This is an optimization exercise on Yosys and OpenROAD, whose aim is small area, not a production implementation. Where RTL was checked, it was by simulation tests only, not by an equivalence proof against the original. Not every run is shown, and edits may drop behaviour that the tests do not exercise. The RTL of runs 2, 4 and 9 to 13 was laid out without a check of its function. Power is estimated from default activity; no workload was simulated.

==> flow/design.v <==
module DECODER_UNIT
(input wire [1:0]            alu_fun,
output reg arith_enable,logic_enable,comp_enable,shift_enable);
  always@(*)
  begin
    arith_enable = 1'b0;
    logic_enable = 1'b0;
    comp_enable = 1'b0;
    shift_enable = 1'b0;
    case(alu_fun)
      4'b00:arith_enable = 1'b1;
      4'b01:logic_enable = 1'b1;
      4'b10:comp_enable = 1'b1;
      4'b11:shift_enable = 1'b1;
      default: begin
            arith_enable = 1'b0;
            logic_enable = 1'b0;
            comp_enable =1'b 0;
            shift_enable = 1'b0;
        end
      endcase
  end
endmodule
module ARITHMATIC_UNIT#(parameter alu_width =16)
(
  input wire [alu_width-1:0]  A,B,
  input wire                  clk,rst,
  input wire arith_enable,
  input wire [1:0]            alu_fun,
  output reg                  arith_flag,carry_out,
  output reg [alu_width-1:0]  arith_out);
reg [alu_width:0] arith_out_reg;
wire carry_out_reg;
reg arith_flag_reg;  
always@(posedge clk or negedge rst)
begin
  if(!rst)
    begin
    arith_out <= 16'b0;
    carry_out <= 16'b0;
    arith_flag <= 16'b0;
    end
  else
   begin
    arith_out <= arith_out_reg[alu_width-1:0];
    carry_out <= carry_out_reg;
    arith_flag <= arith_flag_reg;
   end 
end
always@(*)
  begin
    arith_out_reg   = 1'b0  ;
    arith_flag_reg  = 1'b0 ;
      if(arith_enable)
        begin
    case(alu_fun)  
    4'b00:begin
    arith_out_reg   = A+B  ;
    arith_flag_reg  = 1'b1 ;
            end
    4'b01:begin
    arith_out_reg   = A-B  ;
    arith_flag_reg  = 1'b1 ;
           end
    4'b10:begin
    arith_out_reg   = A*B  ;
    arith_flag_reg  = 1'b1 ;
            end
    4'b11:begin
    arith_out_reg   = (B == 0) ? {1'b0, {alu_width{1'b1}}} : A/B  ;
    arith_flag_reg  = 1'b1 ;
           end
          endcase
          end    
end
assign carry_out_reg = arith_out_reg[alu_width] ;
endmodule
module LOGIC_UNIT#(parameter alu_width =16)
(
  input wire [alu_width-1:0]  A,B,
  input wire                  clk,rst,
  input wire logic_enable,
  input wire [1:0]            alu_fun,
  output reg                  logic_flag,
  output reg [alu_width-1:0]  logic_out);
reg [alu_width-1:0] logic_out_reg;
reg logic_flag_reg;
always @ (posedge clk or negedge rst)
 begin 
   if (!rst)
     begin
      logic_out  <= 'b0 ;
      logic_flag <= 'b0 ;	
	 end
   else
     begin   
      logic_out  <= logic_out_reg ;
      logic_flag <= logic_flag_reg ;
	 end
 end	
always@(*)
begin
    logic_out_reg  = 1'b0  ;
    logic_flag_reg = 1'b0 ;
    if(logic_enable)
        begin
    case(alu_fun)  
    4'b00:begin
    logic_out_reg   = A&B  ;
    logic_flag_reg  = 1'b1 ;
            end
    4'b01:begin
    logic_out_reg   = A|B  ;
    logic_flag_reg  = 1'b1 ;
           end
    4'b10:begin
    logic_out_reg   = ~(A&B) ;
    logic_flag_reg  = 1'b1 ;
            end
    4'b11:begin
    logic_out_reg   = ~(A|B) ;
    logic_flag_reg  = 1'b1 ;
           end
          endcase
          end            
end 
endmodule
module comparsion_unit#(parameter alu_width =16)
(
  input wire [alu_width-1:0]  A,B,
  input wire                  clk,rst,
  input wire comp_enable,
  input wire [1:0]            alu_fun,
  output reg                  comp_flag,
  output reg [alu_width-1:0]  comp_out);
reg comp_out_reg ;
reg  comp_flag_reg ;
always @ (posedge clk or negedge rst)
 begin 
   if (!rst)
     begin
      comp_out  <= 'b0 ;
      comp_flag <= 'b0 ;	
	 end
   else
     begin   
      comp_out  <= comp_out_reg ;
      comp_flag <= comp_flag_reg ;
	 end
 end
always@(*)
    begin
      comp_out_reg = 1'b0;
      comp_flag_reg = 1'b0;
      if(comp_enable)
        begin
  case(alu_fun)
      4'b00:begin
      comp_out_reg = 1'b0;
      comp_flag_reg = 1'b1;
      end 
      4'b01:begin
        comp_flag_reg  = 1'b1;
        if(A==B)
           begin
    comp_out_reg = 1'b1;
          end
       else
          begin
    comp_out_reg   = 1'b0;
          end
        end
    4'b10:begin
      comp_flag_reg  = 1'b1 ;
      if(A > B)
        begin
    comp_out_reg   = 1'b1;
        end
    else
        begin
    comp_out_reg   = 1'b0;
        end
        end
    4'b11:begin
      comp_flag_reg  = 1'b1;
      if(A < B)
          begin
    comp_out_reg   = 16'b1;
          end
    else
          begin
    comp_out_reg   = 1'b0;
          end
      end
   endcase
          end
   end
  endmodule
module shift_unit#(parameter alu_width =16)
(
  input wire [alu_width-1:0]  A,B,
  input wire                  clk,rst,
  input wire                shift_enable,
  input wire [1:0]            alu_fun,
  output reg                  shift_flag,
  output reg [alu_width-1:0]  shift_out);
reg [alu_width-1:0]  shift_out_reg ;
reg shift_flag_reg ;
always @ (posedge clk or negedge rst)
 begin 
   if (!rst)
     begin
      shift_out  <= 'b0 ;
      shift_flag <= 'b0 ;	
	 end
   else
     begin   
      shift_out  <= shift_out_reg ;
      shift_flag <= shift_flag_reg ;
	 end
 end
   always@(*)
begin
        shift_out_reg = 1'b0;
        shift_flag_reg = 1'b0;
      if(shift_enable)
        begin
      case(alu_fun)  
        4'b00:begin
        shift_flag_reg = 1'b1;
        shift_out_reg = A >> 1;
        end
        4'b01:begin
        shift_out_reg = A << 1;
        shift_flag_reg = 1'b1;
        end
        4'b10:begin
        shift_flag_reg = 1'b1;
        shift_out_reg = B >> 1;
         end
        4'b11:begin
        shift_flag_reg = 1'b1;
        shift_out_reg = B << 1;
        end
      endcase
end
end 
endmodule
module TOP_VIEW#(parameter alu_width =16)
(
  input wire [alu_width-1:0]    A,B,
  input wire                    clk,rst,
  input wire [3:0]              alu_fun,
  output wire                   arith_flag,carry_out,logic_flag,comp_flag,shift_flag,
  output wire [alu_width-1:0]   arith_out,logic_out,comp_out,shift_out
  );
wire                  comp_enable ;
wire                  shift_enable ;
wire                  logic_enable ;
wire                  arith_enable ;
  DECODER_UNIT U_decoder(
  .alu_fun(alu_fun[3:2]),
  .arith_enable(arith_enable),
  .logic_enable(logic_enable),
  .shift_enable(shift_enable),
  .comp_enable(comp_enable)
  );
  ARITHMATIC_UNIT U_arithmatic(
  .A(A),
  .arith_enable(arith_enable),
  .B(B),
  .clk(clk),
  .rst(rst),
  .alu_fun(alu_fun[1:0]),
  .arith_out(arith_out),
  .arith_flag(arith_flag),
  .carry_out(carry_out)
  );
   LOGIC_UNIT U_logic(
  .A(A),
  .logic_enable(logic_enable),
  .B(B),
  .clk(clk),
  .rst(rst),
  .alu_fun(alu_fun[1:0]),
  .logic_out(logic_out),
  .logic_flag(logic_flag)
   );
   comparsion_unit U_comp (
  .A(A),
  .comp_enable(comp_enable),
  .B(B),
  .clk(clk),
  .rst(rst),
  .alu_fun(alu_fun[1:0]),
  .comp_out(comp_out),
  .comp_flag(comp_flag)
  );
  shift_unit U_shift(
  .A(A),
  .shift_enable(shift_enable),
  .B(B),
  .clk(clk),
  .rst(rst),
  .alu_fun(alu_fun[1:0]),
  .shift_out(shift_out),
  .shift_flag(shift_flag)
  );
endmodule
==> flow/run.sh <==
#!/bin/bash
# synth_recipe.tcl (not shown) runs the flow's synth.tcl, then flattens the netlist and writes it again
# the make line also repeats each setting of config.mk as NAME=value (left out here)
make -C /OpenROAD-flow-scripts/flow DESIGN_CONFIG=/design/flow/config.mk WORK_HOME=/design/flow/orfs CLKGATE_MAP_FILE= SYNTH_SCRIPT=/design/flow/synth_recipe.tcl finish
==> flow/config.mk <==
export PLATFORM = sky130hd
export DESIGN_NAME = TOP_VIEW
export DESIGN_NICKNAME = TOP_VIEW
export VERILOG_FILES = /design/flow/design.v
export SDC_FILE = /design/flow/constraint.sdc
export NUM_CORES = 4
export LEC_CHECK = 0
export CAP_MARGIN = 20
export CORE_MARGIN = 2
export CORE_UTILIZATION = 40
export SLEW_MARGIN = 20
==> flow/constraint.sdc <==
create_clock -name core_clock -period 36.0 [get_ports {clk}]
set_input_delay 7.2000 -clock core_clock [delete_from_list [all_inputs] [get_ports {clk}]]
set_output_delay 7.2000 -clock core_clock [all_outputs]
set_load 0.01 [all_outputs]
### Signal wires on met1, run 1

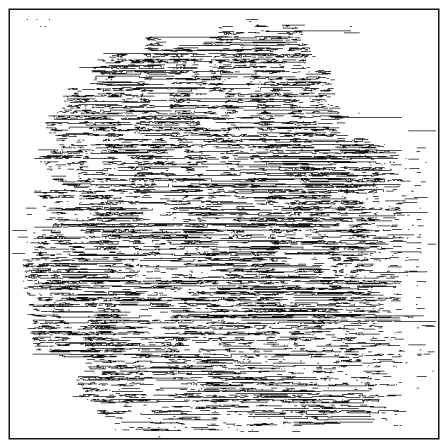
nets with wire on the layer: 2376
wire length on this layer: 25.4 mm
global-route track usage on met1: 37.0%
Routed WL: 57700 um
vias: 15800

### M2 wires, run 1

Cells faint in the background.
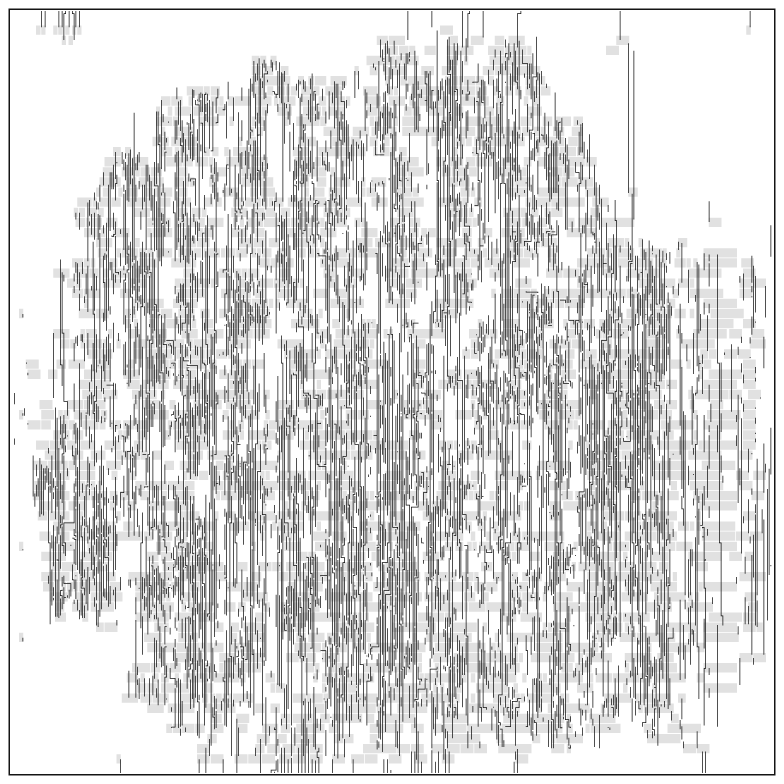
main direction: vertical
wire length on this layer: 26.6 mm
met2 Usage GRT: 45.6%

==> flow_summary.json, run 1 <==
{
  "status": "no timing/DRC/antenna violations",
  "multi_input_area_share_pct": 74.6,
  "num-fill-cells": 3952,
  "hp-class": "in2async",
  "layout_common_cells": "ha_1, nor2_1, inv_1, nand2_1, buf_4",
  "clk_pin_slew_ps": 90,
  "seq_cells": 54,
  "portBuffers": 91,
  "final_common_cell": "ha_1",
  "post_dp_cell_area_sq_mm": 0.0181,
  "busiest_layer": "met2",
  "antenna_found_initial": 0,
  "muxShareOfSynthArea_pct": 5.87,
  "synth_edf_count": 0,
  "drv_slew": 0,
  "drc_errors": 0,
  "worstSetupPathDepth": 129,
  "slowest_delay_ps": 570,
  "area_growth_pct": 16.2,
  "synth.avg_cell_area_sq_um": 7.89,
  "finish.utilization_pct": 47.2,
  "cts_resized": 12,
  "grt_first_pass_wirelength_um": 88600,
  "yosys_warnings": 5,
  "cts_max_level": 2,
  "hpwlAfterDp_um": 44300,
  "synth_compound_area_share_pct": 19.3,
  "critPathBufInv": 17,
  "startpoint_type": "primary input",
  "holdWs_ps": 7030,
  "finalHoldViolCount": 0,
  "seq_area_frac_synth_pct": 8.33,
  "std_cell_rows": 73,
  "synth_xor_area_share_pct": 7.94,
  "min_period_ps": 34550,
  "yosys_most_used_dff": "dfrtp_1",
  "cts_root_buf": "clkbuf_16"
}
### Metal 3, run 1

Bar = 50 um.
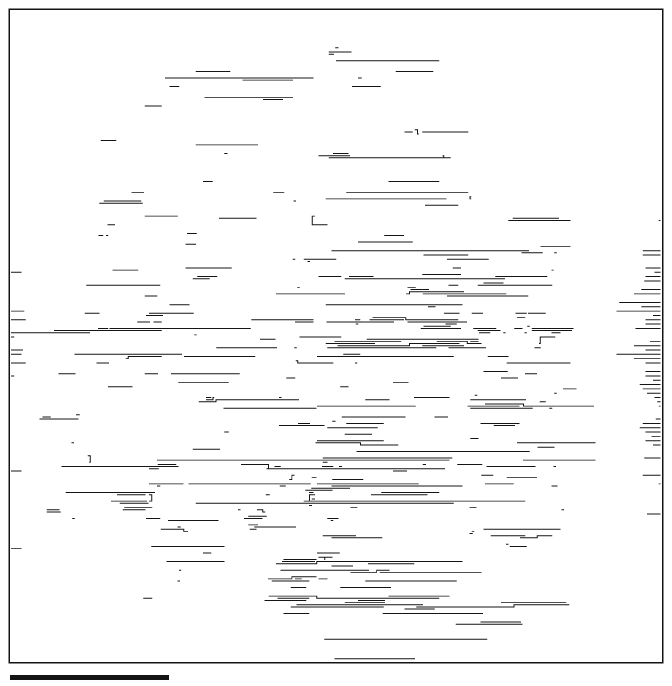
wire length on this layer: 4070 um
main direction: horizontal
nets with wire on the layer: 209
met3 Track Usage GR: 3.45%

==> run 1: where the power goes <==
group	leakage, uW	switching, uW	total [uW]	internal [uW]
combinational	0.00807	340	613	273
clock	0.0000704	24.5	50.8	26.3
sequential	0.000726	1.73	67.4	65.6
total	0.00887	367	731	364
==> run 1: synth_stat cells (9+ instances only) <==
master    instances
nor4_1           11
o21bai_1         12
o22ai_1          13
nor3_1           64
nand3_1          28
nand2_1         180
and2_1           10
fa_1             96
nand4_1          14
xnor2_1         105
clkbuf_1         69
or3_1            14
a211oi_1         16
a21o_1           36
mux4_2           15
inv_1           199
a31oi_1          17
nor2_1          242
o211ai_1         16
ha_1            251
a21oi_1         113
nand2b_1         17
dfrtp_1          54
buf_4            15
xor2_1           42
and3_1            9
mux2i_1          28
or2_2            17
mux2_2           27
o31ai_1          11
o21ai_0          68
nor2b_1          35
o21ai_1           9
o21a_1           37
==> run 1: per-layer routing <==
metal / part of all wire [%] / vias to the layer above
li1: - / 7394
met1: 44 / 7629
met2: 46 / 628
met3: 7.1 / 111
met4: 2.8 / 0
met5: 0 / -
==> run 2: changes to the inputs <==
==> flow/design.v (replaced) <==
module DECODER_UNIT
(input wire [1:0]            alu_fun,
output wire arith_enable,logic_enable,comp_enable,shift_enable);
assign arith_enable = alu_fun == 2'b00;
assign logic_enable = alu_fun == 2'b01;
assign comp_enable  = alu_fun == 2'b10;
assign shift_enable = alu_fun == 2'b11;
endmodule
module ARITHMATIC_UNIT
(
  input wire [15:0]  A,B,
  input wire         mul, div, add,
  output wire [16:0] sum,
  output wire [15:0] quo);
wire [16:0] a = {1'b0, A};
wire [16:0] bx = {1'b0, B} ^ {17{~add}};   
wire cin = ~mul & ~add;
wire [16:0] hz;
assign hz[16] = 1'b1;
genvar k, i;
generate
  for (i = 15; i >= 0; i = i - 1) begin : g_hz
    assign hz[i] = hz[i+1] & ~B[i];
  end
endgenerate
wire [16:0] R [0:16];
assign R[16] = 17'b0;
generate
  for (k = 15; k >= 0; k = k - 1) begin : g_stage
    localparam W = 17 - k;
    wire [W-1:0] x, y, s;
    wire [W:0] c;
    assign x = {R[k+1][W-2:0], A[k] & ~mul};
    assign y = mul ? (a[W-1:0] & {W{B[k]}}) : bx[W-1:0];
    assign c[0] = cin;
    for (i = 0; i < W; i = i + 1) begin : g_bit
      assign s[i] = x[i] ^ y[i] ^ c[i];
      assign c[i+1] = (x[i] & y[i]) | (c[i] & (x[i] ^ y[i]));
    end
    assign quo[k] = hz[16-k] & c[W-1];
    if (k > 0) begin : g_sel
      wire sel = mul | (div & quo[k]);
      assign R[k] = {{k{1'b0}}, sel ? s : x};
    end else begin : g_last
      assign R[k] = s;
    end
  end
endgenerate
assign sum = R[0];
endmodule
module LOGIC_UNIT
(
  input wire [15:0]  A,B,
  input wire         logic_enable,
  input wire [1:0]   alu_fun,
  output wire [15:0] logic_out);
wire [15:0] r = alu_fun[0] ? (A | B) : (A & B);
assign logic_out = logic_enable ? (r ^ {16{alu_fun[1]}}) : 16'b0;
endmodule
module comparsion_unit
(
  input wire [16:0]  diff,
  input wire         comp_enable,
  input wire [1:0]   alu_fun,
  output wire [15:0] comp_out);
wire lt = diff[16];
wire eq = ~|diff[15:0];
wire gt = ~lt & ~eq;
assign comp_out = {15'b0, comp_enable & (alu_fun == 2'b01 ? eq :
                                         alu_fun == 2'b10 ? gt :
                                         alu_fun == 2'b11 ? lt : 1'b0)};
endmodule
module shift_unit
(
  input wire [15:0]  A,B,
  input wire         shift_enable,
  input wire [1:0]   alu_fun,
  output wire [15:0] shift_out);
wire [15:0] s = alu_fun[1] ? B : A;
assign shift_out = shift_enable ? (alu_fun[0] ? {s[14:0], 1'b0} : {1'b0, s[15:1]}) : 16'b0;
endmodule
module TOP_VIEW#(parameter alu_width =16)
(
  input wire [alu_width-1:0]    A,B,
  input wire                    clk,rst,
  input wire [3:0]              alu_fun,
  output wire                   arith_flag,carry_out,logic_flag,comp_flag,shift_flag,
  output wire [alu_width-1:0]   arith_out,logic_out,comp_out,shift_out
  );
reg [15:0] a_r, b_r;
reg [1:0]  fun_r;
reg        arith_en, logic_en, comp_en, shift_en;
wire arith_enable, logic_enable, comp_enable, shift_enable;
DECODER_UNIT U_decoder(
  .alu_fun(alu_fun[3:2]),
  .arith_enable(arith_enable),
  .logic_enable(logic_enable),
  .shift_enable(shift_enable),
  .comp_enable(comp_enable)
  );
always @(posedge clk) begin
  a_r   <= A;
  b_r   <= B;
  fun_r <= alu_fun[1:0];
end
always @(posedge clk or negedge rst) begin
  if (!rst) begin
    arith_en <= 1'b0;
    logic_en <= 1'b0;
    comp_en  <= 1'b0;
    shift_en <= 1'b0;
  end else begin
    arith_en <= arith_enable;
    logic_en <= logic_enable;
    comp_en  <= comp_enable;
    shift_en <= shift_enable;
  end
end
assign arith_flag = arith_en;
assign logic_flag = logic_en;
assign comp_flag  = comp_en;
assign shift_flag = shift_en;
wire [16:0] sum;
wire [15:0] quo;
ARITHMATIC_UNIT U_arithmatic(
  .A(a_r),
  .B(b_r),
  .mul(arith_en & fun_r == 2'b10),
  .div(arith_en & fun_r == 2'b11),
  .add(arith_en & fun_r == 2'b00),
  .sum(sum),
  .quo(quo)
  );
wire div_sel = fun_r == 2'b11;
assign arith_out = arith_en ? (div_sel ? quo : sum[15:0]) : 16'b0;
assign carry_out = arith_en & ~div_sel & sum[16];
LOGIC_UNIT U_logic(
  .A(a_r),
  .B(b_r),
  .logic_enable(logic_en),
  .alu_fun(fun_r),
  .logic_out(logic_out)
  );
comparsion_unit U_comp(
  .diff(sum),
  .comp_enable(comp_en),
  .alu_fun(fun_r),
  .comp_out(comp_out)
  );
shift_unit U_shift(
  .A(a_r),
  .B(b_r),
  .shift_enable(shift_en),
  .alu_fun(fun_r),
  .shift_out(shift_out)
  );
endmodule
### Top view of the die, run 2

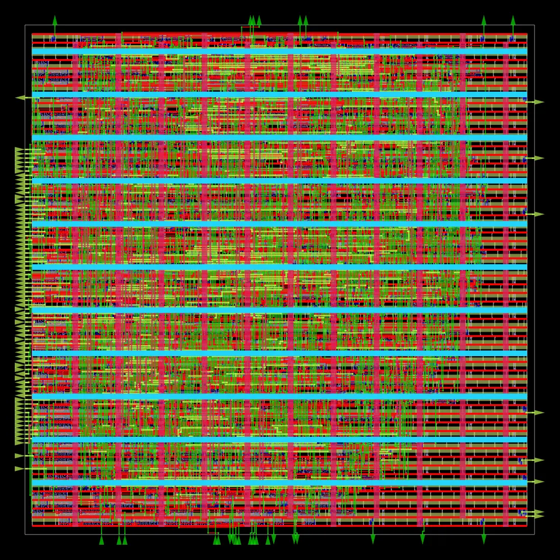
Core Util, Final: 56.8%
Routed WL: 42300 um

### Metal 4, run 2

Cells faint in the background.
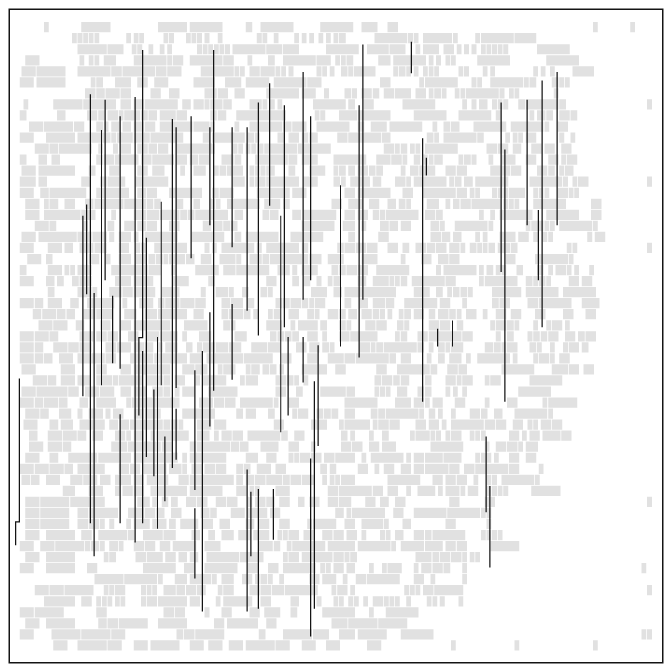
main direction: vertical
nets with wire on the layer: 49
share of all routed wire: 6.0%
longest straight run: 110 um
wire length on this layer: 2520 um
vias: 10900

### The worst timing path, run 2

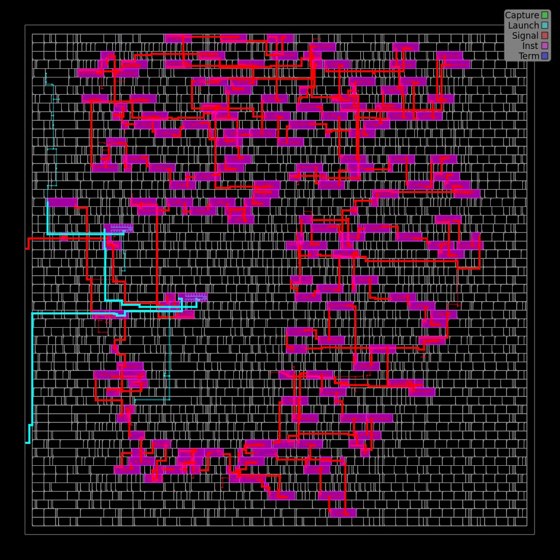
Final min period: 56200 ps
Setup TNS: -322780 ps

==> run 2 against run 1 <==
  * The layout now fails its checks (negative setup slack)
  * Power shrank 44%
  * Clock power grew 13%
  * Setup slack lost 22000 ps
  * Flip-flop and latch count shrank 16
  * Global-route usage grew 5.5 points
  * Sequential power shrank about 30%
  * Largest power group unchanged
==> flow_summary.json, run 2 <==
{
  "status": "finished with violations",
  "violatedChecks": "negative setup slack",
  "portBuffers": 91,
  "p_comb_share_pct": 74.4,
  "p_int_uw": 233,
  "synthArstFlopShare_pct": 10.5,
  "wl_met2_um": 18900,
  "yosys_most_used_dff": "dfxtp_1",
  "layout_common_cells": "buf_4, nand2_1, fa_2, nor2_1, a21oi_1",
  "busiest_layer": "met2",
  "wl_met3_um": 4260,
  "yosys-top-cells-count": "nand2_1, fa_1, nor2_1",
  "clk_pin_slew_ps": 60,
  "synth_edf_count": 0,
  "synth.avg_cell_area_sq_um": 7.51,
  "post_dp_cell_area_sq_mm": 0.0133,
  "ant_nets": 0,
  "cts_resized": 96,
  "holdWs_ps": 7110,
  "grt_use_met2_pct": 52.5,
  "cts_root_buf": "clkbuf_16",
  "drc_errors": 0,
  "tightest_slew_ps": 779,
  "std_cell_rows": 57,
  "seq-power_uw": 47.2,
  "top_layer": "met4",
  "use_met1_pct": 42.1,
  "yosysMostFrequentCell": "nand2_1",
  "first_pass_iters": 5,
  "finalHoldViolCount": 0,
  "startpoint_type": "flip-flop",
  "p_clk_uw": 57.5,
  "grt_pass1_vias": 11000,
  "drv_slew": 0,
  "final_common_cell": "buf_4",
  "seq_area_frac_synth_pct": 7.96,
  "hp-class": "in2async",
  "hpwlAfterDp_um": 31800,
  "synth_top_family_by_area": "adder cells",
  "grt_use_met3_pct": 6.82,
  "fin_ws_ps": -20200,
  "clockPowerShare_pct": 14.1,
  "slowest_delay_ps": 490,
  "antenna_found_initial": 1,
  "swShare_pct": 43.1,
  "cts_max_level": 2,
  "ys_top_cells_by_area": "fa_1, nand2_1, dfxtp_1, a21oi_1, nor2_1",
  "wl_met1_um": 16600,
  "area_growth_pct": 39.9,
  "num-fill-cells": 2225,
  "synth_compound_area_share_pct": 17.8,
  "cpMaxStageDelayCell": "or4_4",
  "setup_viol": 18,
  "p_leak_uw": 0.00611,
  "pwr-share-seq_pct": 11.5,
  "muxShareOfSynthArea_pct": 7.87,
  "synth_xor_area_share_pct": 3.53,
  "critPathBufInv": 19,
  "power.group.top": "combinational logic",
  "p_switching_uw": 177
}
-- run 2: cell types whose count changed in the layout (fill, tap and decap cells not counted), moves of 51 or more --
cell,before,now
ha_1,245,0
inv_1,199,28
buf_4,122,292
fa_2,0,120
nor2_1,235,119
nand2_1,180,291
xnor2_1,105,16
fa_1,96,15
dfrtp_1,54,3
-- run 2: worst max-delay path by stage --
stage,endpoint,cells past startpoint,start,slack (ps)
5_1_grt,carry_out,200,arith_en$_DFF_PN0_,-21670
2_1_floorplan,comp_out[0],208,arith_en$_DFF_PN0_,-20010
4_1_cts,carry_out,199,arith_en$_DFF_PN0_,-20150
3_5_place_dp,comp_out[0],199,arith_en$_DFF_PN0_,-20430
6_report,carry_out,199,arith_en$_DFF_PN0_,-20200
3_3_place_gp,comp_out[0],199,arith_en$_DFF_PN0_,-19840
-- run 2: cell type report --
type	instances	area, sq um	area share (%)
multi-input combinational	1115	9020	65.7
tap	324	405	2.95
timing repair buffer	394	3180	23.2
clock buffer	6	150	1.09
inverter	40	150	1.09
sequential	38	785	5.72
clock inverter	2	38.8	0.283
==> run 3: changes to the inputs <==
--- a/flow/design.v
+++ b/flow/design.v
@@ -8,3 +8,3 @@
 endmodule
-module ARITHMATIC_UNIT
+module ARITHMATIC_UNIT #(parameter KH = 15, parameter KL = 0, parameter P_TOP = 0)
 (
@@ -12,4 +12,5 @@
   input wire         mul, div, add,
-  output wire [16:0] sum,
-  output wire [15:0] quo);
+  input wire [16:0]  r_in,     
+  output wire [16:0] r_out,    
+  output wire [15:0] quo);     
 wire [16:0] a = {1'b0, A};
@@ -17,2 +18,3 @@
 wire cin = ~mul & ~add;
+wire [15:0] mb = B & {16{mul}};
 wire [16:0] hz;
@@ -25,12 +27,18 @@
 endgenerate
-wire [16:0] R [0:16];
-assign R[16] = 17'b0;
+wire [16:0] R [KL:KH+1];
+assign R[KH+1] = r_in;
 generate
-  for (k = 15; k >= 0; k = k - 1) begin : g_stage
+  for (k = KH; k >= KL; k = k - 1) begin : g_stage
     localparam W = 17 - k;
+    localparam P = (P_TOP + KH - k) % 2;
     wire [W-1:0] x, y, s;
     wire [W:0] c;
-    assign x = {R[k+1][W-2:0], A[k] & ~mul};
-    assign y = mul ? (a[W-1:0] & {W{B[k]}}) : bx[W-1:0];
-    assign c[0] = cin;
+    wire lsb = (A[k] & ~mul) ^ P;
+    if (W > 1) begin : g_x
+      assign x = {R[k+1][W-2:0], lsb};
+    end else begin : g_x1
+      assign x = lsb;
+    end
+    assign y = ((a[W-1:0] & {W{mb[k]}}) | (bx[W-1:0] & {W{~mul}})) ^ {W{P[0]}};
+    assign c[0] = cin ^ P;
     for (i = 0; i < W; i = i + 1) begin : g_bit
@@ -39,6 +47,6 @@
     end
-    assign quo[k] = hz[16-k] & c[W-1];
+    assign quo[k] = hz[16-k] & (c[W-1] ^ P);
     if (k > 0) begin : g_sel
       wire sel = mul | (div & quo[k]);
-      assign R[k] = {{k{1'b0}}, sel ? s : x};
+      assign R[k] = {{k{1'b0}}, ~(sel ? s : x)};
     end else begin : g_last
@@ -48,3 +56,9 @@
 endgenerate
-assign sum = R[0];
+assign r_out = R[KL];
+if (KL > 0) begin : g_qlo
+  assign quo[KL-1:0] = {KL{1'b0}};
+end
+if (KH < 15) begin : g_qhi
+  assign quo[15:KH+1] = {(15-KH){1'b0}};
+end
 endmodule
@@ -89,5 +103,3 @@
   );
-reg [15:0] a_r, b_r;
-reg [1:0]  fun_r;
-reg        arith_en, logic_en, comp_en, shift_en;
+localparam KS = 5;
 wire arith_enable, logic_enable, comp_enable, shift_enable;
@@ -100,5 +112,26 @@
   );
+wire mul_i = arith_enable & alu_fun[1:0] == 2'b10;
+wire div_i = arith_enable & alu_fun[1:0] == 2'b11;
+wire add_i = arith_enable & alu_fun[1:0] == 2'b00;
+wire [16:0] r_mid;
+wire [15:0] quo_hi;
+localparam P0 = KS % 2;
+ARITHMATIC_UNIT #(.KH(15), .KL(KS), .P_TOP((15-KS)%2)) U_arith_hi(
+  .A(A), .B(B),
+  .mul(mul_i), .div(div_i), .add(add_i),
+  .r_in({17{(15-KS)%2 == 1}}),
+  .r_out(r_mid),
+  .quo(quo_hi)
+  );
+reg [KS-1:0]   a_lo;
+reg [15-KS:0]  h_r;        
+reg [15:0]     b_r;
+reg [16-KS:0]  r_r;
+reg [1:0]      fun_r;
+reg            arith_en, logic_en, comp_en, shift_en;
 always @(posedge clk) begin
-  a_r   <= A;
+  a_lo  <= A[KS-1:0];
+  h_r   <= div_i ? quo_hi[15:KS] : A[15:KS];
   b_r   <= B;
+  r_r   <= r_mid[16-KS:0];    
   fun_r <= alu_fun[1:0];
@@ -122,15 +155,17 @@
 assign shift_flag = shift_en;
-wire [16:0] sum;
-wire [15:0] quo;
-ARITHMATIC_UNIT U_arithmatic(
-  .A(a_r),
-  .B(b_r),
+wire [15:0] a_r = {h_r, a_lo};
+wire div_sel = fun_r == 2'b11;
+wire [16:0] sum_p;
+wire [16:0] sum = sum_p ^ {17{P0 == 1}};
+wire [15:0] quo_lo;
+ARITHMATIC_UNIT #(.KH(KS-1), .KL(0), .P_TOP(1)) U_arith_lo(
+  .A(a_r), .B(b_r),
   .mul(arith_en & fun_r == 2'b10),
-  .div(arith_en & fun_r == 2'b11),
+  .div(arith_en & div_sel),
   .add(arith_en & fun_r == 2'b00),
-  .sum(sum),
-  .quo(quo)
+  .r_in({{KS{1'b0}}, r_r}),
+  .r_out(sum_p),
+  .quo(quo_lo)
   );
-wire div_sel = fun_r == 2'b11;
-assign arith_out = arith_en ? (div_sel ? quo : sum[15:0]) : 16'b0;
+assign arith_out = arith_en ? (div_sel ? {h_r, quo_lo[KS-1:0]} : sum[15:0]) : 16'b0;
 assign carry_out = arith_en & ~div_sel & sum[16];
--- a/flow/config.mk
+++ b/flow/config.mk
@@ -7,2 +7,3 @@
 export LEC_CHECK = 0
+export ABC_AREA = 1
 export CAP_MARGIN = 20
### M2 wires, run 3

Cells faint in the background.
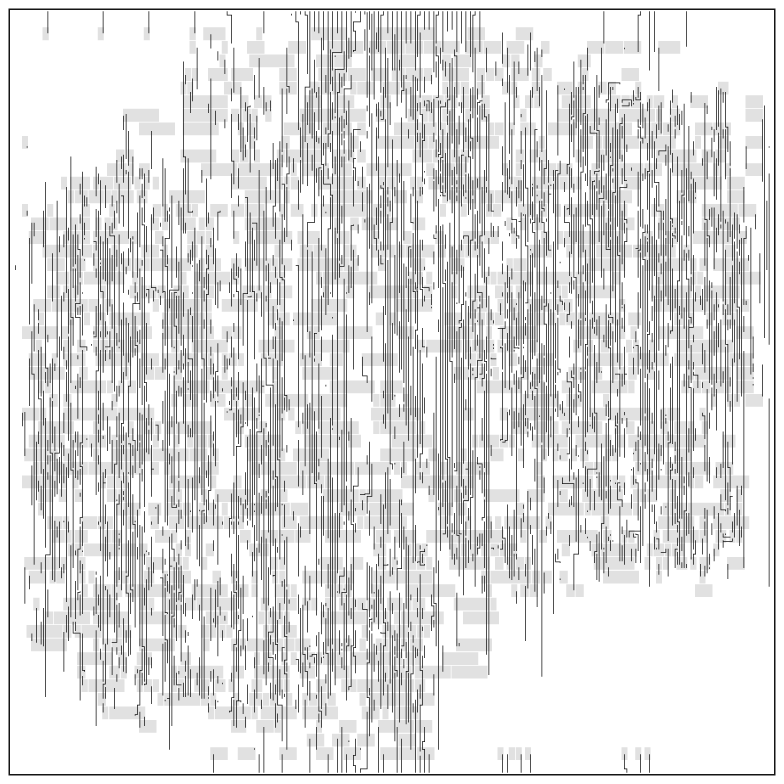
met2 Usage GRT: 48.6%
vias: 9060
Routed WL: 33500 um

### Signal wires on met1, run 3

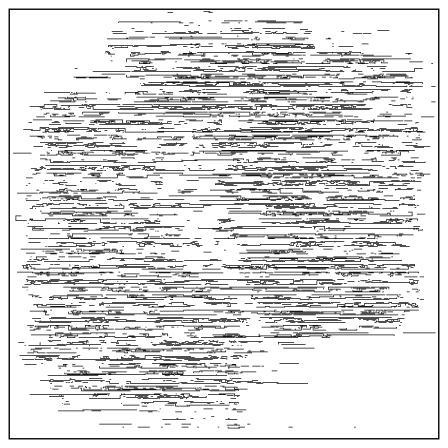
longest straight run: 42.5 um
share of all routed wire: 40%
global-route track usage on met1: 37.1%

### Metal 3, run 3

Bar = 50 um.
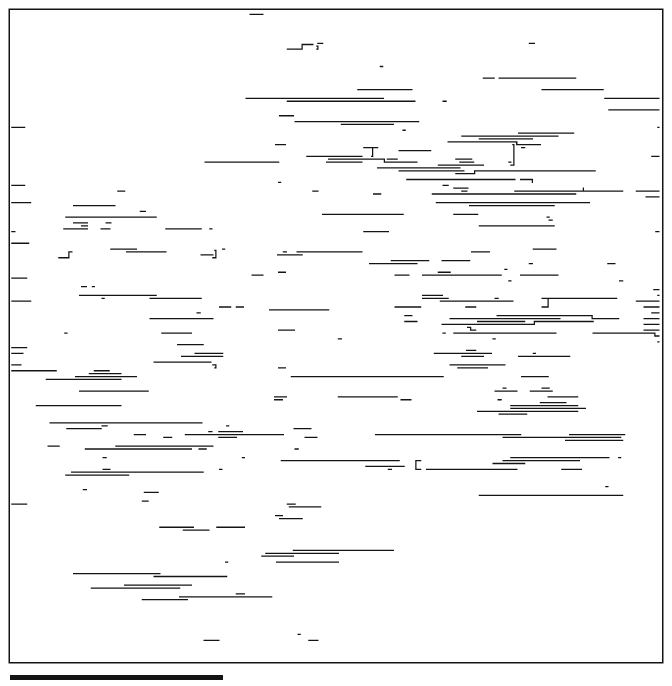
longest straight run: 35.9 um
main direction: horizontal
met3 Track Usage GR: 1.73%

==> run 3 against run 2 <==
  * The run now finishes clean
  * Non-clock buffer count is 243 lower
  * Critical path depth is 90 lower
  * Synthesized area is 9.5% lower
  * Largest power group unchanged
  * Critical endpoint is now comp_out[0]
  * Wire length is 21% lower
  * Clock power is 7.3% lower
==> flow_summary.json, run 3 <==
{
  "area.sequential_sq_mm": 0.00103,
  "area_growth_pct": 19.8,
  "wl_met3_um": 2140,
  "critPathBufInv": 18,
  "startpoint_type": "flip-flop",
  "cts_root_buf": "clkbuf_16",
  "yosys-top-cells-count": "nand2_1, o21ai_0, inv_1",
  "synth_top_family_by_area": "adder cells",
  "hpwlAfterDp_um": 27300,
  "yosysMostFrequentCell": "nand2_1",
  "wl_met1_um": 13300,
  "final_common_cell": "nand2_1",
  "cts_max_level": 2,
  "drc_errors": 0,
  "multi_input_area_sq_mm": 0.00696,
  "status": "no timing/DRC/antenna violations",
  "ant_nets": 0,
  "first_pass_iters": 5,
  "synth.avg_cell_area_sq_um": 7.05,
  "synth_compound_area_share_pct": 20.5,
  "tightest_slew_ps": 1110,
  "ys_top_cells_by_area": "fa_1, o21ai_0, dfxtp_1, nand2_1, inv_1",
  "std_cell_rows": 54,
  "top_layer": "met4",
  "hp-class": "in2async",
  "cpMaxStageDelayCell": "fa_1",
  "min_period_ps": 34990
}
-- run 3: cell count changes in the layout (fill, tap and decap cells not counted), moves of 64 or more --
| cell | before | now |
|---|---|---|
| buf_4 | 292 | 60 |
| fa_2 | 120 | 28 |
| fa_1 | 15 | 108 |
| nor2_1 | 119 | 55 |
| inv_1 | 28 | 188 |
| o21ai_0 | 42 | 186 |
-- run 3: path summary, 6_finish.rpt --
kind,startpoint,to,slack [ps],depth (start not counted)
min in group core_clock,alu_fun[0],fun_r[0]$_DFF_P_,7150,1
max in group asynchronous,rst,arith_en$_DFF_PN0_,28670,1
hold / removal,rst,comp_en$_DFF_PN0_,7130,1
setup / recovery,arith_en$_DFF_PN0_,comp_out[0],1010,109
-- run 3: final cells by class --
type,count,share of cell area (%)
multi-input cells,959,65.4
repair buffers,151,12.9
flip-flops and latches,50,9.65
inverters,203,7.16
well taps,280,3.29
clock buffers,6,1.21
clock inverters,2,0.353
-- run 3: report_power, final --
| group | internal [uW] | switching [uW] |
|---|---|---|
| clock network | 32.8 | 20.5 |
| registers | 60.5 | 5.80 |
| logic | 84.1 | 121 |
## Run 4: files that changed since run 3, shown whole
removed: flow/run.sh
==> flow/design.v <==
module DECODER_UNIT
(input wire [1:0]            alu_fun,
output wire arith_enable,logic_enable,comp_enable,shift_enable);
assign arith_enable = alu_fun == 2'b00;
assign logic_enable = alu_fun == 2'b01;
assign comp_enable  = alu_fun == 2'b10;
assign shift_enable = alu_fun == 2'b11;
endmodule
module ARITHMATIC_UNIT #(parameter KH = 15, parameter KL = 0, parameter P_TOP = 0)
(
  input wire [15:0]  A,B,
  input wire         mul, div, add,
  input wire [15-KH:0] r_in,    
  output wire [16-KL:0] r_out,  
  output wire [KH:KL] sel);     
wire sub = ~mul & ~add;                  
wire [15:0] mb = B & {16{mul}};          
wire [15:0] nbx = (B ^ {16{sub}}) & {16{~mul}};   
wire [16:0] hz;
assign hz[16] = 1'b1;
genvar k, i;
generate
  for (i = 15; i >= 0; i = i - 1) begin : g_hz
    assign hz[i] = hz[i+1] & ~B[i];
  end
endgenerate
generate
  for (k = KH; k >= KL; k = k - 1) begin : g_stage
    localparam W = 17 - k;
    localparam P = (P_TOP + KH - k) % 2;
    wire [W-1:0] x;        
    wire [W-1:0] r;        
    wire [W-1:0] c;        
    wire lsb = (A[k] & ~mul) ^ P;
    if (k == KH) begin : g_x0
      if (W > 1) begin : g_w
        assign x = {r_in[W-2:0], lsb};
      end else begin : g_w1
        assign x = lsb;
      end
    end else begin : g_x
      assign x = {g_stage[k+1].r[W-2:0], lsb};
    end
    for (i = 0; i < W-1; i = i + 1) begin : g_bit
      if (k > 0) begin : g_c
        ALU_CELL #(.P(P)) U_cell(
          .x(x[i]), .c(i == 0 ? sub ^ P[0] : c[i-1]),
          .a(A[i]), .mb(mb[k]), .nbx(nbx[i]), .sel(sel[k]),
          .co(c[i]), .r(r[i]));
      end else begin : g_c0
        ALU_CELL0 #(.P(P)) U_cell(
          .x(x[i]), .c(i == 0 ? sub ^ P[0] : c[i-1]),
          .a(A[i]), .mb(mb[k]), .nbx(nbx[i]),
          .co(c[i]), .s(r[i]));
      end
    end
    if (k > 0) begin : g_top
      wire st = x[W-1] ^ ((A[W-1] & mb[k]) ^ P[0]) ^ c[W-2];
      if (P == 0) begin : g_p0
        assign r[W-1] = ~(sel[k] & st);
      end else begin : g_p1
        assign r[W-1] = sel[k] & ~st;
      end
      assign sel[k] = mul | (div & hz[16-k] & (c[W-2] ^ P[0]));
    end else begin : g_top0
      assign r[W-1] = x[W-1] ^ (sub ^ P[0]) ^ c[W-2];
      assign sel[0] = c[W-2] ^ P[0];    
    end
  end
endgenerate
assign r_out = g_stage[KL].r;
endmodule
module ALU_CELL #(parameter P = 0)
(
  input wire x, c, a, mb, nbx, sel,
  output wire co, r);
wire y = ((a & mb) | nbx) ^ P[0];
wire s = x ^ y ^ c;
assign co = (x & y) | (c & (x ^ y));
assign r = ~(sel ? s : x);
endmodule
module ALU_CELL0 #(parameter P = 0)
(
  input wire x, c, a, mb, nbx,
  output wire co, s);
wire y = ((a & mb) | nbx) ^ P[0];
assign s = x ^ y ^ c;
assign co = (x & y) | (c & (x ^ y));
endmodule
module LOGIC_UNIT
(
  input wire [15:0]  A,B,
  input wire         logic_enable,
  input wire [1:0]   alu_fun,
  output wire [15:0] logic_out);
wire [15:0] r = alu_fun[0] ? (A | B) : (A & B);
assign logic_out = logic_enable ? (r ^ {16{alu_fun[1]}}) : 16'b0;
endmodule
module comparsion_unit
(
  input wire [16:0]  diff,
  input wire         comp_enable,
  input wire [1:0]   alu_fun,
  output wire [15:0] comp_out);
wire lt = diff[16];
wire eq = ~|diff[15:0];
wire gt = ~lt & ~eq;
assign comp_out = {15'b0, comp_enable & (alu_fun == 2'b01 ? eq :
                                         alu_fun == 2'b10 ? gt :
                                         alu_fun == 2'b11 ? lt : 1'b0)};
endmodule
module shift_unit
(
  input wire [15:0]  A,B,
  input wire         shift_enable,
  input wire [1:0]   alu_fun,
  output wire [15:0] shift_out);
wire [15:0] s = alu_fun[1] ? B : A;
assign shift_out = shift_enable ? (alu_fun[0] ? {s[14:0], 1'b0} : {1'b0, s[15:1]}) : 16'b0;
endmodule
module TOP_VIEW#(parameter alu_width =16)
(
  input wire [alu_width-1:0]    A,B,
  input wire                    clk,rst,
  input wire [3:0]              alu_fun,
  output wire                   arith_flag,carry_out,logic_flag,comp_flag,shift_flag,
  output wire [alu_width-1:0]   arith_out,logic_out,comp_out,shift_out
  );
localparam KS = 5;
localparam P0 = KS % 2;
wire arith_enable, logic_enable, comp_enable, shift_enable;
DECODER_UNIT U_decoder(
  .alu_fun(alu_fun[3:2]),
  .arith_enable(arith_enable),
  .logic_enable(logic_enable),
  .shift_enable(shift_enable),
  .comp_enable(comp_enable)
  );
wire mul_i = arith_enable & alu_fun[1:0] == 2'b10;
wire div_i = arith_enable & alu_fun[1:0] == 2'b11;
wire add_i = arith_enable & alu_fun[1:0] == 2'b00;
wire [16-KS:0] r_mid;
wire [15:KS]   sel_hi;
ARITHMATIC_UNIT #(.KH(15), .KL(KS), .P_TOP((15-KS)%2)) U_arith_hi(
  .A(A), .B(B),
  .mul(mul_i), .div(div_i), .add(add_i),
  .r_in((15-KS)%2 == 1),
  .r_out(r_mid),
  .sel(sel_hi)
  );
reg [KS-1:0]   a_lo;
reg [15-KS:0]  h_r;        
reg [15:0]     b_r;
reg [16-KS:0]  r_r;        
reg [1:0]      fun_r;
reg            arith_en, logic_en, comp_en, shift_en;
always @(posedge clk) begin
  a_lo  <= A[KS-1:0];
  h_r   <= div_i ? sel_hi : A[15:KS];
  b_r   <= B;
  r_r   <= r_mid;
  fun_r <= alu_fun[1:0];
end
always @(posedge clk or negedge rst) begin
  if (!rst) begin
    arith_en <= 1'b0;
    logic_en <= 1'b0;
    comp_en  <= 1'b0;
    shift_en <= 1'b0;
  end else begin
    arith_en <= arith_enable;
    logic_en <= logic_enable;
    comp_en  <= comp_enable;
    shift_en <= shift_enable;
  end
end
assign arith_flag = arith_en;
assign logic_flag = logic_en;
assign comp_flag  = comp_en;
assign shift_flag = shift_en;
wire [15:0] a_r = {h_r, a_lo};
wire div_sel = fun_r == 2'b11;
wire [16:0] sum_p;
wire [16:0] sum = sum_p ^ {17{P0 == 1}};
wire [KS-1:0] sel_lo;
ARITHMATIC_UNIT #(.KH(KS-1), .KL(0), .P_TOP(1)) U_arith_lo(
  .A(a_r), .B(b_r),
  .mul(arith_en & fun_r == 2'b10),
  .div(arith_en & div_sel),
  .add(arith_en & fun_r == 2'b00),
  .r_in(r_r),
  .r_out(sum_p),
  .sel(sel_lo)
  );
assign arith_out = arith_en ? (div_sel ? {h_r, sel_lo} : sum[15:0]) : 16'b0;
assign carry_out = arith_en & ~div_sel & sum[16];
LOGIC_UNIT U_logic(
  .A(a_r),
  .B(b_r),
  .logic_enable(logic_en),
  .alu_fun(fun_r),
  .logic_out(logic_out)
  );
comparsion_unit U_comp(
  .diff(sum),
  .comp_enable(comp_en),
  .alu_fun(fun_r),
  .comp_out(comp_out)
  );
shift_unit U_shift(
  .A(a_r),
  .B(b_r),
  .shift_enable(shift_en),
  .alu_fun(fun_r),
  .shift_out(shift_out)
  );
endmodule
==> flow/flow/run.sh <==
#!/bin/bash
# Layout flow: the standard flow (standard.sh), with two changes.
#  - Synthesis is the standard flow's synthesis script, except that ABC maps the logic
#    with the area-oriented script in flow/abc_area.script instead of
#    ORFS's default.  Registers are untouched by ABC, so they are the same
#    as in the standard synthesis.
#  - Port buffers are sky130_fd_sc_hd__buf_1; the resizer still sizes them
#    up where timing or slew needs it.
# Each tool's output goes to a log file in this folder.
set -euo pipefail
HERE=$(pwd)
FLOWDIR=$HERE/flow

# ORFS's synth.tcl with the abc call replaced
sed 's#^\(\s*\)log_cmd abc {\*}$abc_args$#\1log_cmd abc -script '"$FLOWDIR"'/abc_area.script {*}$lib_args {*}$lib_dont_use_args#' \
  "$FLOW_HOME/scripts/synth.tcl" > "$HERE/synth_area.tcl"
grep -q "abc_area.script {\*}\$lib_args" "$HERE/synth_area.tcl"

# The standard flow's synthesis script, sourcing that copy
sed 's#^source \$::env(SCRIPTS_DIR)/synth.tcl$#source '"$HERE"'/synth_area.tcl#' \
  "$HERE/synth_recipe.tcl" > "$HERE/synth_recipe_area.tcl"
grep -q "synth_area.tcl" "$HERE/synth_recipe_area.tcl"

# standard.sh, using that synthesis script
sed 's#SYNTH_SCRIPT=[^ ]*synth_recipe.tcl#SYNTH_SCRIPT='"$HERE"'/synth_recipe_area.tcl#' \
  "$HERE/standard.sh" > "$HERE/standard_area.sh"
grep -q "synth_recipe_area.tcl" "$HERE/standard_area.sh"

export BUFFER_PORTS_ARGS="-buffer_cell sky130_fd_sc_hd__buf_1"
bash "$HERE/standard_area.sh" > "$HERE/flow.log" 2>&1
==> flow/flow/abc_area.script <==
strash
dch
map -a
topo
==> flow/standard.sh <==
#!/bin/bash
# synth_recipe.tcl (not shown) runs the flow's synth.tcl, then flattens the netlist and writes it again
# the make line also repeats each setting of config.mk as NAME=value (left out here)
make -C /OpenROAD-flow-scripts/flow DESIGN_CONFIG=/design/flow/config.mk WORK_HOME=/design/flow/orfs CLKGATE_MAP_FILE= SYNTH_SCRIPT=/design/flow/synth_recipe.tcl "${@:-finish}"
==> flow/config.mk <==
export PLATFORM = sky130hd
export DESIGN_NAME = TOP_VIEW
export DESIGN_NICKNAME = TOP_VIEW
export VERILOG_FILES = /design/flow/design.v
export SDC_FILE = /design/flow/constraint.sdc
export NUM_CORES = 4
export LEC_CHECK = 0
export CAP_MARGIN = 20
export CORE_MARGIN = 2
export CORE_UTILIZATION = 40
export SLEW_MARGIN = 20
### Metal 3, run 4

Bar = 50 um.
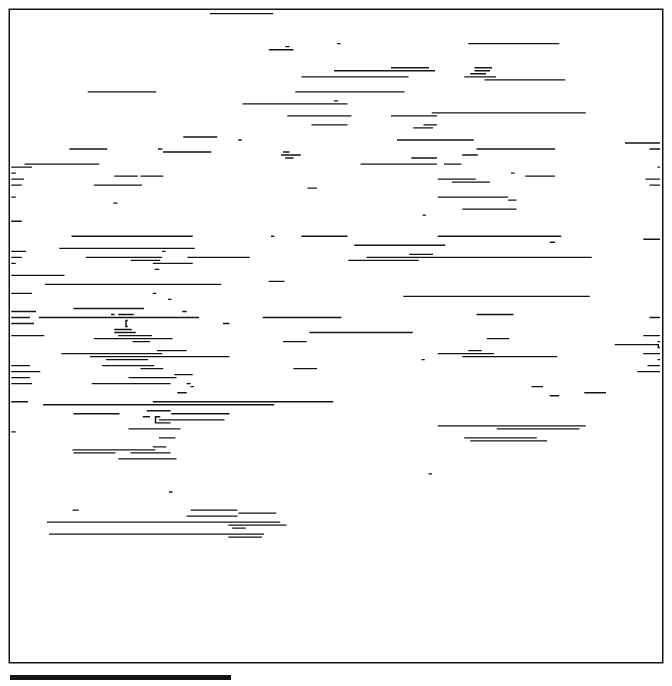
main direction: horizontal
nets with wire on the layer: 137
wire length on this layer: 1670 um
vias: 8308
Routed WL: 28400 um
met3 Track Usage GR: 2.33%

### Metal 4, run 4

Cells faint in the background.
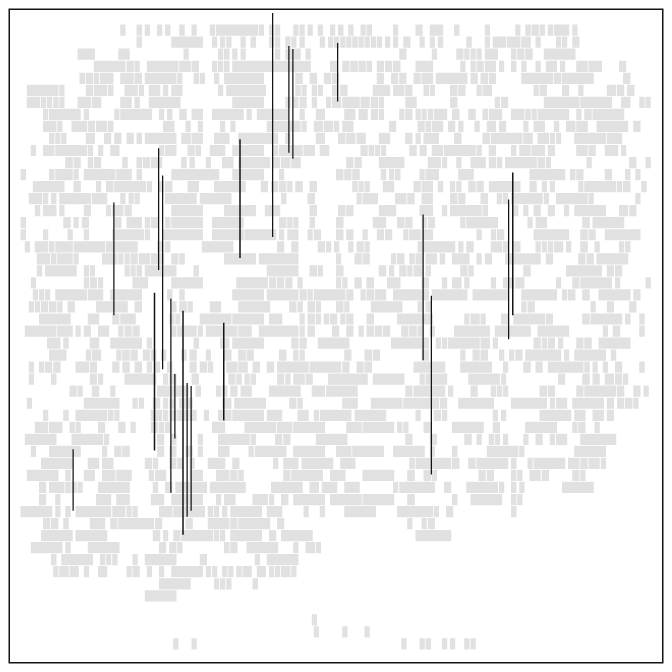

### The worst timing path, run 4

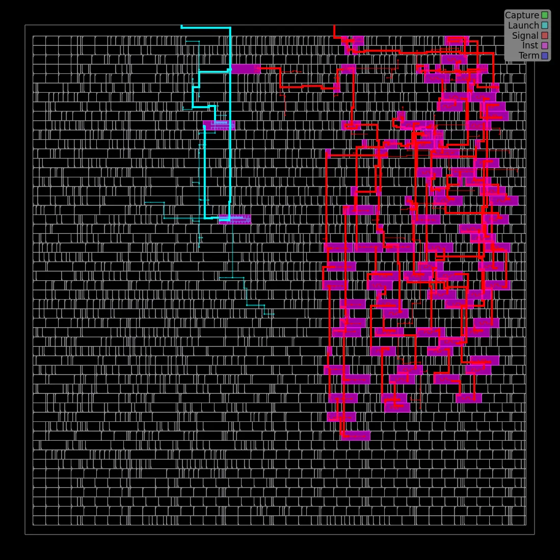
Final min period: 34950 ps
Setup TNS: 0 ps
Core Util, Final: 48.1%
Final Worst Setup Slack: 1050 ps

==> run 4 against run 3 <==
  * Flip-flop and latch count is the same
  * Via count shrank 8.3%
  * Setup slack gained 35 ps
  * Global-route usage shrank 2.3 points
  * Critical path type unchanged
  * Critical endpoint unchanged
  * Highest routed layer unchanged
==> flow_summary.json, run 4 <==
{
  "drt_iter0_drc": 571,
  "p_comb_share_pct": 61.7,
  "p_clk_uw": 53.3,
  "std_cell_rows": 52,
  "synth_top_family_by_area": "adder cells",
  "seq_area_frac_synth_pct": 12.4,
  "slowest_delay_ps": 450,
  "p_switching_uw": 142,
  "grtUsageTotal_pct": 26.3,
  "core-area_sq_mm": 0.0202,
  "use_met1_pct": 36.8,
  "ys_top_cells_by_area": "fa_1, o21ai_0, dfxtp_1, nand2_1, clkinv_1",
  "hp-class": "in2async",
  "startpoint_type": "flip-flop",
  "grt_use_met2_pct": 44.3,
  "status": "no timing/DRC/antenna violations",
  "cts_buffer_depth": 2,
  "tightest_slew_ps": 898,
  "gp_congestion": 0.923,
  "synth_compound_area_share_pct": 22.2,
  "first_pass_iters": 5,
  "startpoint": "fun_r[0]$_DFF_P_",
  "yosys-top-cells-count": "nand2_1, o21ai_0, clkinv_1",
  "final_common_cell": "nand2_1",
  "swShare_pct": 45.7,
  "comb_power_uw": 191,
  "clockPowerShare_pct": 17.2,
  "grt_pass1_vias": 8047,
  "cpMaxStageDelayCell": "fa_1",
  "synth.avg_cell_area_sq_um": 7.42,
  "power.group.top": "combinational logic",
  "drc_errors": 0,
  "hpwlAfterDp_um": 23400,
  "grt_max_degree": 36,
  "ys_ff_latch": 50,
  "p_int_uw": 168,
  "yosysMostFrequentCell": "nand2_1",
  "cts_max_level": 2,
  "yosys_warnings": 1,
  "synthArstFlopShare_pct": 8.00,
  "pwr-share-seq_pct": 21.1,
  "seq-power_uw": 65.4,
  "area_growth_pct": 18.1,
  "cts_root_buf": "clkbuf_16",
  "critPathBufInv": 18,
  "dieArea_sq_mm": 0.0217,
  "drive_gt1_share_pct": 10.7,
  "ant_nets": 0
}
==> run 4: cell count changes after synthesis, moves of 25 or more <==
cell      before  now
a21oi_1       80  113
nand2_1      244  196
nand3_1       55   30
clkinv_1       2  158
nor2_1        56   91
inv_1        190    0
clkbuf_1      30    0
==> run 4: worst paths after layout <==
kind | end | slack, ps | cells past startpoint
worst min-delay path | comp_en$_DFF_PN0_ | 6720 | 1
max in group asynchronous | arith_en$_DFF_PN0_ | 29090 | 1
min in group core_clock | b_r[11]$_DFF_P_ | 7030 | 1
worst max-delay path | comp_out[0] | 1050 | 109
==> run 4: cell type report <==
type	count	area, sq um
fill	2139	10500
multi-input combinational	899	6760
sequential	50	1030
timing repair buffer	146	788
inverter	158	619
tap	270	338
clock buffer	5	125
clock inverter	3	47.5
==> run 4: metrics by stage <==
stage	cells	total power [uW]	utilization (%)	instance area (sq um)
floorplan	1122	198	-	8280
global placement	1509	248	45.4	9160
detailed placement	1509	249	45.4	9160
CTS	1520	305	46.7	9420
global route	1531	343	48.1	9710
finish	1531	310	48.1	9710
==> run 4: layer usage <==
metal  up-vias  part of all wire [%]
met5         -                     0
met4         0                   2.1
met3        41                   5.9
met2       291                    49
met1      4013                    43
li1       3963                     -
==> run 5: changes to the inputs <==
--- a/flow/design.v
+++ b/flow/design.v
@@ -11,3 +11,3 @@
   input wire [15:0]  A,B,
-  input wire         mul, div, add,
+  input wire         mul, div, add,    
   input wire [15-KH:0] r_in,    
@@ -15,5 +15,4 @@
   output wire [KH:KL] sel);     
-wire sub = ~mul & ~add;                  
 wire [15:0] mb = B & {16{mul}};          
-wire [15:0] nbx = (B ^ {16{sub}}) & {16{~mul}};   
+wire [15:0] nbd = ~B & {16{~mul}};       
 wire [16:0] hz;
@@ -43,16 +42,9 @@
     end
-    for (i = 0; i < W-1; i = i + 1) begin : g_bit
-      if (k > 0) begin : g_c
+    if (k > 0) begin : g_mid
+      for (i = 0; i < W-1; i = i + 1) begin : g_bit
         ALU_CELL #(.P(P)) U_cell(
-          .x(x[i]), .c(i == 0 ? sub ^ P[0] : c[i-1]),
-          .a(A[i]), .mb(mb[k]), .nbx(nbx[i]), .sel(sel[k]),
+          .x(x[i]), .c(i == 0 ? ~mul ^ P[0] : c[i-1]),
+          .a(A[i]), .mb(mb[k]), .nb(nbd[i]), .sel(sel[k]),
           .co(c[i]), .r(r[i]));
-      end else begin : g_c0
-        ALU_CELL0 #(.P(P)) U_cell(
-          .x(x[i]), .c(i == 0 ? sub ^ P[0] : c[i-1]),
-          .a(A[i]), .mb(mb[k]), .nbx(nbx[i]),
-          .co(c[i]), .s(r[i]));
-      end
-    end
-    if (k > 0) begin : g_top
+      end
       wire st = x[W-1] ^ ((A[W-1] & mb[k]) ^ P[0]) ^ c[W-2];
@@ -64,3 +56,11 @@
       assign sel[k] = mul | (div & hz[16-k] & (c[W-2] ^ P[0]));
-    end else begin : g_top0
+    end else begin : g_last
+      wire sub = ~mul & ~add;
+      wire [15:0] nb0 = (B ^ {16{sub}}) & {16{~mul}};
+      for (i = 0; i < W-1; i = i + 1) begin : g_bit
+        ALU_CELL0 #(.P(P)) U_cell(
+          .x(x[i]), .c(i == 0 ? sub ^ P[0] : c[i-1]),
+          .a(A[i]), .mb(mb[k]), .nb(nb0[i]),
+          .co(c[i]), .s(r[i]));
+      end
       assign r[W-1] = x[W-1] ^ (sub ^ P[0]) ^ c[W-2];
@@ -74,5 +74,5 @@
 (
-  input wire x, c, a, mb, nbx, sel,
+  input wire x, c, a, mb, nb, sel,
   output wire co, r);
-wire y = ((a & mb) | nbx) ^ P[0];
+wire y = ((a & mb) | nb) ^ P[0];
 wire s = x ^ y ^ c;
@@ -83,5 +83,5 @@
 (
-  input wire x, c, a, mb, nbx,
+  input wire x, c, a, mb, nb,
   output wire co, s);
-wire y = ((a & mb) | nbx) ^ P[0];
+wire y = ((a & mb) | nb) ^ P[0];
 assign s = x ^ y ^ c;
@@ -98,3 +98,3 @@
 endmodule
-module comparsion_unit
+module comparsion_unit #(parameter P = 0)
 (
@@ -104,4 +104,4 @@
   output wire [15:0] comp_out);
-wire lt = diff[16];
-wire eq = ~|diff[15:0];
+wire lt = diff[16] ^ P[0];
+wire eq = P ? &diff[15:0] : ~|diff[15:0];
 wire gt = ~lt & ~eq;
@@ -203,4 +203,4 @@
   );
-comparsion_unit U_comp(
-  .diff(sum),
+comparsion_unit #(.P(P0)) U_comp(
+  .diff(sum_p),
   .comp_enable(comp_en),
--- a/flow/config.mk
+++ b/flow/config.mk
@@ -7,5 +7,7 @@
 export LEC_CHECK = 0
-export CAP_MARGIN = 20
+export CAP_MARGIN = 5
 export CORE_MARGIN = 2
 export CORE_UTILIZATION = 40
-export SLEW_MARGIN = 20
+export CTS_BUF_LIST = sky130_fd_sc_hd__clkbuf_8
+export SLEW_MARGIN = 5
+export SYNTH_HIERARCHICAL = 1
### Metal 4, run 5

Cells faint in the background.
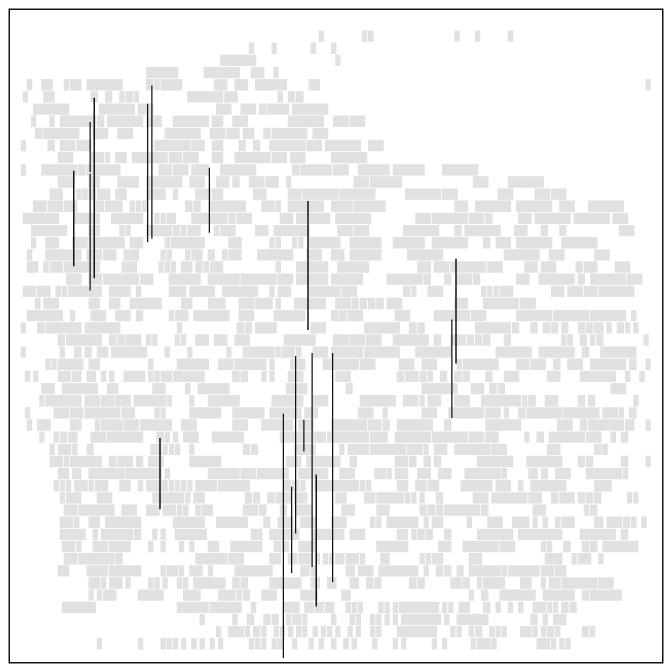
longest straight run: 54.4 um
nets with wire on the layer: 14
vias: 7068
Routed WL: 25800 um

### M2 wires, run 5

Cells faint in the background.
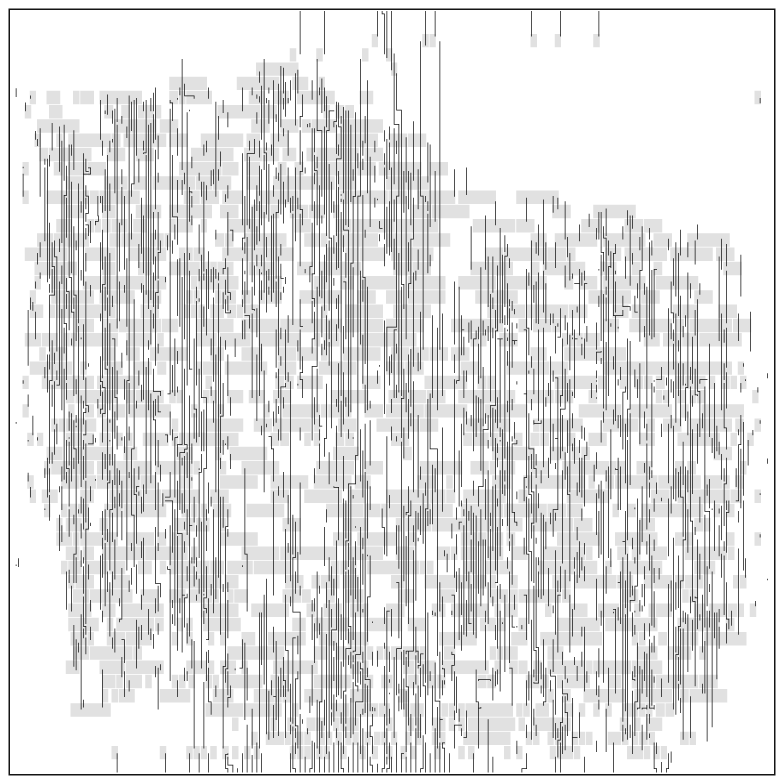
met2 Usage GRT: 38.7%

### Signal wires on met1, run 5

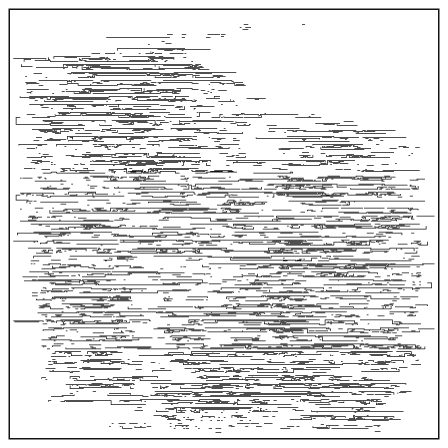
wire length on this layer: 11500 um
nets with wire on the layer: 1055
global-route track usage on met1: 33.8%

==> run 5 against run 4 <==
  * Hold slack worse by 40 ps
  * Critical path depth decreased by 23
  * Die area decreased by 1.9%
  * Synthesized area is 2.0% lower
  * Via count shrank 15%
  * First-iteration DRC count down 30%
  * Largest cell class unchanged
==> flow_summary.json, run 5 <==
{
  "status": "no timing/DRC/antenna violations",
  "core-area_sq_mm": 0.0196,
  "ant_nets": 0,
  "min_period_ps": 35430,
  "grt_pass1_vias": 7081,
  "critPathBufInv": 4,
  "dpl.cell_count": 1246,
  "cts_buffer_depth": 2,
  "grt_use_met3_pct": 2.70,
  "grt_max_degree": 54,
  "drt_iter0_drc": 402,
  "hp-class": "in2async",
  "yosys_warnings": 7,
  "crit_end": "comp_out[0]",
  "top_layer": "met4",
  "design_area_sq_mm": 0.00994,
  "startpoint_type": "flip-flop",
  "post_dp_cell_area_sq_mm": 0.00954,
  "area_growth_pct": 23.3,
  "maxCapViolCount": 0,
  "grtUsageTotal_pct": 23.8,
  "first_pass_iters": 4,
  "wl_met1_um": 11500,
  "num-fill-cells": 1885,
  "drc_errors": 0,
  "fin_ws_ps": 566,
  "startpoint": "arith_en$_DFF_PN0_",
  "totalNegativeSetupSlack_ps": 0,
  "stdcell_count": 1282,
  "finish.utilization_pct": 50.7,
  "worstSetupPathDepth": 86,
  "cts_hold_buf": 0,
  "dieArea_sq_mm": 0.0213,
  "cts_root_buf": "clkbuf_8",
  "finalPower_uw": 309,
  "wl_met3_um": 1260,
  "synth.avg_cell_area_sq_um": 9.35,
  "drive_gt1_share_pct": 29.9,
  "wl_met2_um": 12500,
  "final_common_cell": "mux2i_1"
}
## run 5: where the power goes
| part | internal, uW | total (uW) | switching, uW | leakage, uW |
|---|---|---|---|---|
| clock network | 14.6 | 35.6 | 21.0 | 0.0000506 |
| logic | 90.0 | 204 | 114 | 0.00304 |
| registers | 60.6 | 69.2 | 8.60 | 0.000440 |
| total | 165 | 309 | 144 | 0.00353 |
## run 5: final cells by class
type / instances / area (sq um) / area share [%]
multi-input combinational: 768 / 7490 / 75.3
sequential: 50 / 1020 / 10.3
timing repair buffer: 147 / 812 / 8.17
tap: 265 / 332 / 3.34
inverter: 44 / 186 / 1.88
clock buffer: 5 / 68.8 / 0.692
clock inverter: 3 / 28.8 / 0.290
## run 5: how the worst min path moves through the flow
stage / start / to / slack (ps) / cells after the start
finish: rst / comp_en$_DFF_PN0_ / 6680 / 1
global route: rst / comp_en$_DFF_PN0_ / 6690 / 1
CTS: rst / comp_en$_DFF_PN0_ / 6680 / 1
detailed placement: rst / comp_en$_DFF_PN0_ / 7040 / 1
global placement: rst / arith_en$_DFF_PN0_ / 7030 / 1
floorplan: rst / arith_en$_DFF_PN0_ / 6900 / 0
==> run 6: changes to the inputs <==
==> flow/flow/abc_area.script (replaced) <==
strash
dch
amap
topo
--- a/flow/config.mk
+++ b/flow/config.mk
@@ -12,2 +12 @@
 export SLEW_MARGIN = 5
-export SYNTH_HIERARCHICAL = 1
### Metal 3, run 6

Bar = 50 um.
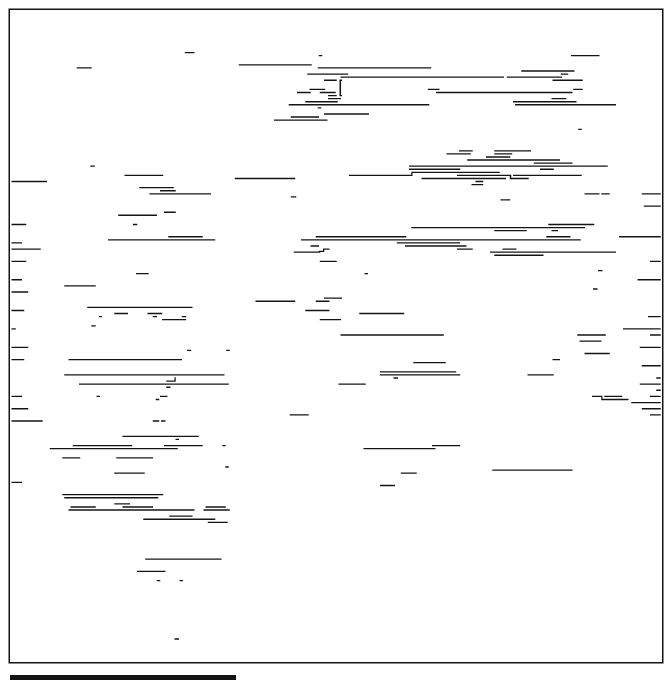
Routed WL: 26600 um
met3 Track Usage GR: 2.58%
vias: 7932

### The worst timing path, run 6

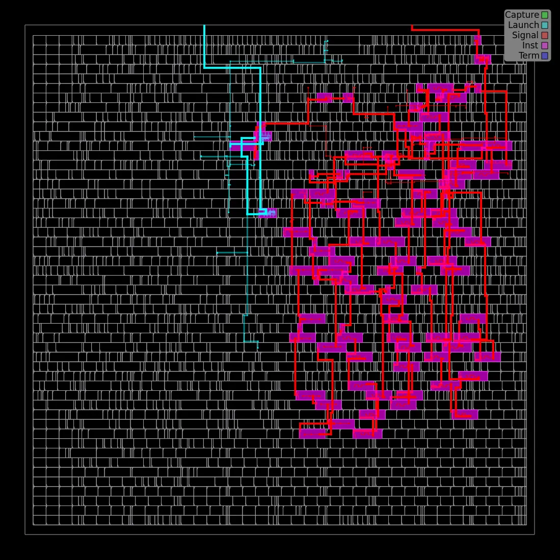
Final Non-Filler Cells: 1385
Final Worst Setup Slack: 1110 ps
Core Util, Final: 47.8%

### M2 wires, run 6

Cells faint in the background.
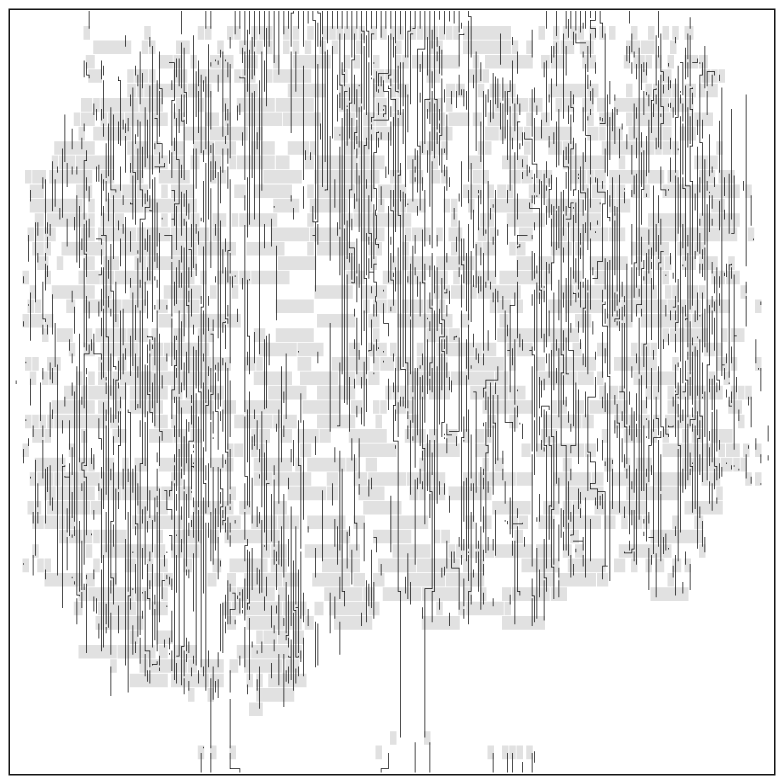
main direction: vertical
nets with wire on the layer: 1085
met2 Usage GRT: 41.7%

==> run 6 against run 5 <==
  * Still clean
  * First-iteration DRC count increased by 70%
  * Cell area down 6.7%
  * Core utilization fell by 2.9 points
  * Via count increased by 12%
  * Synthesized area decreased by 2.1%
  * Critical path type unchanged
  * Critical endpoint unchanged
==> flow_summary.json, run 6 <==
{
  "status": "no timing/DRC/antenna violations",
  "pwr-share-seq_pct": 23.1,
  "p_switching_uw": 128,
  "grt-ovfl-total": 0,
  "dpl.cell_count": 1374,
  "worstPathArrival_ps": 27690,
  "comb_power_uw": 176,
  "synth.avg_cell_area_sq_um": 8.08,
  "startpoint_type": "flip-flop",
  "drt_iter0_drc": 685,
  "startpoint": "fun_r[0]$_DFF_P_",
  "grtUsageTotal_pct": 25.6,
  "yosys_warnings": 1,
  "finalPower_uw": 280,
  "grt_max_degree": 44,
  "critPathBufInv": 12,
  "maxCapViolCount": 0,
  "yosysMostFrequentCell": "fa_1",
  "drive_gt1_share_pct": 11.0,
  "first_pass_iters": 5,
  "p_clk_uw": 39.3,
  "num-fill-cells": 1984,
  "clockPowerShare_pct": 14.0,
  "power.group.top": "combinational logic",
  "drc_errors": 0,
  "dieArea_sq_mm": 0.0209,
  "p_int_uw": 152,
  "final_common_cell": "o22ai_1",
  "grt_pass1_vias": 7513,
  "cts_buffer_depth": 2,
  "design_area_sq_mm": 0.00928,
  "post_dp_cell_area_sq_mm": 0.00894,
  "cts_root_buf": "clkbuf_8",
  "hp-class": "in2async",
  "cp-end-kind": "output pin",
  "seq-power_uw": 64.5,
  "crit_end": "comp_out[0]",
  "swShare_pct": 45.7,
  "area_growth_pct": 17.6
}
==> run 6: final cells by class <==
class	instances	area, sq um	share of cell area, %
well taps	265	332	3.57
inverters	134	518	5.58
flip-flops and latches	50	1020	11.0
multi-input cells	791	6590	71.1
clock buffers	5	68.8	0.742
clock inverters	3	45.0	0.486
repair buffers	137	696	7.50
==> run 6: through the flow <==
| stage | worst slack (ps) | TNS (ps) |
|---|---|---|
| floorplan | 19.9 | 0 |
| global placement | 326 | 0 |
| detailed placement | -308 | -3020 |
| CTS | 65.7 | 0 |
| global route | -120 | -615 |
| finish | 1110 | 0 |
==> run 6: layer usage <==
layer / part of all wire (%) / vias up / track usage, % / wire length (um)
met5: 0 / - / 0 / 0
met4: 2.9 / 0 / 8.58 / 761
met3: 5.6 / 58 / 2.58 / 1480
met2: 48 / 300 / 41.7 / 12700
met1: 44 / 3838 / 35.9 / 11700
li1: - / 3736 / - / -
==> run 6: repair_timing <==
action | in CTS | in global routing
gates cloned | 0 | 0
setup buffers | 0 | 3
endpoints found under the setup margin | 1 | 18
pin swaps | 0 | 9
gates resized for setup | 1 | 61
==> run 7: changes to the inputs <==
==> flow/flow/abc_area.script (replaced) <==
strash
dch -f
amap
topo
### Metal 4, run 7

Cells faint in the background.
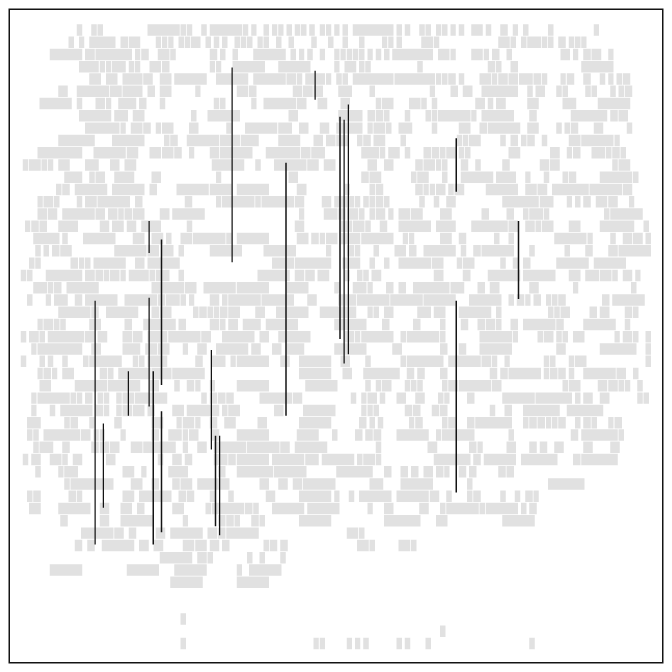
longest straight run: 55.8 um
nets with wire on the layer: 20
share of all routed wire: 2.2%
vias: 8024
Routed WL: 27200 um

### M2 wires, run 7

Cells faint in the background.
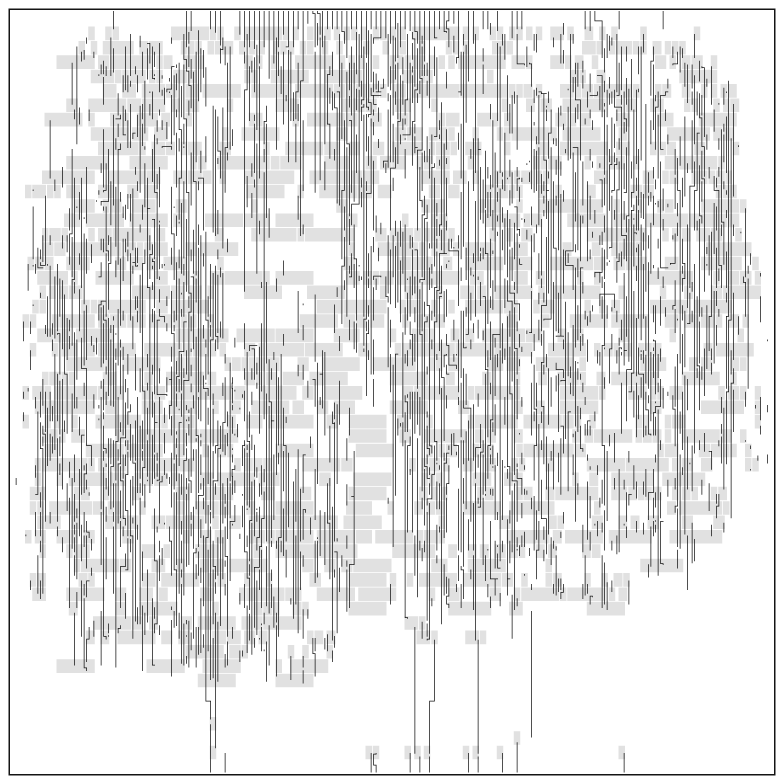
main direction: vertical
longest straight run: 46.6 um
met2 Usage GRT: 43.7%

### Top view of the die, run 7

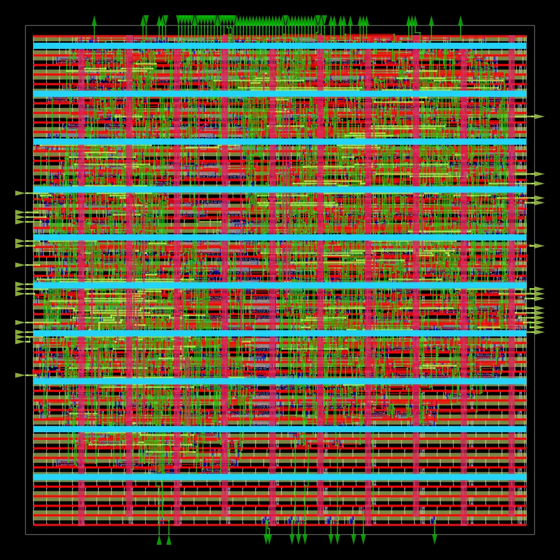
DIE WIDTH: 145 um
Final Cell Area: 0.00923 sq mm

==> run 7 against run 6 <==
  * Still clean
  * Clock power fell by 12%
  * Wire length rose by 2.2%
  * Largest power group unchanged
  * Combinational power barely moved
  * First-iteration DRC count fell by 2.3%
  * Cell count rose by 0.79%
  * Critical path depth did not move
  * Largest cell class unchanged
  * Non-clock buffer count fell by 9
  * Sequential power barely moved
  * Synthesized cell count rose by 2.0%
  * Core utilization fell by 0.23 points
  * Hold slack got worse by 5.2 ps
  * Via count rose by 1.2%
==> flow_summary.json, run 7 <==
{
  "yosys_warnings": 1,
  "p_switching_uw": 131,
  "first_pass_iters": 5,
  "pwr-share-seq_pct": 23.4,
  "synth.avg_cell_area_sq_um": 7.93,
  "seq-power_uw": 64.4,
  "hp-class": "in2async",
  "grt_use_met3_pct": 1.46,
  "status": "no timing/DRC/antenna violations",
  "fin_ws_ps": 1010,
  "post_dp_cell_area_sq_mm": 0.00880,
  "finalPower_uw": 275,
  "grt_max_degree": 48,
  "pre_cts_ws_ps": -604,
  "critPathBufInv": 15,
  "cts_root_buf": "clkbuf_8",
  "wl_met3_um": 1730,
  "drt_iter0_drc": 669,
  "clockPowerShare_pct": 12.5,
  "drc_errors": 0,
  "wl_met1_um": 11700,
  "dpl.cell_count": 1381,
  "swShare_pct": 47.6,
  "cts_resized": 7,
  "grtUsageTotal_pct": 26.1,
  "finish.utilization_pct": 47.6,
  "startpoint_type": "flip-flop",
  "totalNegativeSetupSlack_ps": 0,
  "use_met1_pct": 36.7,
  "worstPathArrival_ps": 27790,
  "cts_setup_buffers": 0
}
-- run 7: cell types whose count changed after synthesis, moves of 5 or more --
cell,previous run,this run
nor2_1,128,122
a22oi_1,10,5
o21ai_0,124,152
clkinv_1,134,147
o22a_1,29,5
a22o_1,4,9
-- run 7: final timing paths --
path                                   from            endpoint  cells past startpoint  slack, ps
worst max-delay path       fun_r[1]$_DFF_P_         comp_out[0]                    100       1010
worst min-delay path                    rst  shift_en$_DFF_PN0_                      1       6690
min in group core_clock                A[3]     a_lo[3]$_DFF_P_                      1       7020
max in group asynchronous               rst   comp_en$_DFF_PN0_                      1      29130
-- run 7: final cells by class --
class	instances	area, sq um	area share, %
clock buffer	5	68.8	0.746
inverter	147	568	6.15
multi-input combinational	798	6580	71.3
clock inverter	3	28.8	0.312
timing repair buffer	128	628	6.80
tap	265	332	3.59
sequential	50	1020	11.1
-- run 7: cells by family (layout without fill, tap and decap cells) --
kind of cell / count (synthesis) / after routing
other cells: 1 / 15
flops: 50 / 50
fa+ha+maj: 136 / 136
buf+inv: 162 / 283
xor+xnor: 3 / 3
compound gates: 398 / 398
simple gates: 246 / 246
==> run 8: changes to the inputs <==
==> flow/flow/abc_area.script (replaced) <==
strash
dch
map -a
topo
--- a/flow/config.mk
+++ b/flow/config.mk
@@ -12 +12,2 @@
 export SLEW_MARGIN = 5
+export SYNTH_HIERARCHICAL = 0
### Signal wires on met1, run 8

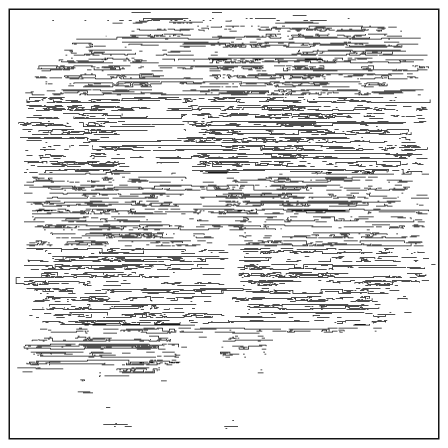
longest straight run: 53.8 um
share of all routed wire: 44%
main direction: horizontal
nets with wire on the layer: 1227
global-route track usage on met1: 36.5%
vias: 8126
Routed WL: 27100 um

### Top view of the die, run 8

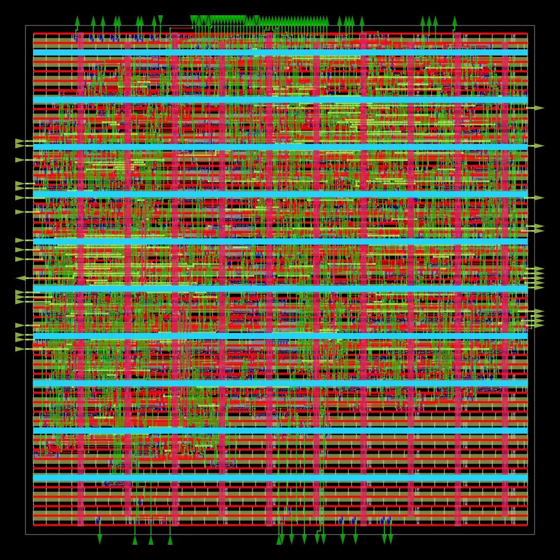
Core Util, Final: 46.5%
Final Non-Filler Cells: 1494
die area: 0.0215 sq mm
DIE WIDTH: 146 um

### Metal 4, run 8

Cells faint in the background.
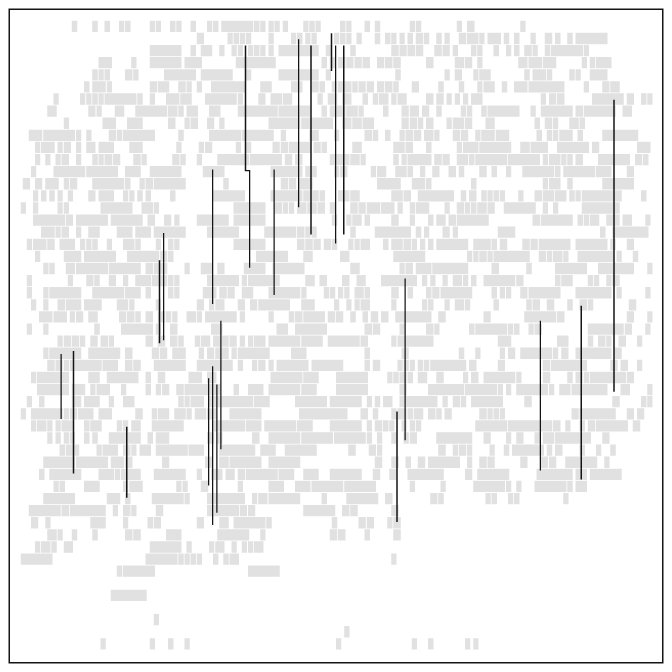

==> run 8 against run 7 <==
  * Still clean
  * Count of clock-buffer cells in the layout is the same
  * First-iteration DRC count grew 2.4%
  * Hold slack gained 14 ps
  * Power grew 1.9%
  * Combinational power is essentially flat
  * Synthesized area grew 2.8%
  * Wire length shrank 0.25%
  * Core utilization shrank 1.0 points
  * Die area grew 2.8%
  * Synthesized cell count grew 9.2%
  * Cell area grew 1.4%
  * Flip-flop and latch count is the same
  * Highest routed layer unchanged
==> flow_summary.json, run 8 <==
{
  "status": "no timing/DRC/antenna violations",
  "area_growth_pct": 15.2,
  "first_pass_iters": 5,
  "startpoint": "fun_r[1]$_DFF_P_",
  "synth.avg_cell_area_sq_um": 7.46,
  "muxShareOfSynthArea_pct": 4.21,
  "p_int_uw": 150,
  "design_area_sq_mm": 0.00936,
  "worstPathArrival_ps": 27780,
  "hp-class": "in2async",
  "pwr-share-seq_pct": 23.5,
  "cts_resized": 16,
  "drc_errors": 0,
  "min_period_ps": 34980,
  "cts_setup_buffers": 0,
  "yosys_warnings": 1,
  "ys_ff_latch": 50,
  "critPathBufInv": 17,
  "num-fill-cells": 2102,
  "pre_cts_ws_ps": -319,
  "grtUsageTotal_pct": 25.3,
  "multi_input_area_sq_mm": 0.00668,
  "p_switching_uw": 130,
  "cts_root_buf": "clkbuf_8",
  "grt_max_degree": 37,
  "fin_ws_ps": 1020,
  "clockPowerShare_pct": 13.9,
  "startpoint_type": "flip-flop",
  "area.sequential_sq_mm": 0.00102,
  "finalPower_uw": 280,
  "post_dp_cell_area_sq_mm": 0.00898,
  "drt_iter0_drc": 685
}
[run 8: worst paths after layout]
path                                      end  cells after the start
min in group core_clock        b_r[7]$_DFF_P_                      1
hold / removal             logic_en$_DFF_PN0_                      1
max in group asynchronous  shift_en$_DFF_PN0_                      1
setup / recovery                  comp_out[0]                    107
[run 8: power by group through the flow]
stage	Sequential (uW)	Clock, uW	Combinational, uW
global route	66.4	41.4	203
floorplan	65.3	0	124
finish	65.9	39.0	176
detailed placement	67.0	0	169
CTS	65.7	40.1	171
global placement	67.0	0	167
[run 8: area by class of cell]
cell class,count,area share (%)
inverter,140,5.79
clock inverter,3,0.468
timing repair buffer,129,7.03
multi-input combinational,897,71.4
tap,270,3.61
sequential,50,10.9
clock buffer,5,0.735
[run 8: metal layers]
layer	GRT usage, %	wire length (um)	up-vias
met5	0	0	-
met2	41.1	12600	311
met3	2.13	1900	46
met4	6.80	695	0
met1	36.5	11900	3903
li1	-	-	3866
[run 8: metrics by stage]
stage	TNS, ps	cells
floorplan	-124	1102
global placement	-195	1477
detailed placement	-319	1477
CTS	0	1485
global route	-1130	1494
finish	0	1494
==> run 9: changes to the inputs <==
--- a/flow/design.v
+++ b/flow/design.v
@@ -43,7 +43,15 @@
     if (k > 0) begin : g_mid
+      wire nsel;
       for (i = 0; i < W-1; i = i + 1) begin : g_bit
-        ALU_CELL #(.P(P)) U_cell(
-          .x(x[i]), .c(i == 0 ? ~mul ^ P[0] : c[i-1]),
-          .a(A[i]), .mb(mb[k]), .nb(nbd[i]), .sel(sel[k]),
-          .co(c[i]), .r(r[i]));
+        if (P == 0) begin : g_p
+          ALU_CELL_P U_cell(
+            .x(x[i]), .c(i == 0 ? ~mul : c[i-1]),
+            .a(A[i]), .mb(mb[k]), .nb(nbd[i]), .sel(sel[k]), .nsel(nsel),
+            .co(c[i]), .r(r[i]));
+        end else begin : g_n
+          ALU_CELL_N U_cell(
+            .x(x[i]), .c(i == 0 ? mul : c[i-1]),
+            .a(A[i]), .mb(mb[k]), .nb(nbd[i]), .sel(sel[k]), .nsel(nsel),
+            .co(c[i]), .r(r[i]));
+        end
       end
@@ -56,2 +64,3 @@
       assign sel[k] = mul | (div & hz[16-k] & (c[W-2] ^ P[0]));
+      assign nsel = ~sel[k];
     end else begin : g_last
@@ -60,6 +69,13 @@
       for (i = 0; i < W-1; i = i + 1) begin : g_bit
-        ALU_CELL0 #(.P(P)) U_cell(
-          .x(x[i]), .c(i == 0 ? sub ^ P[0] : c[i-1]),
-          .a(A[i]), .mb(mb[k]), .nb(nb0[i]),
-          .co(c[i]), .s(r[i]));
+        if (P == 0) begin : g_p
+          ALU_CELL0_P U_cell(
+            .x(x[i]), .c(i == 0 ? sub : c[i-1]),
+            .a(A[i]), .mb(mb[k]), .nb(nb0[i]),
+            .co(c[i]), .s(r[i]));
+        end else begin : g_n
+          ALU_CELL0_N U_cell(
+            .x(x[i]), .c(i == 0 ? ~sub : c[i-1]),
+            .a(A[i]), .mb(mb[k]), .nb(nb0[i]),
+            .co(c[i]), .s(r[i]));
+        end
       end
@@ -72,12 +88,21 @@
 endmodule
-module ALU_CELL #(parameter P = 0)
-(
-  input wire x, c, a, mb, nb, sel,
+module ALU_CELL_P
+(
+  input wire x, c, a, mb, nb, sel, nsel,
   output wire co, r);
-wire y = ((a & mb) | nb) ^ P[0];
+wire y = (a & mb) | nb;
 wire s = x ^ y ^ c;
 assign co = (x & y) | (c & (x ^ y));
-assign r = ~(sel ? s : x);
-endmodule
-module ALU_CELL0 #(parameter P = 0)
+assign r = ~((sel | x) & (nsel | s));
+endmodule
+module ALU_CELL_N
+(
+  input wire x, c, a, mb, nb, sel, nsel,
+  output wire co, r);
+wire y = ~((a & mb) | nb);
+wire s = x ^ y ^ c;
+assign co = (x & y) | (c & (x ^ y));
+assign r = ~((sel | x) & (nsel | s));
+endmodule
+module ALU_CELL0_P
 (
@@ -85,3 +110,11 @@
   output wire co, s);
-wire y = ((a & mb) | nb) ^ P[0];
+wire y = (a & mb) | nb;
+assign s = x ^ y ^ c;
+assign co = (x & y) | (c & (x ^ y));
+endmodule
+module ALU_CELL0_N
+(
+  input wire x, c, a, mb, nb,
+  output wire co, s);
+wire y = ~((a & mb) | nb);
 assign s = x ^ y ^ c;
--- a/flow/flow/run.sh
+++ b/flow/flow/run.sh
@@ -6,2 +6,5 @@
 #    as in the standard synthesis.
+#  - The adder cells of the array (modules ALU_CELL_*) keep their hierarchy
+#    through ABC, so each is mapped on its own; the netlist is flattened
+#    before the layout as usual.
 #  - Port buffers are sky130_fd_sc_hd__buf_1; the resizer still sizes them
@@ -29,2 +32,3 @@
 export BUFFER_PORTS_ARGS="-buffer_cell sky130_fd_sc_hd__buf_1"
+export SYNTH_KEEP_MODULES="ALU_CELL_P ALU_CELL_N ALU_CELL0_N"
 bash "$HERE/standard_area.sh" > "$HERE/flow.log" 2>&1
==> flow/flow/abc_area.script (replaced) <==
strash; dch; map -a; topo
--- a/flow/config.mk
+++ b/flow/config.mk
@@ -12,2 +12 @@
 export SLEW_MARGIN = 5
-export SYNTH_HIERARCHICAL = 0
### M2 wires, run 9

Cells faint in the background.
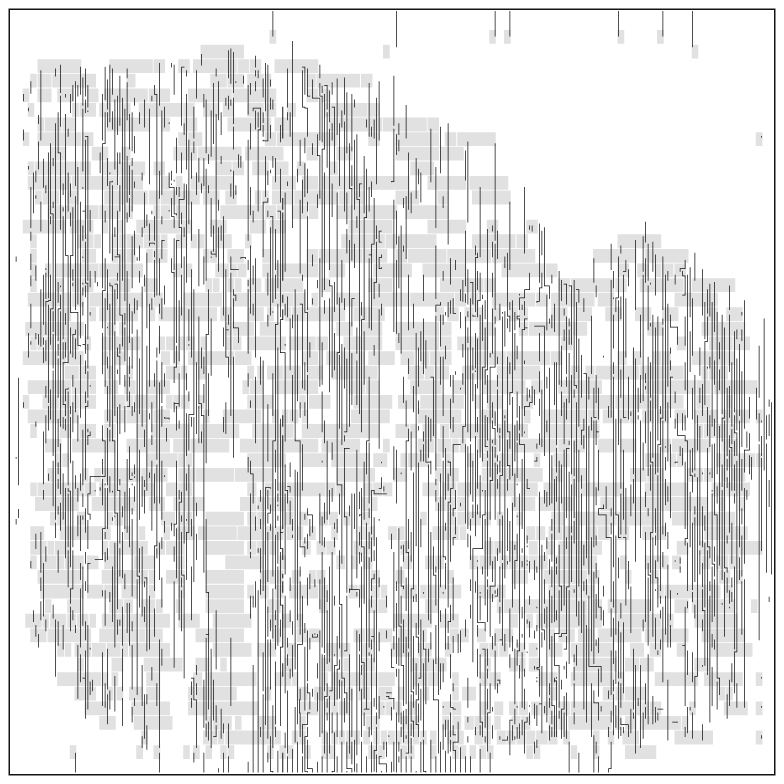
met2 Usage GRT: 46.3%
vias: 7859
Routed WL: 28400 um

### Signal wires on met1, run 9

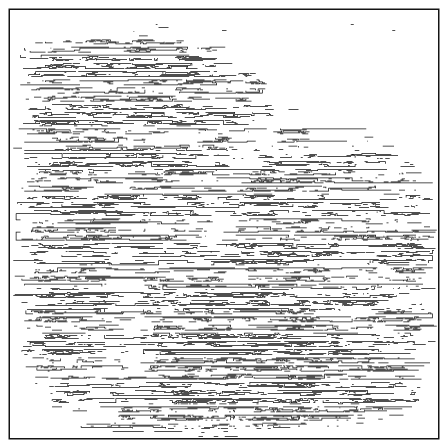
share of all routed wire: 42%
main direction: horizontal
nets with wire on the layer: 1134
wire length on this layer: 12000 um
global-route track usage on met1: 39.0%

### Metal 3, run 9

Bar = 50 um.
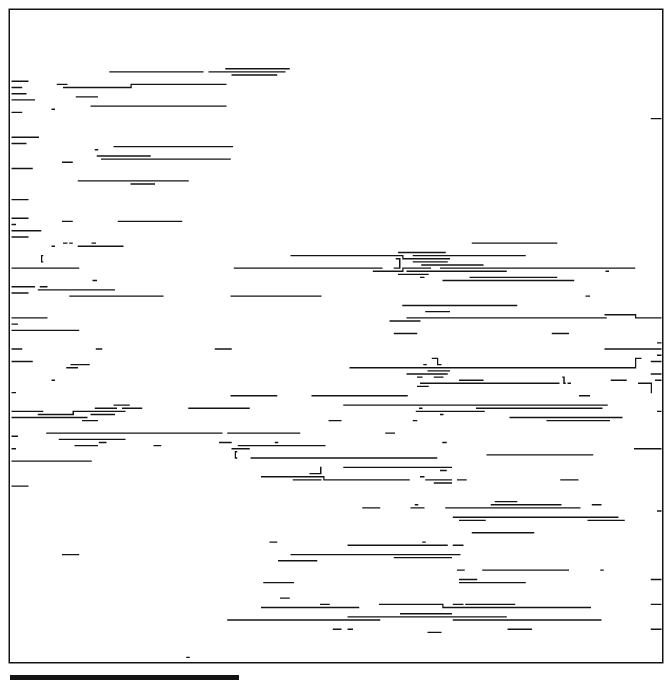
main direction: horizontal
share of all routed wire: 6.9%
met3 Track Usage GR: 3.63%

==> run 9 against run 8 <==
  * Synthesized area shrank 5.7%
  * Hold slack got worse by 12 ps
  * First-iteration DRC count is 7.9% higher
  * Flip-flop and latch count is the same
  * Sequential share of layout area shrank 0.38 points
  * Largest power group unchanged
  * Synthesized cell count shrank 17%
  * Critical path depth is 14 lower
  * Clock power decreased by 11%
  * Still clean
  * Sequential power up 3.9%
  * Cell area is 4.2% higher
  * Maximum frequency down 1.2%
==> flow_summary.json, run 9 <==
{
  "die_x_um": 142,
  "startpoint": "fun_r[1]$_DFF_P_",
  "design_area_sq_mm": 0.00975,
  "wl_met1_um": 12000,
  "pre_cts_ws_ps": -46.4,
  "min_period_ps": 35400,
  "pwr-share-seq_pct": 22.8,
  "busiest_layer": "met2",
  "grt_max_degree": 63,
  "yosys_warnings": 1,
  "drc_errors": 0,
  "clockPowerShare_pct": 11.6,
  "crit_end": "comp_out[0]",
  "first_pass_iters": 5,
  "critPathBufInv": 6,
  "worstSetupPathDepth": 93,
  "clock_sinks": 50,
  "grtUsageTotal_pct": 28.1,
  "comb_power_uw": 198,
  "post_dp_cell_area_sq_mm": 0.00922,
  "slew_headroom_pct": 31.1,
  "p_int_uw": 163,
  "hp-class": "in2async",
  "status": "no timing/DRC/antenna violations",
  "finish.utilization_pct": 52.0,
  "worstPathArrival_ps": 28200,
  "worst_ir_drop_vdd_mv": 0.0155,
  "totalNegativeSetupSlack_ps": 0,
  "cts_root_buf": "clkbuf_8",
  "synth_fa_ha_area_share_pct": 35.5,
  "gp_congestion": 0.956,
  "p_switching_uw": 138,
  "num-fill-cells": 1829,
  "drt_iter0_drc": 739,
  "dpl.cell_count": 1283,
  "area_growth_pct": 27.3,
  "synth.avg_cell_area_sq_um": 8.44,
  "finalPower_uw": 301,
  "p_clk_uw": 34.8,
  "ys_ff_latch": 50,
  "dieArea_sq_mm": 0.0203,
  "stdcell_count": 1322,
  "top_layer": "met5",
  "wl_met3_um": 1950,
  "portBuffers": 91,
  "startpoint_type": "flip-flop",
  "p_per_area_mw_per_mm2": 30.9,
  "seq-power_uw": 68.5,
  "muxShareOfSynthArea_pct": 0,
  "fin_ws_ps": 603,
  "power.group.top": "combinational logic",
  "diodes": 0,
  "wl_met2_um": 13500
}
==> run 9: cell types whose count changed in the layout (fill, tap and decap cells not counted), moves of 18 or more <==
cell	previous run	this run
nand2_1	196	67
fa_1	107	14
fa_2	29	122
o22ai_1	34	120
o21ai_0	148	64
clkinv_1	132	62
a21o_2	0	66
a21oi_1	84	136
nor2_1	117	65
buf_4	32	80
mux2i_1	32	0
nand3_1	25	2
o22ai_2	0	19
a31oi_1	18	0
==> run 9: final cells by class <==
| type | instances | area (sq um) | share of cell area, % |
|---|---|---|---|
| Sequential cell | 50 | 1030 | 10.5 |
| Clock buffer | 5 | 68.8 | 0.706 |
| Multi-Input combinational cell | 778 | 7020 | 72.0 |
| Clock inverter | 3 | 26.3 | 0.269 |
| Timing Repair inverter | 1 | 6.26 | 0.0642 |
| Timing Repair Buffer | 172 | 955 | 9.79 |
| Inverter | 79 | 350 | 3.59 |
| Tap cell | 234 | 293 | 3.00 |
==> run 9: repair_timing <==
action                                  in CTS  in global routing
cloned                                       0                  1
endpoints found under the setup margin       2                 16
buffers inserted                             8                 22
pin swaps                                   24                 59
gates resized for setup                      6                 39
==> run 10: changes to the inputs <==
--- a/flow/flow/run.sh
+++ b/flow/flow/run.sh
@@ -1,3 +1,3 @@
 #!/bin/bash
-# Layout flow: the standard flow (standard.sh), with two changes.
+# Layout flow: the standard flow (standard.sh), with these changes.
 #  - Synthesis is the standard flow's synthesis script, except that ABC maps the logic
@@ -9,2 +9,5 @@
 #    before the layout as usual.
+#  - After synthesis, flow/fa_pins.py reconnects full adders whose ripple
+#    carry came in at A or B so that it comes in at CIN, the fastest input
+#    (the full adder's function is symmetric in its inputs).
 #  - Port buffers are sky130_fd_sc_hd__buf_1; the resizer still sizes them
@@ -33,2 +36,5 @@
 export SYNTH_KEEP_MODULES="ALU_CELL_P ALU_CELL_N ALU_CELL0_N"
+RESULTS=$HERE/orfs/results/$FLOW_PLATFORM/TOP_VIEW/base
+bash "$HERE/standard_area.sh" "$RESULTS/1_2_yosys.v" > "$HERE/flow_synth.log" 2>&1
+python3 "$FLOWDIR/fa_pins.py" "$RESULTS/1_2_yosys.v" > "$HERE/fa_pins.log" 2>&1
 bash "$HERE/standard_area.sh" > "$HERE/flow.log" 2>&1
==> flow/flow/fa_pins.py (new file) <==
#!/usr/bin/env python3
"""Reconnect full adders so that the ripple carry enters at CIN.

A sky130 full adder (fa_N) computes the same function of its inputs A, B and
CIN in any order, but CIN is its fastest input.  Yosys's full adder
extraction sometimes puts the carry from the previous adder on A or B.  For
every fa cell whose A or B net is driven by the COUT of another fa cell (and
whose CIN net is not), this swaps that net with the CIN net.  The netlist's
function is unchanged.

usage: fa_pins.py NETLIST.v   (rewritten in place)
"""
import re
import sys

path = sys.argv[1]
text = open(path).read()
inst_re = re.compile(r'(sky130_fd_sc_hd__fa_\d+\s+\S+\s*\()(.*?)(\);)', re.S)
pin_re = re.compile(r'\.(\w+)\(([^()]*)\)')

couts = set()
for m in inst_re.finditer(text):
    for pin, net in pin_re.findall(m.group(2)):
        if pin == 'COUT':
            couts.add(net.strip())

swapped = 0

def fix(m):
    global swapped
    body = m.group(2)
    pins = {p: n.strip() for p, n in pin_re.findall(body)}
    if pins.get('CIN') in couts:
        return m.group(0)
    for p in ('A', 'B'):
        if pins.get(p) in couts:
            a, c = pins[p], pins['CIN']
            body = re.sub(r'\.%s\([^()]*\)' % p, lambda _: '.%s(%s)' % (p, c), body)
            body = re.sub(r'\.CIN\([^()]*\)', lambda _: '.CIN(%s)' % a, body)
            swapped += 1
            break
    return m.group(1) + body + m.group(3)

text = inst_re.sub(fix, text)
open(path, 'w').write(text)
print('fa_pins: moved the carry to CIN on %d full adders' % swapped)
==> run 10 against run 9 <==
  * The flow now stops in 1_synth
==> flow_summary.json, run 10 <==
{
  "error_line": "[ERROR STA-0171] /design/flow/orfs/results/sky130hd/TOP_VIEW/base/1_2_yosys.v line 3490, syntax error",
  "lastStage": "1_synth",
  "status": "stopped before the end",
  "yosys_warnings": 1
}
==> run 11: changes to the inputs <==
==> flow/flow/abc_area.script (replaced) <==
strash
dch -f
amap
topo
==> run 11 against run 10 <==
  * The run again fails in 1_synth
==> flow_summary.json, run 11 <==
{
  "status": "stopped before the end",
  "lastStage": "1_synth",
  "error_line": "[ERROR STA-0171] /design/flow/orfs/results/sky130hd/TOP_VIEW/base/1_2_yosys.v line 3395, syntax error",
  "yosys_warnings": 1
}
==> run 12: changes to the inputs <==
==> flow/flow/abc_area.script (replaced) <==
strash; dch; map -a; topo
--- a/flow/flow/fa_pins.py
+++ b/flow/flow/fa_pins.py
@@ -31,3 +31,5 @@
     body = m.group(2)
-    pins = {p: n.strip() for p, n in pin_re.findall(body)}
+    # nets as written (an escaped name keeps its closing space)
+    raw = {p: n for p, n in pin_re.findall(body)}
+    pins = {p: n.strip() for p, n in raw.items()}
     if pins.get('CIN') in couts:
@@ -36,3 +38,3 @@
         if pins.get(p) in couts:
-            a, c = pins[p], pins['CIN']
+            a, c = raw[p], raw['CIN']
             body = re.sub(r'\.%s\([^()]*\)' % p, lambda _: '.%s(%s)' % (p, c), body)
### Signal wires on met1, run 12

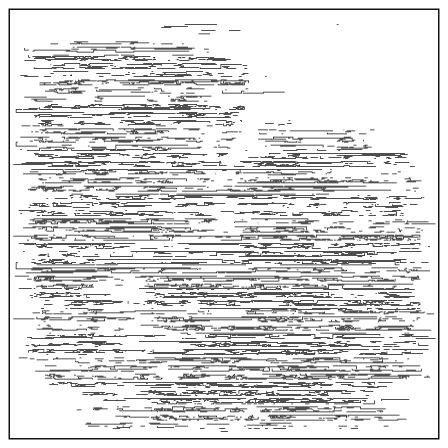
longest straight run: 63.9 um
share of all routed wire: 42%
nets with wire on the layer: 1154
wire length on this layer: 12000 um
main direction: horizontal
Routed WL: 28600 um
global-route track usage on met1: 39.2%
vias: 7854

### M2 wires, run 12

Cells faint in the background.
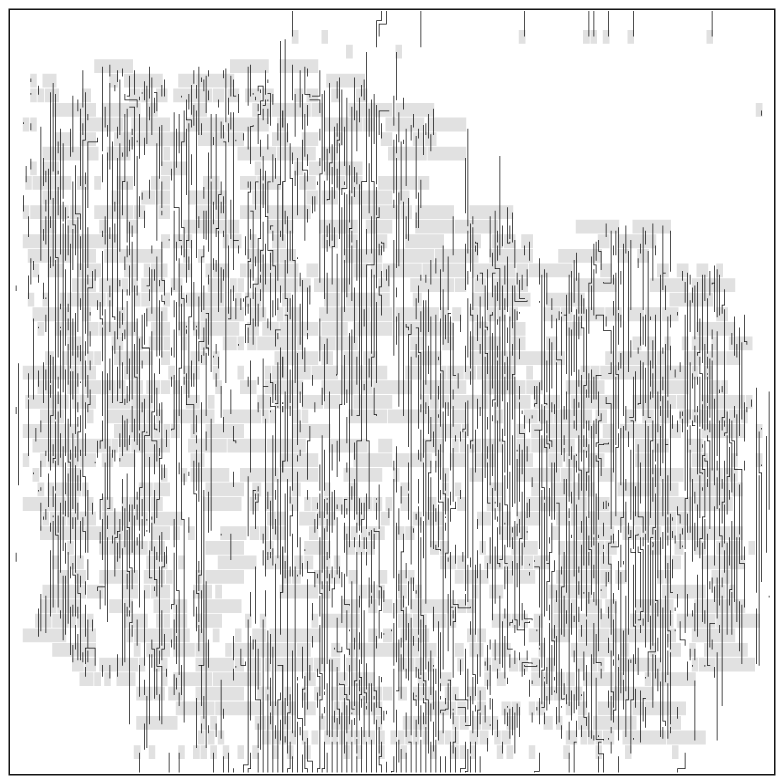
wire length on this layer: 13900 um
nets with wire on the layer: 1097
share of all routed wire: 49%
main direction: vertical
longest straight run: 62.7 um
met2 Usage GRT: 47.1%

### Metal 4, run 12

Cells faint in the background.
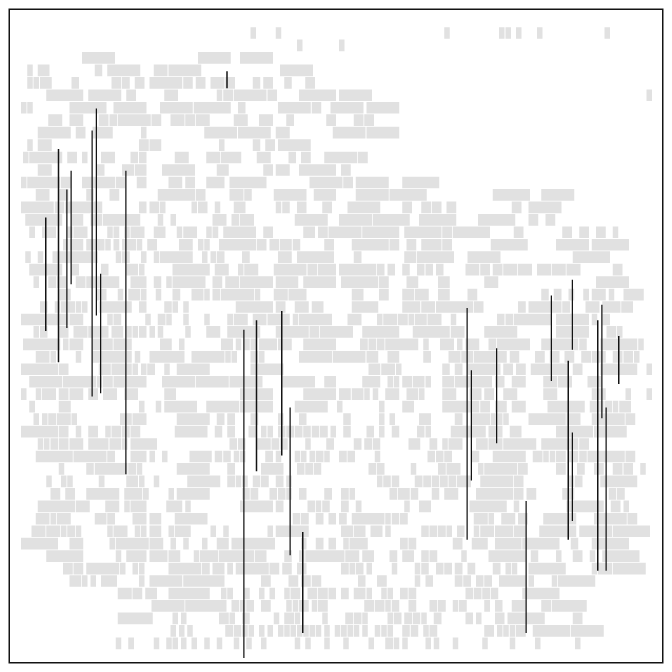

==> run 12 against run 11 <==
  * The run now finishes clean
==> flow_summary.json, run 12 <==
{
  "status": "no timing/DRC/antenna violations",
  "yosys-top-cells-count": "o22ai_1, a21oi_1, fa_1",
  "hpwlAfterDp_um": 22300,
  "cts_tree": "done",
  "yosys_most_used_dff": "dfxtp_1",
  "fp.dieH_um": 142,
  "design_area_sq_mm": 0.00940,
  "cts_hold_buf": 0,
  "diodes": 0,
  "synthArstFlopShare_pct": 8.00,
  "drive_gt1_share_pct": 25.5,
  "synth_top_area_share_pct": 35.5,
  "finalHoldViolCount": 0,
  "final_common_cell": "a21oi_1",
  "grt_first_pass_wirelength_um": 43700,
  "multi_input_cells": 778,
  "fin_ws_ps": 741,
  "netlist_area_sq_mm": 0.00766,
  "finalPower_uw": 292,
  "wl_met3_um": 1830,
  "drt_iter0_drc": 654,
  "pre_cts_ws_ps": -317,
  "yosys_warnings": 1,
  "wl_per_cell_um": 21.9,
  "comb_power_uw": 189,
  "largest_reg_flops": 16,
  "slowest_delay_ps": 540,
  "p_leak_uw": 0.00347,
  "wl_met2_um": 13900,
  "cts_root_buf": "clkbuf_8",
  "grt-ovfl-total": 0,
  "seq-cell-share_pct": 10.9,
  "dpl.cell_count": 1286,
  "multi_input_area_sq_mm": 0.00677,
  "synth_cell_types": 20,
  "reg.largest.list": "b_r x16, r_r x12, h_r x11",
  "wl_met1_um": 12000
}
==> run 12: how the worst max path moves through the flow <==
stage,slack (ps),startpoint,to
finish,740,fun_r[1]$_DFF_P_,comp_out[0]
global route,-100,alu_fun[2],r_r[2]$_DFF_P_
CTS,30,B[12],r_r[2]$_DFF_P_
detailed placement,-320,fun_r[1]$_DFF_P_,comp_out[0]
global placement,-60,B[12],r_r[3]$_DFF_P_
floorplan,20,fun_r[1]$_DFF_P_,comp_out[0]
==> run 12: logic make-up (layout without fill, tap and decap cells) <==
group / after synthesis / after routing / share of synthesized area (%)
AOI/OAI and AO/OA: 413 / 413 / 32.7
and+or+nand+nor: 183 / 183 / 9.51
adders and majority gates: 136 / 136 / 35.5
buffers and inverters: 94 / 248 / 5.34
DFF: 50 / 50 / 13.3
xor gates and xnor gates: 31 / 31 / 3.54
other: 1 / 15 / 0.0490
==> run 12: timing repair <==
| item | in CTS | in global routing |
|---|---|---|
| setup endpoints to repair | 4 | 17 |
| cloned | 0 | 1 |
| resized for setup | 19 | 50 |
| buffers inserted | 6 | 9 |
| pin swaps | 8 | 18 |
==> run 13: changes to the inputs <==
==> flow/flow/abc_area.script (replaced) <==
strash
dch -f
amap
topo
### Metal 3, run 13

Bar = 50 um.
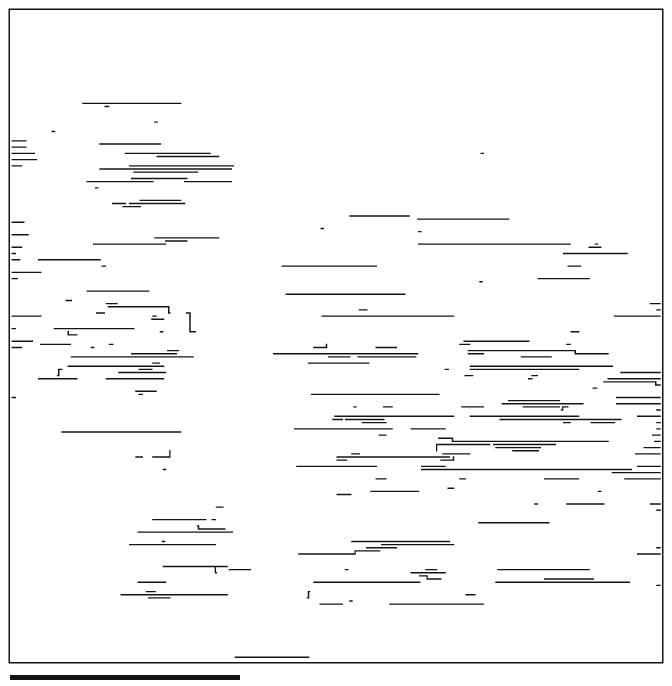
met3 Track Usage GR: 2.90%
vias: 7914
Routed WL: 26800 um

### M2 wires, run 13

Cells faint in the background.
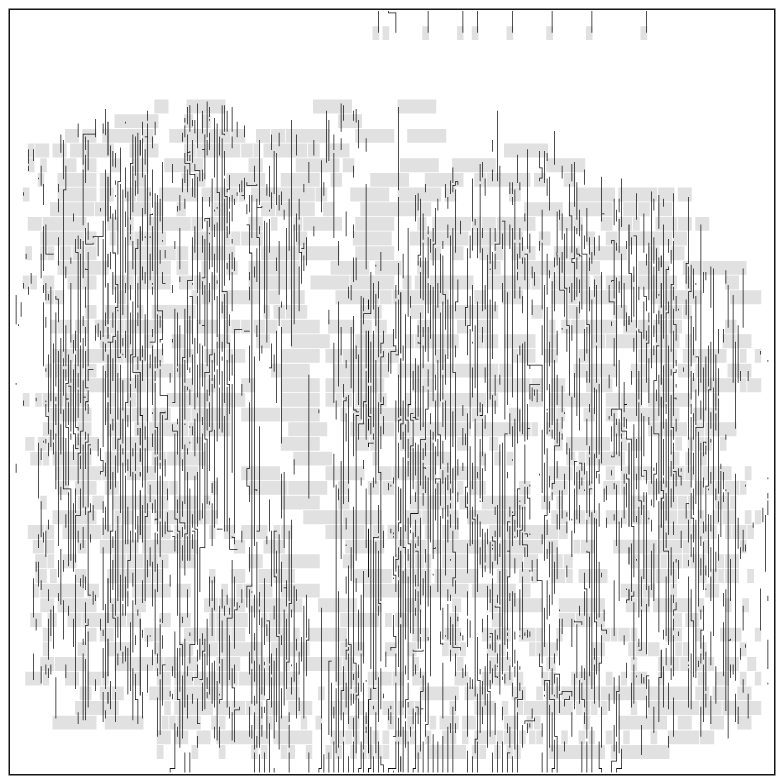
longest straight run: 64.6 um
wire length on this layer: 12600 um
nets with wire on the layer: 1090
main direction: vertical
share of all routed wire: 47%
met2 Usage GRT: 44.4%

### Metal 4, run 13

Cells faint in the background.
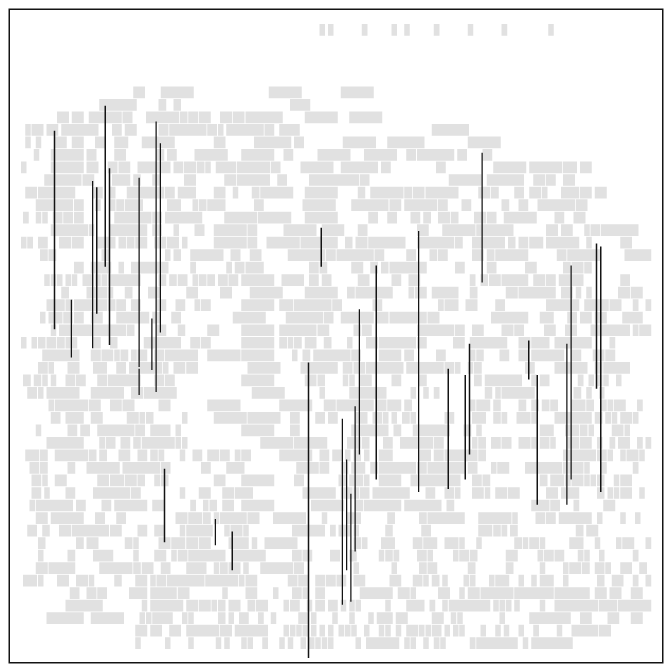

==> run 13 against run 12 <==
  * Synthesized area down 1.0%
  * Synthesized cell count shrank 3.3%
  * Setup slack got worse by 81 ps
  * Still clean
  * First-iteration DRC count is 7.2% lower
  * Maximum frequency is 0.23% lower
  * Die area down 1.0%
  * Critical path depth is 5 lower
  * Clock power increased by 21%
  * Sequential power fell by 2%
  * Cell count shrank 0.84%
==> flow_summary.json, run 13 <==
{
  "seq-cell-share_pct": 10.8,
  "synth_fa_ha_area_share_pct": 35.9,
  "netlist_area_sq_mm": 0.00758,
  "finalHoldViolCount": 0,
  "fin_ws_ps": 661,
  "hpwlAfterDp_um": 21300,
  "grt_first_pass_wirelength_um": 43200,
  "finalPower_uw": 286,
  "synth_top_family_by_area": "adder cells",
  "cts_setup_buffers": 2,
  "multi_input_cells": 754,
  "synth-simple-area-share_pct": 11.6,
  "reg.largest.list": "b_r x16, r_r x12, h_r x11",
  "wl_per_cell_um": 20.6,
  "multi_input_area_sq_mm": 0.00670,
  "synth_cell_types": 27,
  "nWellTaps": 234,
  "cts_resized": 20,
  "final_common_cell": "o22ai_1",
  "largest_reg_flops": 16,
  "design_area_sq_mm": 0.00948,
  "cts_hold_buf": 0,
  "wl_met3_um": 1720,
  "drt_iter0_drc": 607,
  "synthArstFlopShare_pct": 8.00,
  "drive_gt1_share_pct": 21.3,
  "cts_root_buf": "clkbuf_8",
  "yosys-top-cells-count": "o22ai_1, fa_1, nor2_1",
  "status": "no timing/DRC/antenna violations",
  "crit_end": "comp_out[0]",
  "muxShareOfSynthArea_pct": 0,
  "p_leak_uw": 0.00359,
  "wl_met1_um": 11400,
  "use_met1_pct": 38.4,
  "core-area_sq_mm": 0.0186,
  "fp.dieH_um": 142,
  "dpl.cell_count": 1279,
  "pre_cts_ws_ps": -387,
  "yosys_most_used_dff": "dfxtp_1",
  "synth_top_area_share_pct": 35.9
}
## run 13: changes by cell type after synthesis, moves of 11 or more
| cell | before | now |
|---|---|---|
| o22ai_1 | 141 | 163 |
| nand2_1 | 71 | 34 |
| xor2_1 | 24 | 7 |
| a21oi_1 | 137 | 83 |
| o21ai_0 | 64 | 42 |
| a21o_1 | 0 | 64 |
| or3_1 | 0 | 11 |
| nor2_1 | 88 | 101 |
| a221oi_1 | 0 | 19 |
| a21o_2 | 66 | 0 |
| nor2b_1 | 0 | 16 |
| a211oi_1 | 0 | 23 |
## run 13: worst min-delay path by stage
stage               startpoint                 end  slack (ps)  cells after the start
finish                     rst   comp_en$_DFF_PN0_        6680                      1
global route               rst   comp_en$_DFF_PN0_        6690                      1
CTS                        rst   comp_en$_DFF_PN0_        6690                      1
detailed placement         rst  logic_en$_DFF_PN0_        7040                      1
global placement           rst  logic_en$_DFF_PN0_        7030                      1
floorplan                  rst  arith_en$_DFF_PN0_        6900                      0
## run 13: critical path: cells and delay by family, from the launching register on
kind	cells	cell delay (ps)
buffers and inverters	5	410
AOI/OAI and AO/OA	8	950
and+or+nand+nor	9	1640
adders and majority gates	66	24420
DFF	1	400
==> run 14: changes to the inputs <==
--- a/flow/design.v
+++ b/flow/design.v
@@ -63,4 +63,10 @@
       end
-      assign sel[k] = mul | (div & hz[16-k] & (c[W-2] ^ P[0]));
-      assign nsel = ~sel[k];
+      wire dv = div & hz[16-k];
+      if (P == 0) begin : g_sp
+        ALU_SEL_P U_sel(.c(c[W-2]), .dv(dv), .dv2(dv), .mul(mul), .mul2(mul),
+          .sel(sel[k]), .nsel(nsel));
+      end else begin : g_sn
+        ALU_SEL_N U_sel(.cn(c[W-2]), .dv(dv), .dv2(dv), .mul(mul), .mul2(mul),
+          .sel(sel[k]), .nsel(nsel));
+      end
     end else begin : g_last
@@ -69,13 +75,6 @@
       for (i = 0; i < W-1; i = i + 1) begin : g_bit
-        if (P == 0) begin : g_p
-          ALU_CELL0_P U_cell(
-            .x(x[i]), .c(i == 0 ? sub : c[i-1]),
-            .a(A[i]), .mb(mb[k]), .nb(nb0[i]),
-            .co(c[i]), .s(r[i]));
-        end else begin : g_n
-          ALU_CELL0_N U_cell(
-            .x(x[i]), .c(i == 0 ? ~sub : c[i-1]),
-            .a(A[i]), .mb(mb[k]), .nb(nb0[i]),
-            .co(c[i]), .s(r[i]));
-        end
+        ALU_CELL0_N U_cell(
+          .x(x[i]), .c(i == 0 ? ~sub : c[i-1]),
+          .a(A[i]), .mb(mb[k]), .nb(nb0[i]),
+          .co(c[i]), .s(r[i]));
       end
@@ -106,10 +105,2 @@
 endmodule
-module ALU_CELL0_P
-(
-  input wire x, c, a, mb, nb,
-  output wire co, s);
-wire y = (a & mb) | nb;
-assign s = x ^ y ^ c;
-assign co = (x & y) | (c & (x ^ y));
-endmodule
 module ALU_CELL0_N
@@ -121,2 +112,16 @@
 assign co = (x & y) | (c & (x ^ y));
+endmodule
+module ALU_SEL_P
+(
+  input wire c, dv, dv2, mul, mul2,
+  output wire sel, nsel);
+assign sel = mul | (dv & c);
+assign nsel = ~(mul2 | (dv2 & c));
+endmodule
+module ALU_SEL_N
+(
+  input wire cn, dv, dv2, mul, mul2,
+  output wire sel, nsel);
+assign sel = mul | (dv & ~cn);
+assign nsel = ~(mul2 | (dv2 & ~cn));
 endmodule
--- a/flow/flow/run.sh
+++ b/flow/flow/run.sh
@@ -6,3 +6,3 @@
 #    as in the standard synthesis.
-#  - The adder cells of the array (modules ALU_CELL_*) keep their hierarchy
+#  - The array's cells (modules ALU_CELL*, ALU_SEL*) keep their hierarchy
 #    through ABC, so each is mapped on its own; the netlist is flattened
@@ -35,3 +35,5 @@
 export BUFFER_PORTS_ARGS="-buffer_cell sky130_fd_sc_hd__buf_1"
-export SYNTH_KEEP_MODULES="ALU_CELL_P ALU_CELL_N ALU_CELL0_N"
+# the modules named ALU_CELL* and ALU_SEL* in the design
+export SYNTH_KEEP_MODULES="$(sed -n 's/^\s*module\s\+\(ALU_\(CELL\|SEL\)\w*\).*/\1/p' "$FLOW_DESIGN" | sort -u | tr '\n' ' ')"
+echo "SYNTH_KEEP_MODULES=$SYNTH_KEEP_MODULES" > "$HERE/keep_modules.log"
 RESULTS=$HERE/orfs/results/$FLOW_PLATFORM/TOP_VIEW/base
==> flow/flow/abc_area.script (replaced) <==
strash; dch; map -a; topo
### Signal wires on met1, run 14

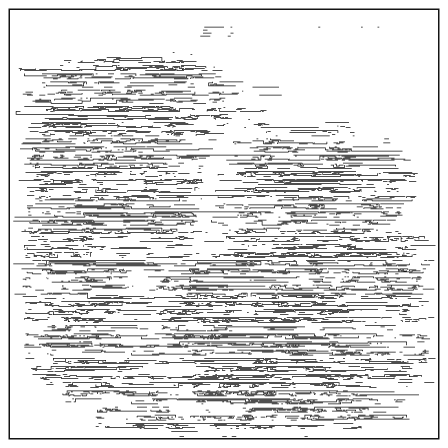
share of all routed wire: 43%
main direction: horizontal
wire length on this layer: 11900 um
longest straight run: 49.2 um
nets with wire on the layer: 1134
Routed WL: 27500 um
vias: 7851
global-route track usage on met1: 39.0%

### The worst timing path, run 14

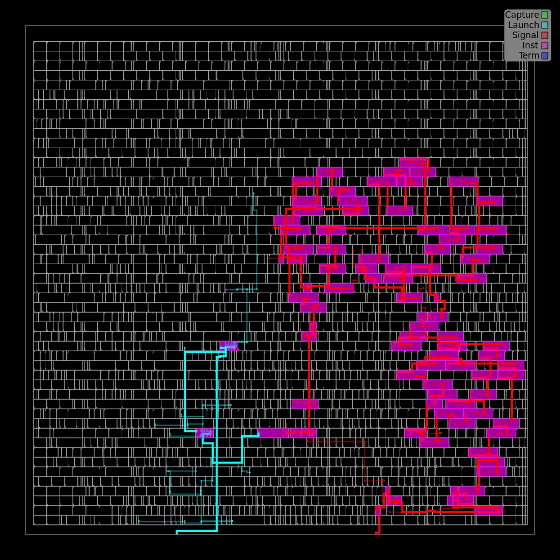
Final min period: 35170 ps
Core Util, Final: 48.6%
Final Non-Filler Cells: 1328
Final Worst Setup Slack: 826 ps

### Top view of the die, run 14

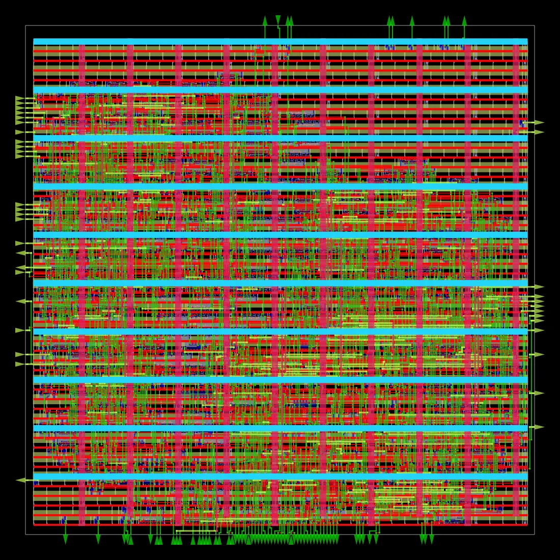
die area: 0.0205 sq mm
IO Pins: 107
DIE WIDTH: 143 um
DIE HEIGHT: 143 um

==> run 14 against run 13 <==
  * Still clean
  * Setup slack better by 170 ps
  * Die area is 2.3% higher
  * Hold slack better by 8.4 ps
  * Critical path type unchanged
  * Non-clock buffer count is 36 lower
==> flow_summary.json, run 14 <==
{
  "grt_first_pass_wirelength_um": 43100,
  "synth_cell_types": 21,
  "cp_top_family": "adder cells",
  "worstSetupPathDepth": 87,
  "cts_setup_buffers": 0,
  "yosys-top-cells-count": "a21oi_1, o22ai_1, fa_1",
  "multi_input_area_sq_mm": 0.00672,
  "pre_cts_ws_ps": -229,
  "drt_iter0_drc": 667,
  "largest_reg_flops": 16,
  "synth_top_area_share_pct": 35.1,
  "wl_met1_um": 11900,
  "final_common_cell": "a21oi_1",
  "synthArstFlopShare_pct": 8.00,
  "p_leak_uw": 0.00345,
  "cts_resized": 15,
  "wl_met3_um": 2020,
  "finalHoldViolCount": 0,
  "yosys_most_used_dff": "dfxtp_1",
  "finalPower_uw": 292,
  "cts_root_buf": "clkbuf_8",
  "crit_end": "comp_out[0]",
  "drive_gt1_share_pct": 19.6,
  "critPathBufInv": 4,
  "wl_per_cell_um": 20.7,
  "status": "no timing/DRC/antenna violations",
  "core-area_sq_mm": 0.0189
}
run 14: cell count changes after synthesis, moves of 14 or more:
| cell | change |
|---|---|
| a21o_2 | +79 |
| a211oi_1 | -23 |
| a21o_1 | -64 |
| o22ai_1 | -23 |
| nand2_1 | +32 |
| nor2_1 | -17 |
| a221oi_1 | -19 |
| a21oi_1 | +79 |
| nor2b_1 | -16 |
| xor2_1 | +14 |
| o21ai_0 | +20 |
run 14: kinds of logic (layout without fill, tap and decap cells):
logic type	Yosys count	after routing	synth area share [%]
AND/OR/NAND/NOR	177	177	9.12
XOR/XNOR	25	25	2.82
adder cells (fa/ha/maj)	136	136	35.1
flip-flops	50	50	13.2
other	1	15	0.0484
buffers and inverters	82	218	4.70
AO/OA/AOI/OAI	447	447	35.0
run 14: area by class of cell:
class                      instances  share of cell area (%)
clock buffer                       5                   0.749
clock inverter                     3                   0.517
sequential                        50                    11.2
inverter                          67                    2.90
multi-input combinational        800                    73.2
tap                              260                    3.54
timing repair buffer             143                    7.96
run 14: stage by stage:
stage,TNS (ps),std cells
final,0,1328
after global routing,0,1328
after CTS,0,1326
after detailed placement,-1450,1318
after global placement,0,1318
after floorplan,-166,932
==> run 15: changes to the inputs <==
==> flow/flow/abc_area.script (replaced) <==
strash
dch -f
amap
topo
### Top view of the die, run 15

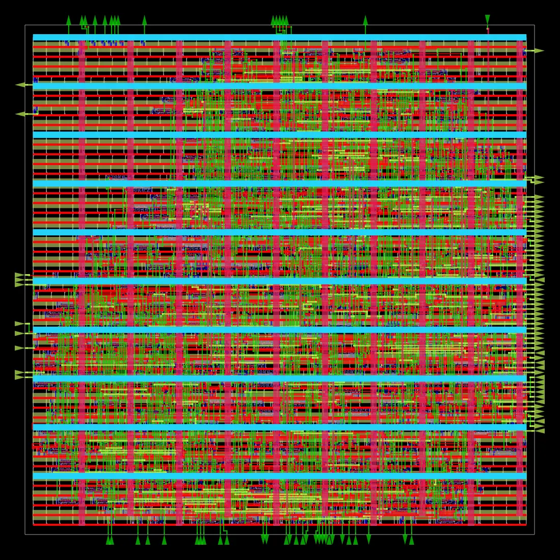
DIE HEIGHT: 142 um
Final Cell Area: 0.00905 sq mm
die area: 0.0202 sq mm

### M2 wires, run 15

Cells faint in the background.
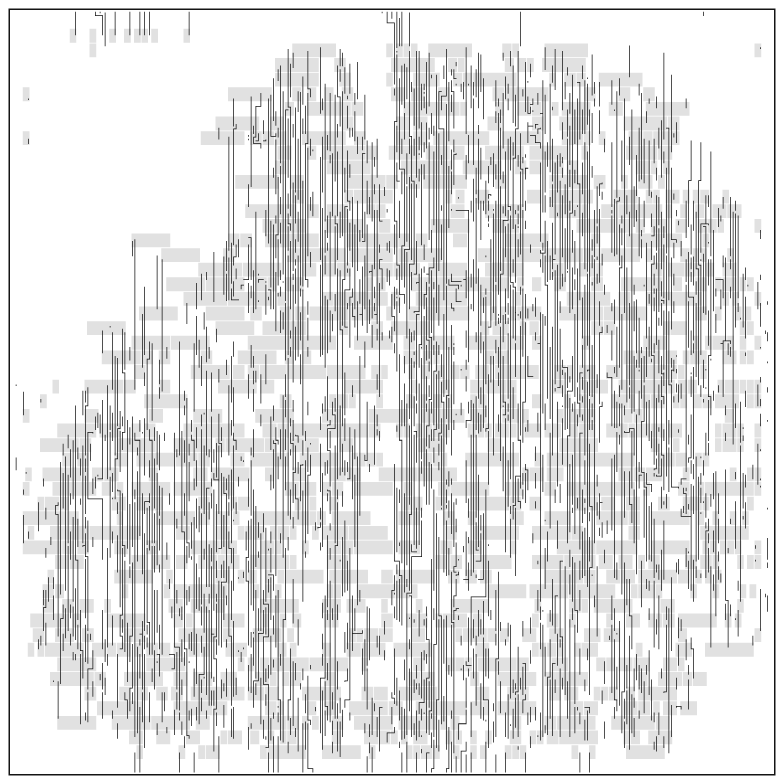
wire length on this layer: 13400 um
share of all routed wire: 47%
longest straight run: 56.4 um
nets with wire on the layer: 1074
met2 Usage GRT: 46.5%
vias: 7997
Routed WL: 28600 um

### Signal wires on met1, run 15

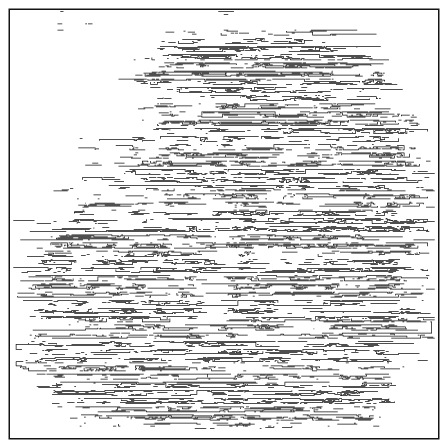
nets with wire on the layer: 1086
wire length on this layer: 12000 um
global-route track usage on met1: 38.2%

==> run 15 against run 14 <==
  * Synthesized area shrank 1.5%
  * First-iteration DRC count down 7.9%
  * Hold slack improved by 16 ps
  * Highest routed layer unchanged
==> flow_summary.json, run 15 <==
{
  "status": "no timing/DRC/antenna violations",
  "wl_met3_um": 2150,
  "cts_setup_buffers": 1,
  "ios": 107,
  "finalPower_uw": 285,
  "drt_iter0_drc": 614,
  "cts_resized": 17,
  "yosys_most_used_dff": "dfxtp_1",
  "drive_gt1_share_pct": 13.9,
  "totalNegativeSetupSlack_ps": 0,
  "largest_reg_flops": 16,
  "finish.utilization_pct": 48.4,
  "wl_met1_um": 12000,
  "finalHoldViolCount": 0,
  "yosys-top-cells-count": "o22ai_1, fa_1, a21oi_1",
  "dpl.cell_count": 1268,
  "fin_ws_ps": 687,
  "pre_cts_ws_ps": -186,
  "stdcell_count": 1280,
  "top_layer": "met4",
  "power.group.top": "combinational logic",
  "die_x_um": 142,
  "min_period_ps": 35310,
  "final_common_cell": "o22ai_1",
  "p_leak_uw": 0.00349,
  "grt_first_pass_wirelength_um": 43700,
  "core-area_sq_mm": 0.0187,
  "wl_per_cell_um": 22.3,
  "synth_cell_types": 29
}
run 15: worst max-delay path, delay by kind of cell (launching register included):
family / cells / cell delay [ps]
AOI/OAI and AO/OA: 10 / 1230
adders and majority gates: 66 / 24900
buffers and inverters: 4 / 360
DFF: 1 / 400
and+or+nand+nor: 7 / 860
run 15: cell type report:
cell class | count | area [sq um]
Timing Repair Buffer | 146 | 756
Sequential cell | 50 | 1030
Multi-Input combinational cell | 768 | 6570
Inverter | 74 | 308
Clock buffer | 5 | 68.8
Fill cell | 1893 | 9660
Tap cell | 234 | 293
Clock inverter | 3 | 25.0
run 15: path summary, 6_finish.rpt:
path                                       to  slack [ps]        startpoint
setup / recovery                  comp_out[0]         690  fun_r[1]$_DFF_P_
hold / removal              comp_en$_DFF_PN0_        6710               rst
max in group asynchronous  shift_en$_DFF_PN0_       29070               rst
min in group core_clock       b_r[13]$_DFF_P_        7020             B[13]
run 15: logic make-up after synthesis:
logic type,share of synthesized area (%)
and+or+nand+nor,9.88
AOI/OAI and AO/OA,35.3
adders and majority gates,35.7
other,0.0491
xor gates and xnor gates,0.574
DFF,13.4
buffers and inverters,5.11

[what the ideal ports hide]
The flow's constraints put no driver on any port. The routed layouts listed below were extracted and timed again, unchanged, in two steps.
Step 1, drivers: a clkbuf_16 drives clk and a buf_2 each remaining input, both assumed.
Step 2 adds t to the input delays and takes it off the output delays; t is the mean of the earliest and latest rising clock arrival at the registers after step 1. Input paths then give back, and output paths get back, about the clock's delay inside the block.
a / b / c = ideal ports / drivers / drivers and shift; a / b = the first two.
run | t (ns) | slack for setup (ns) | worst setup path after step 2 | worst slew at a driven data input, ns | pins driven straight from the clock port
run 1 | 0.343 | 1.453 / 1.472 / 1.129 | input to register | 0.08 | 1
run 2 | 0.331 | -20.201 / -20.241 / -19.910 | register to output | 0.06 | 1
run 3 | 0.322 | 1.014 / 0.979 / 1.300 | register to output | 0.04 | 1
run 4 | 0.321 | 1.049 / 1.014 / 1.114 | input to register | 0.04 | 1
run 5 | 0.347 | 0.566 / 0.535 / 0.612 | input to register | 0.03 | 1
run 6 | 0.335 | 1.106 / 1.075 / 0.835 | input to register | 0.05 | 1
run 7 | 0.335 | 1.011 / 0.983 / 0.868 | input to register | 0.05 | 1
run 8 | 0.325 | 1.016 / 0.990 / 1.230 | input to register | 0.04 | 1
run 9 | 0.337 | 0.603 / 0.574 / 0.623 | input to register | 0.04 | 1
run 12 | 0.339 | 0.741 / 0.706 / 0.751 | input to register | 0.05 | 1
run 13 | 0.348 | 0.661 / 0.624 / 0.664 | input to register | 0.04 | 1
run 14 | 0.334 | 0.826 / 0.797 / 1.023 | input to register | 0.04 | 1
run 15 | 0.359 | 0.687 / 0.645 / 0.850 | input to register | 0.03 | 1
For run 1, which loses most, drivers alone change the setup slack by +0.019 ns; drivers and shift together by -0.324 ns.
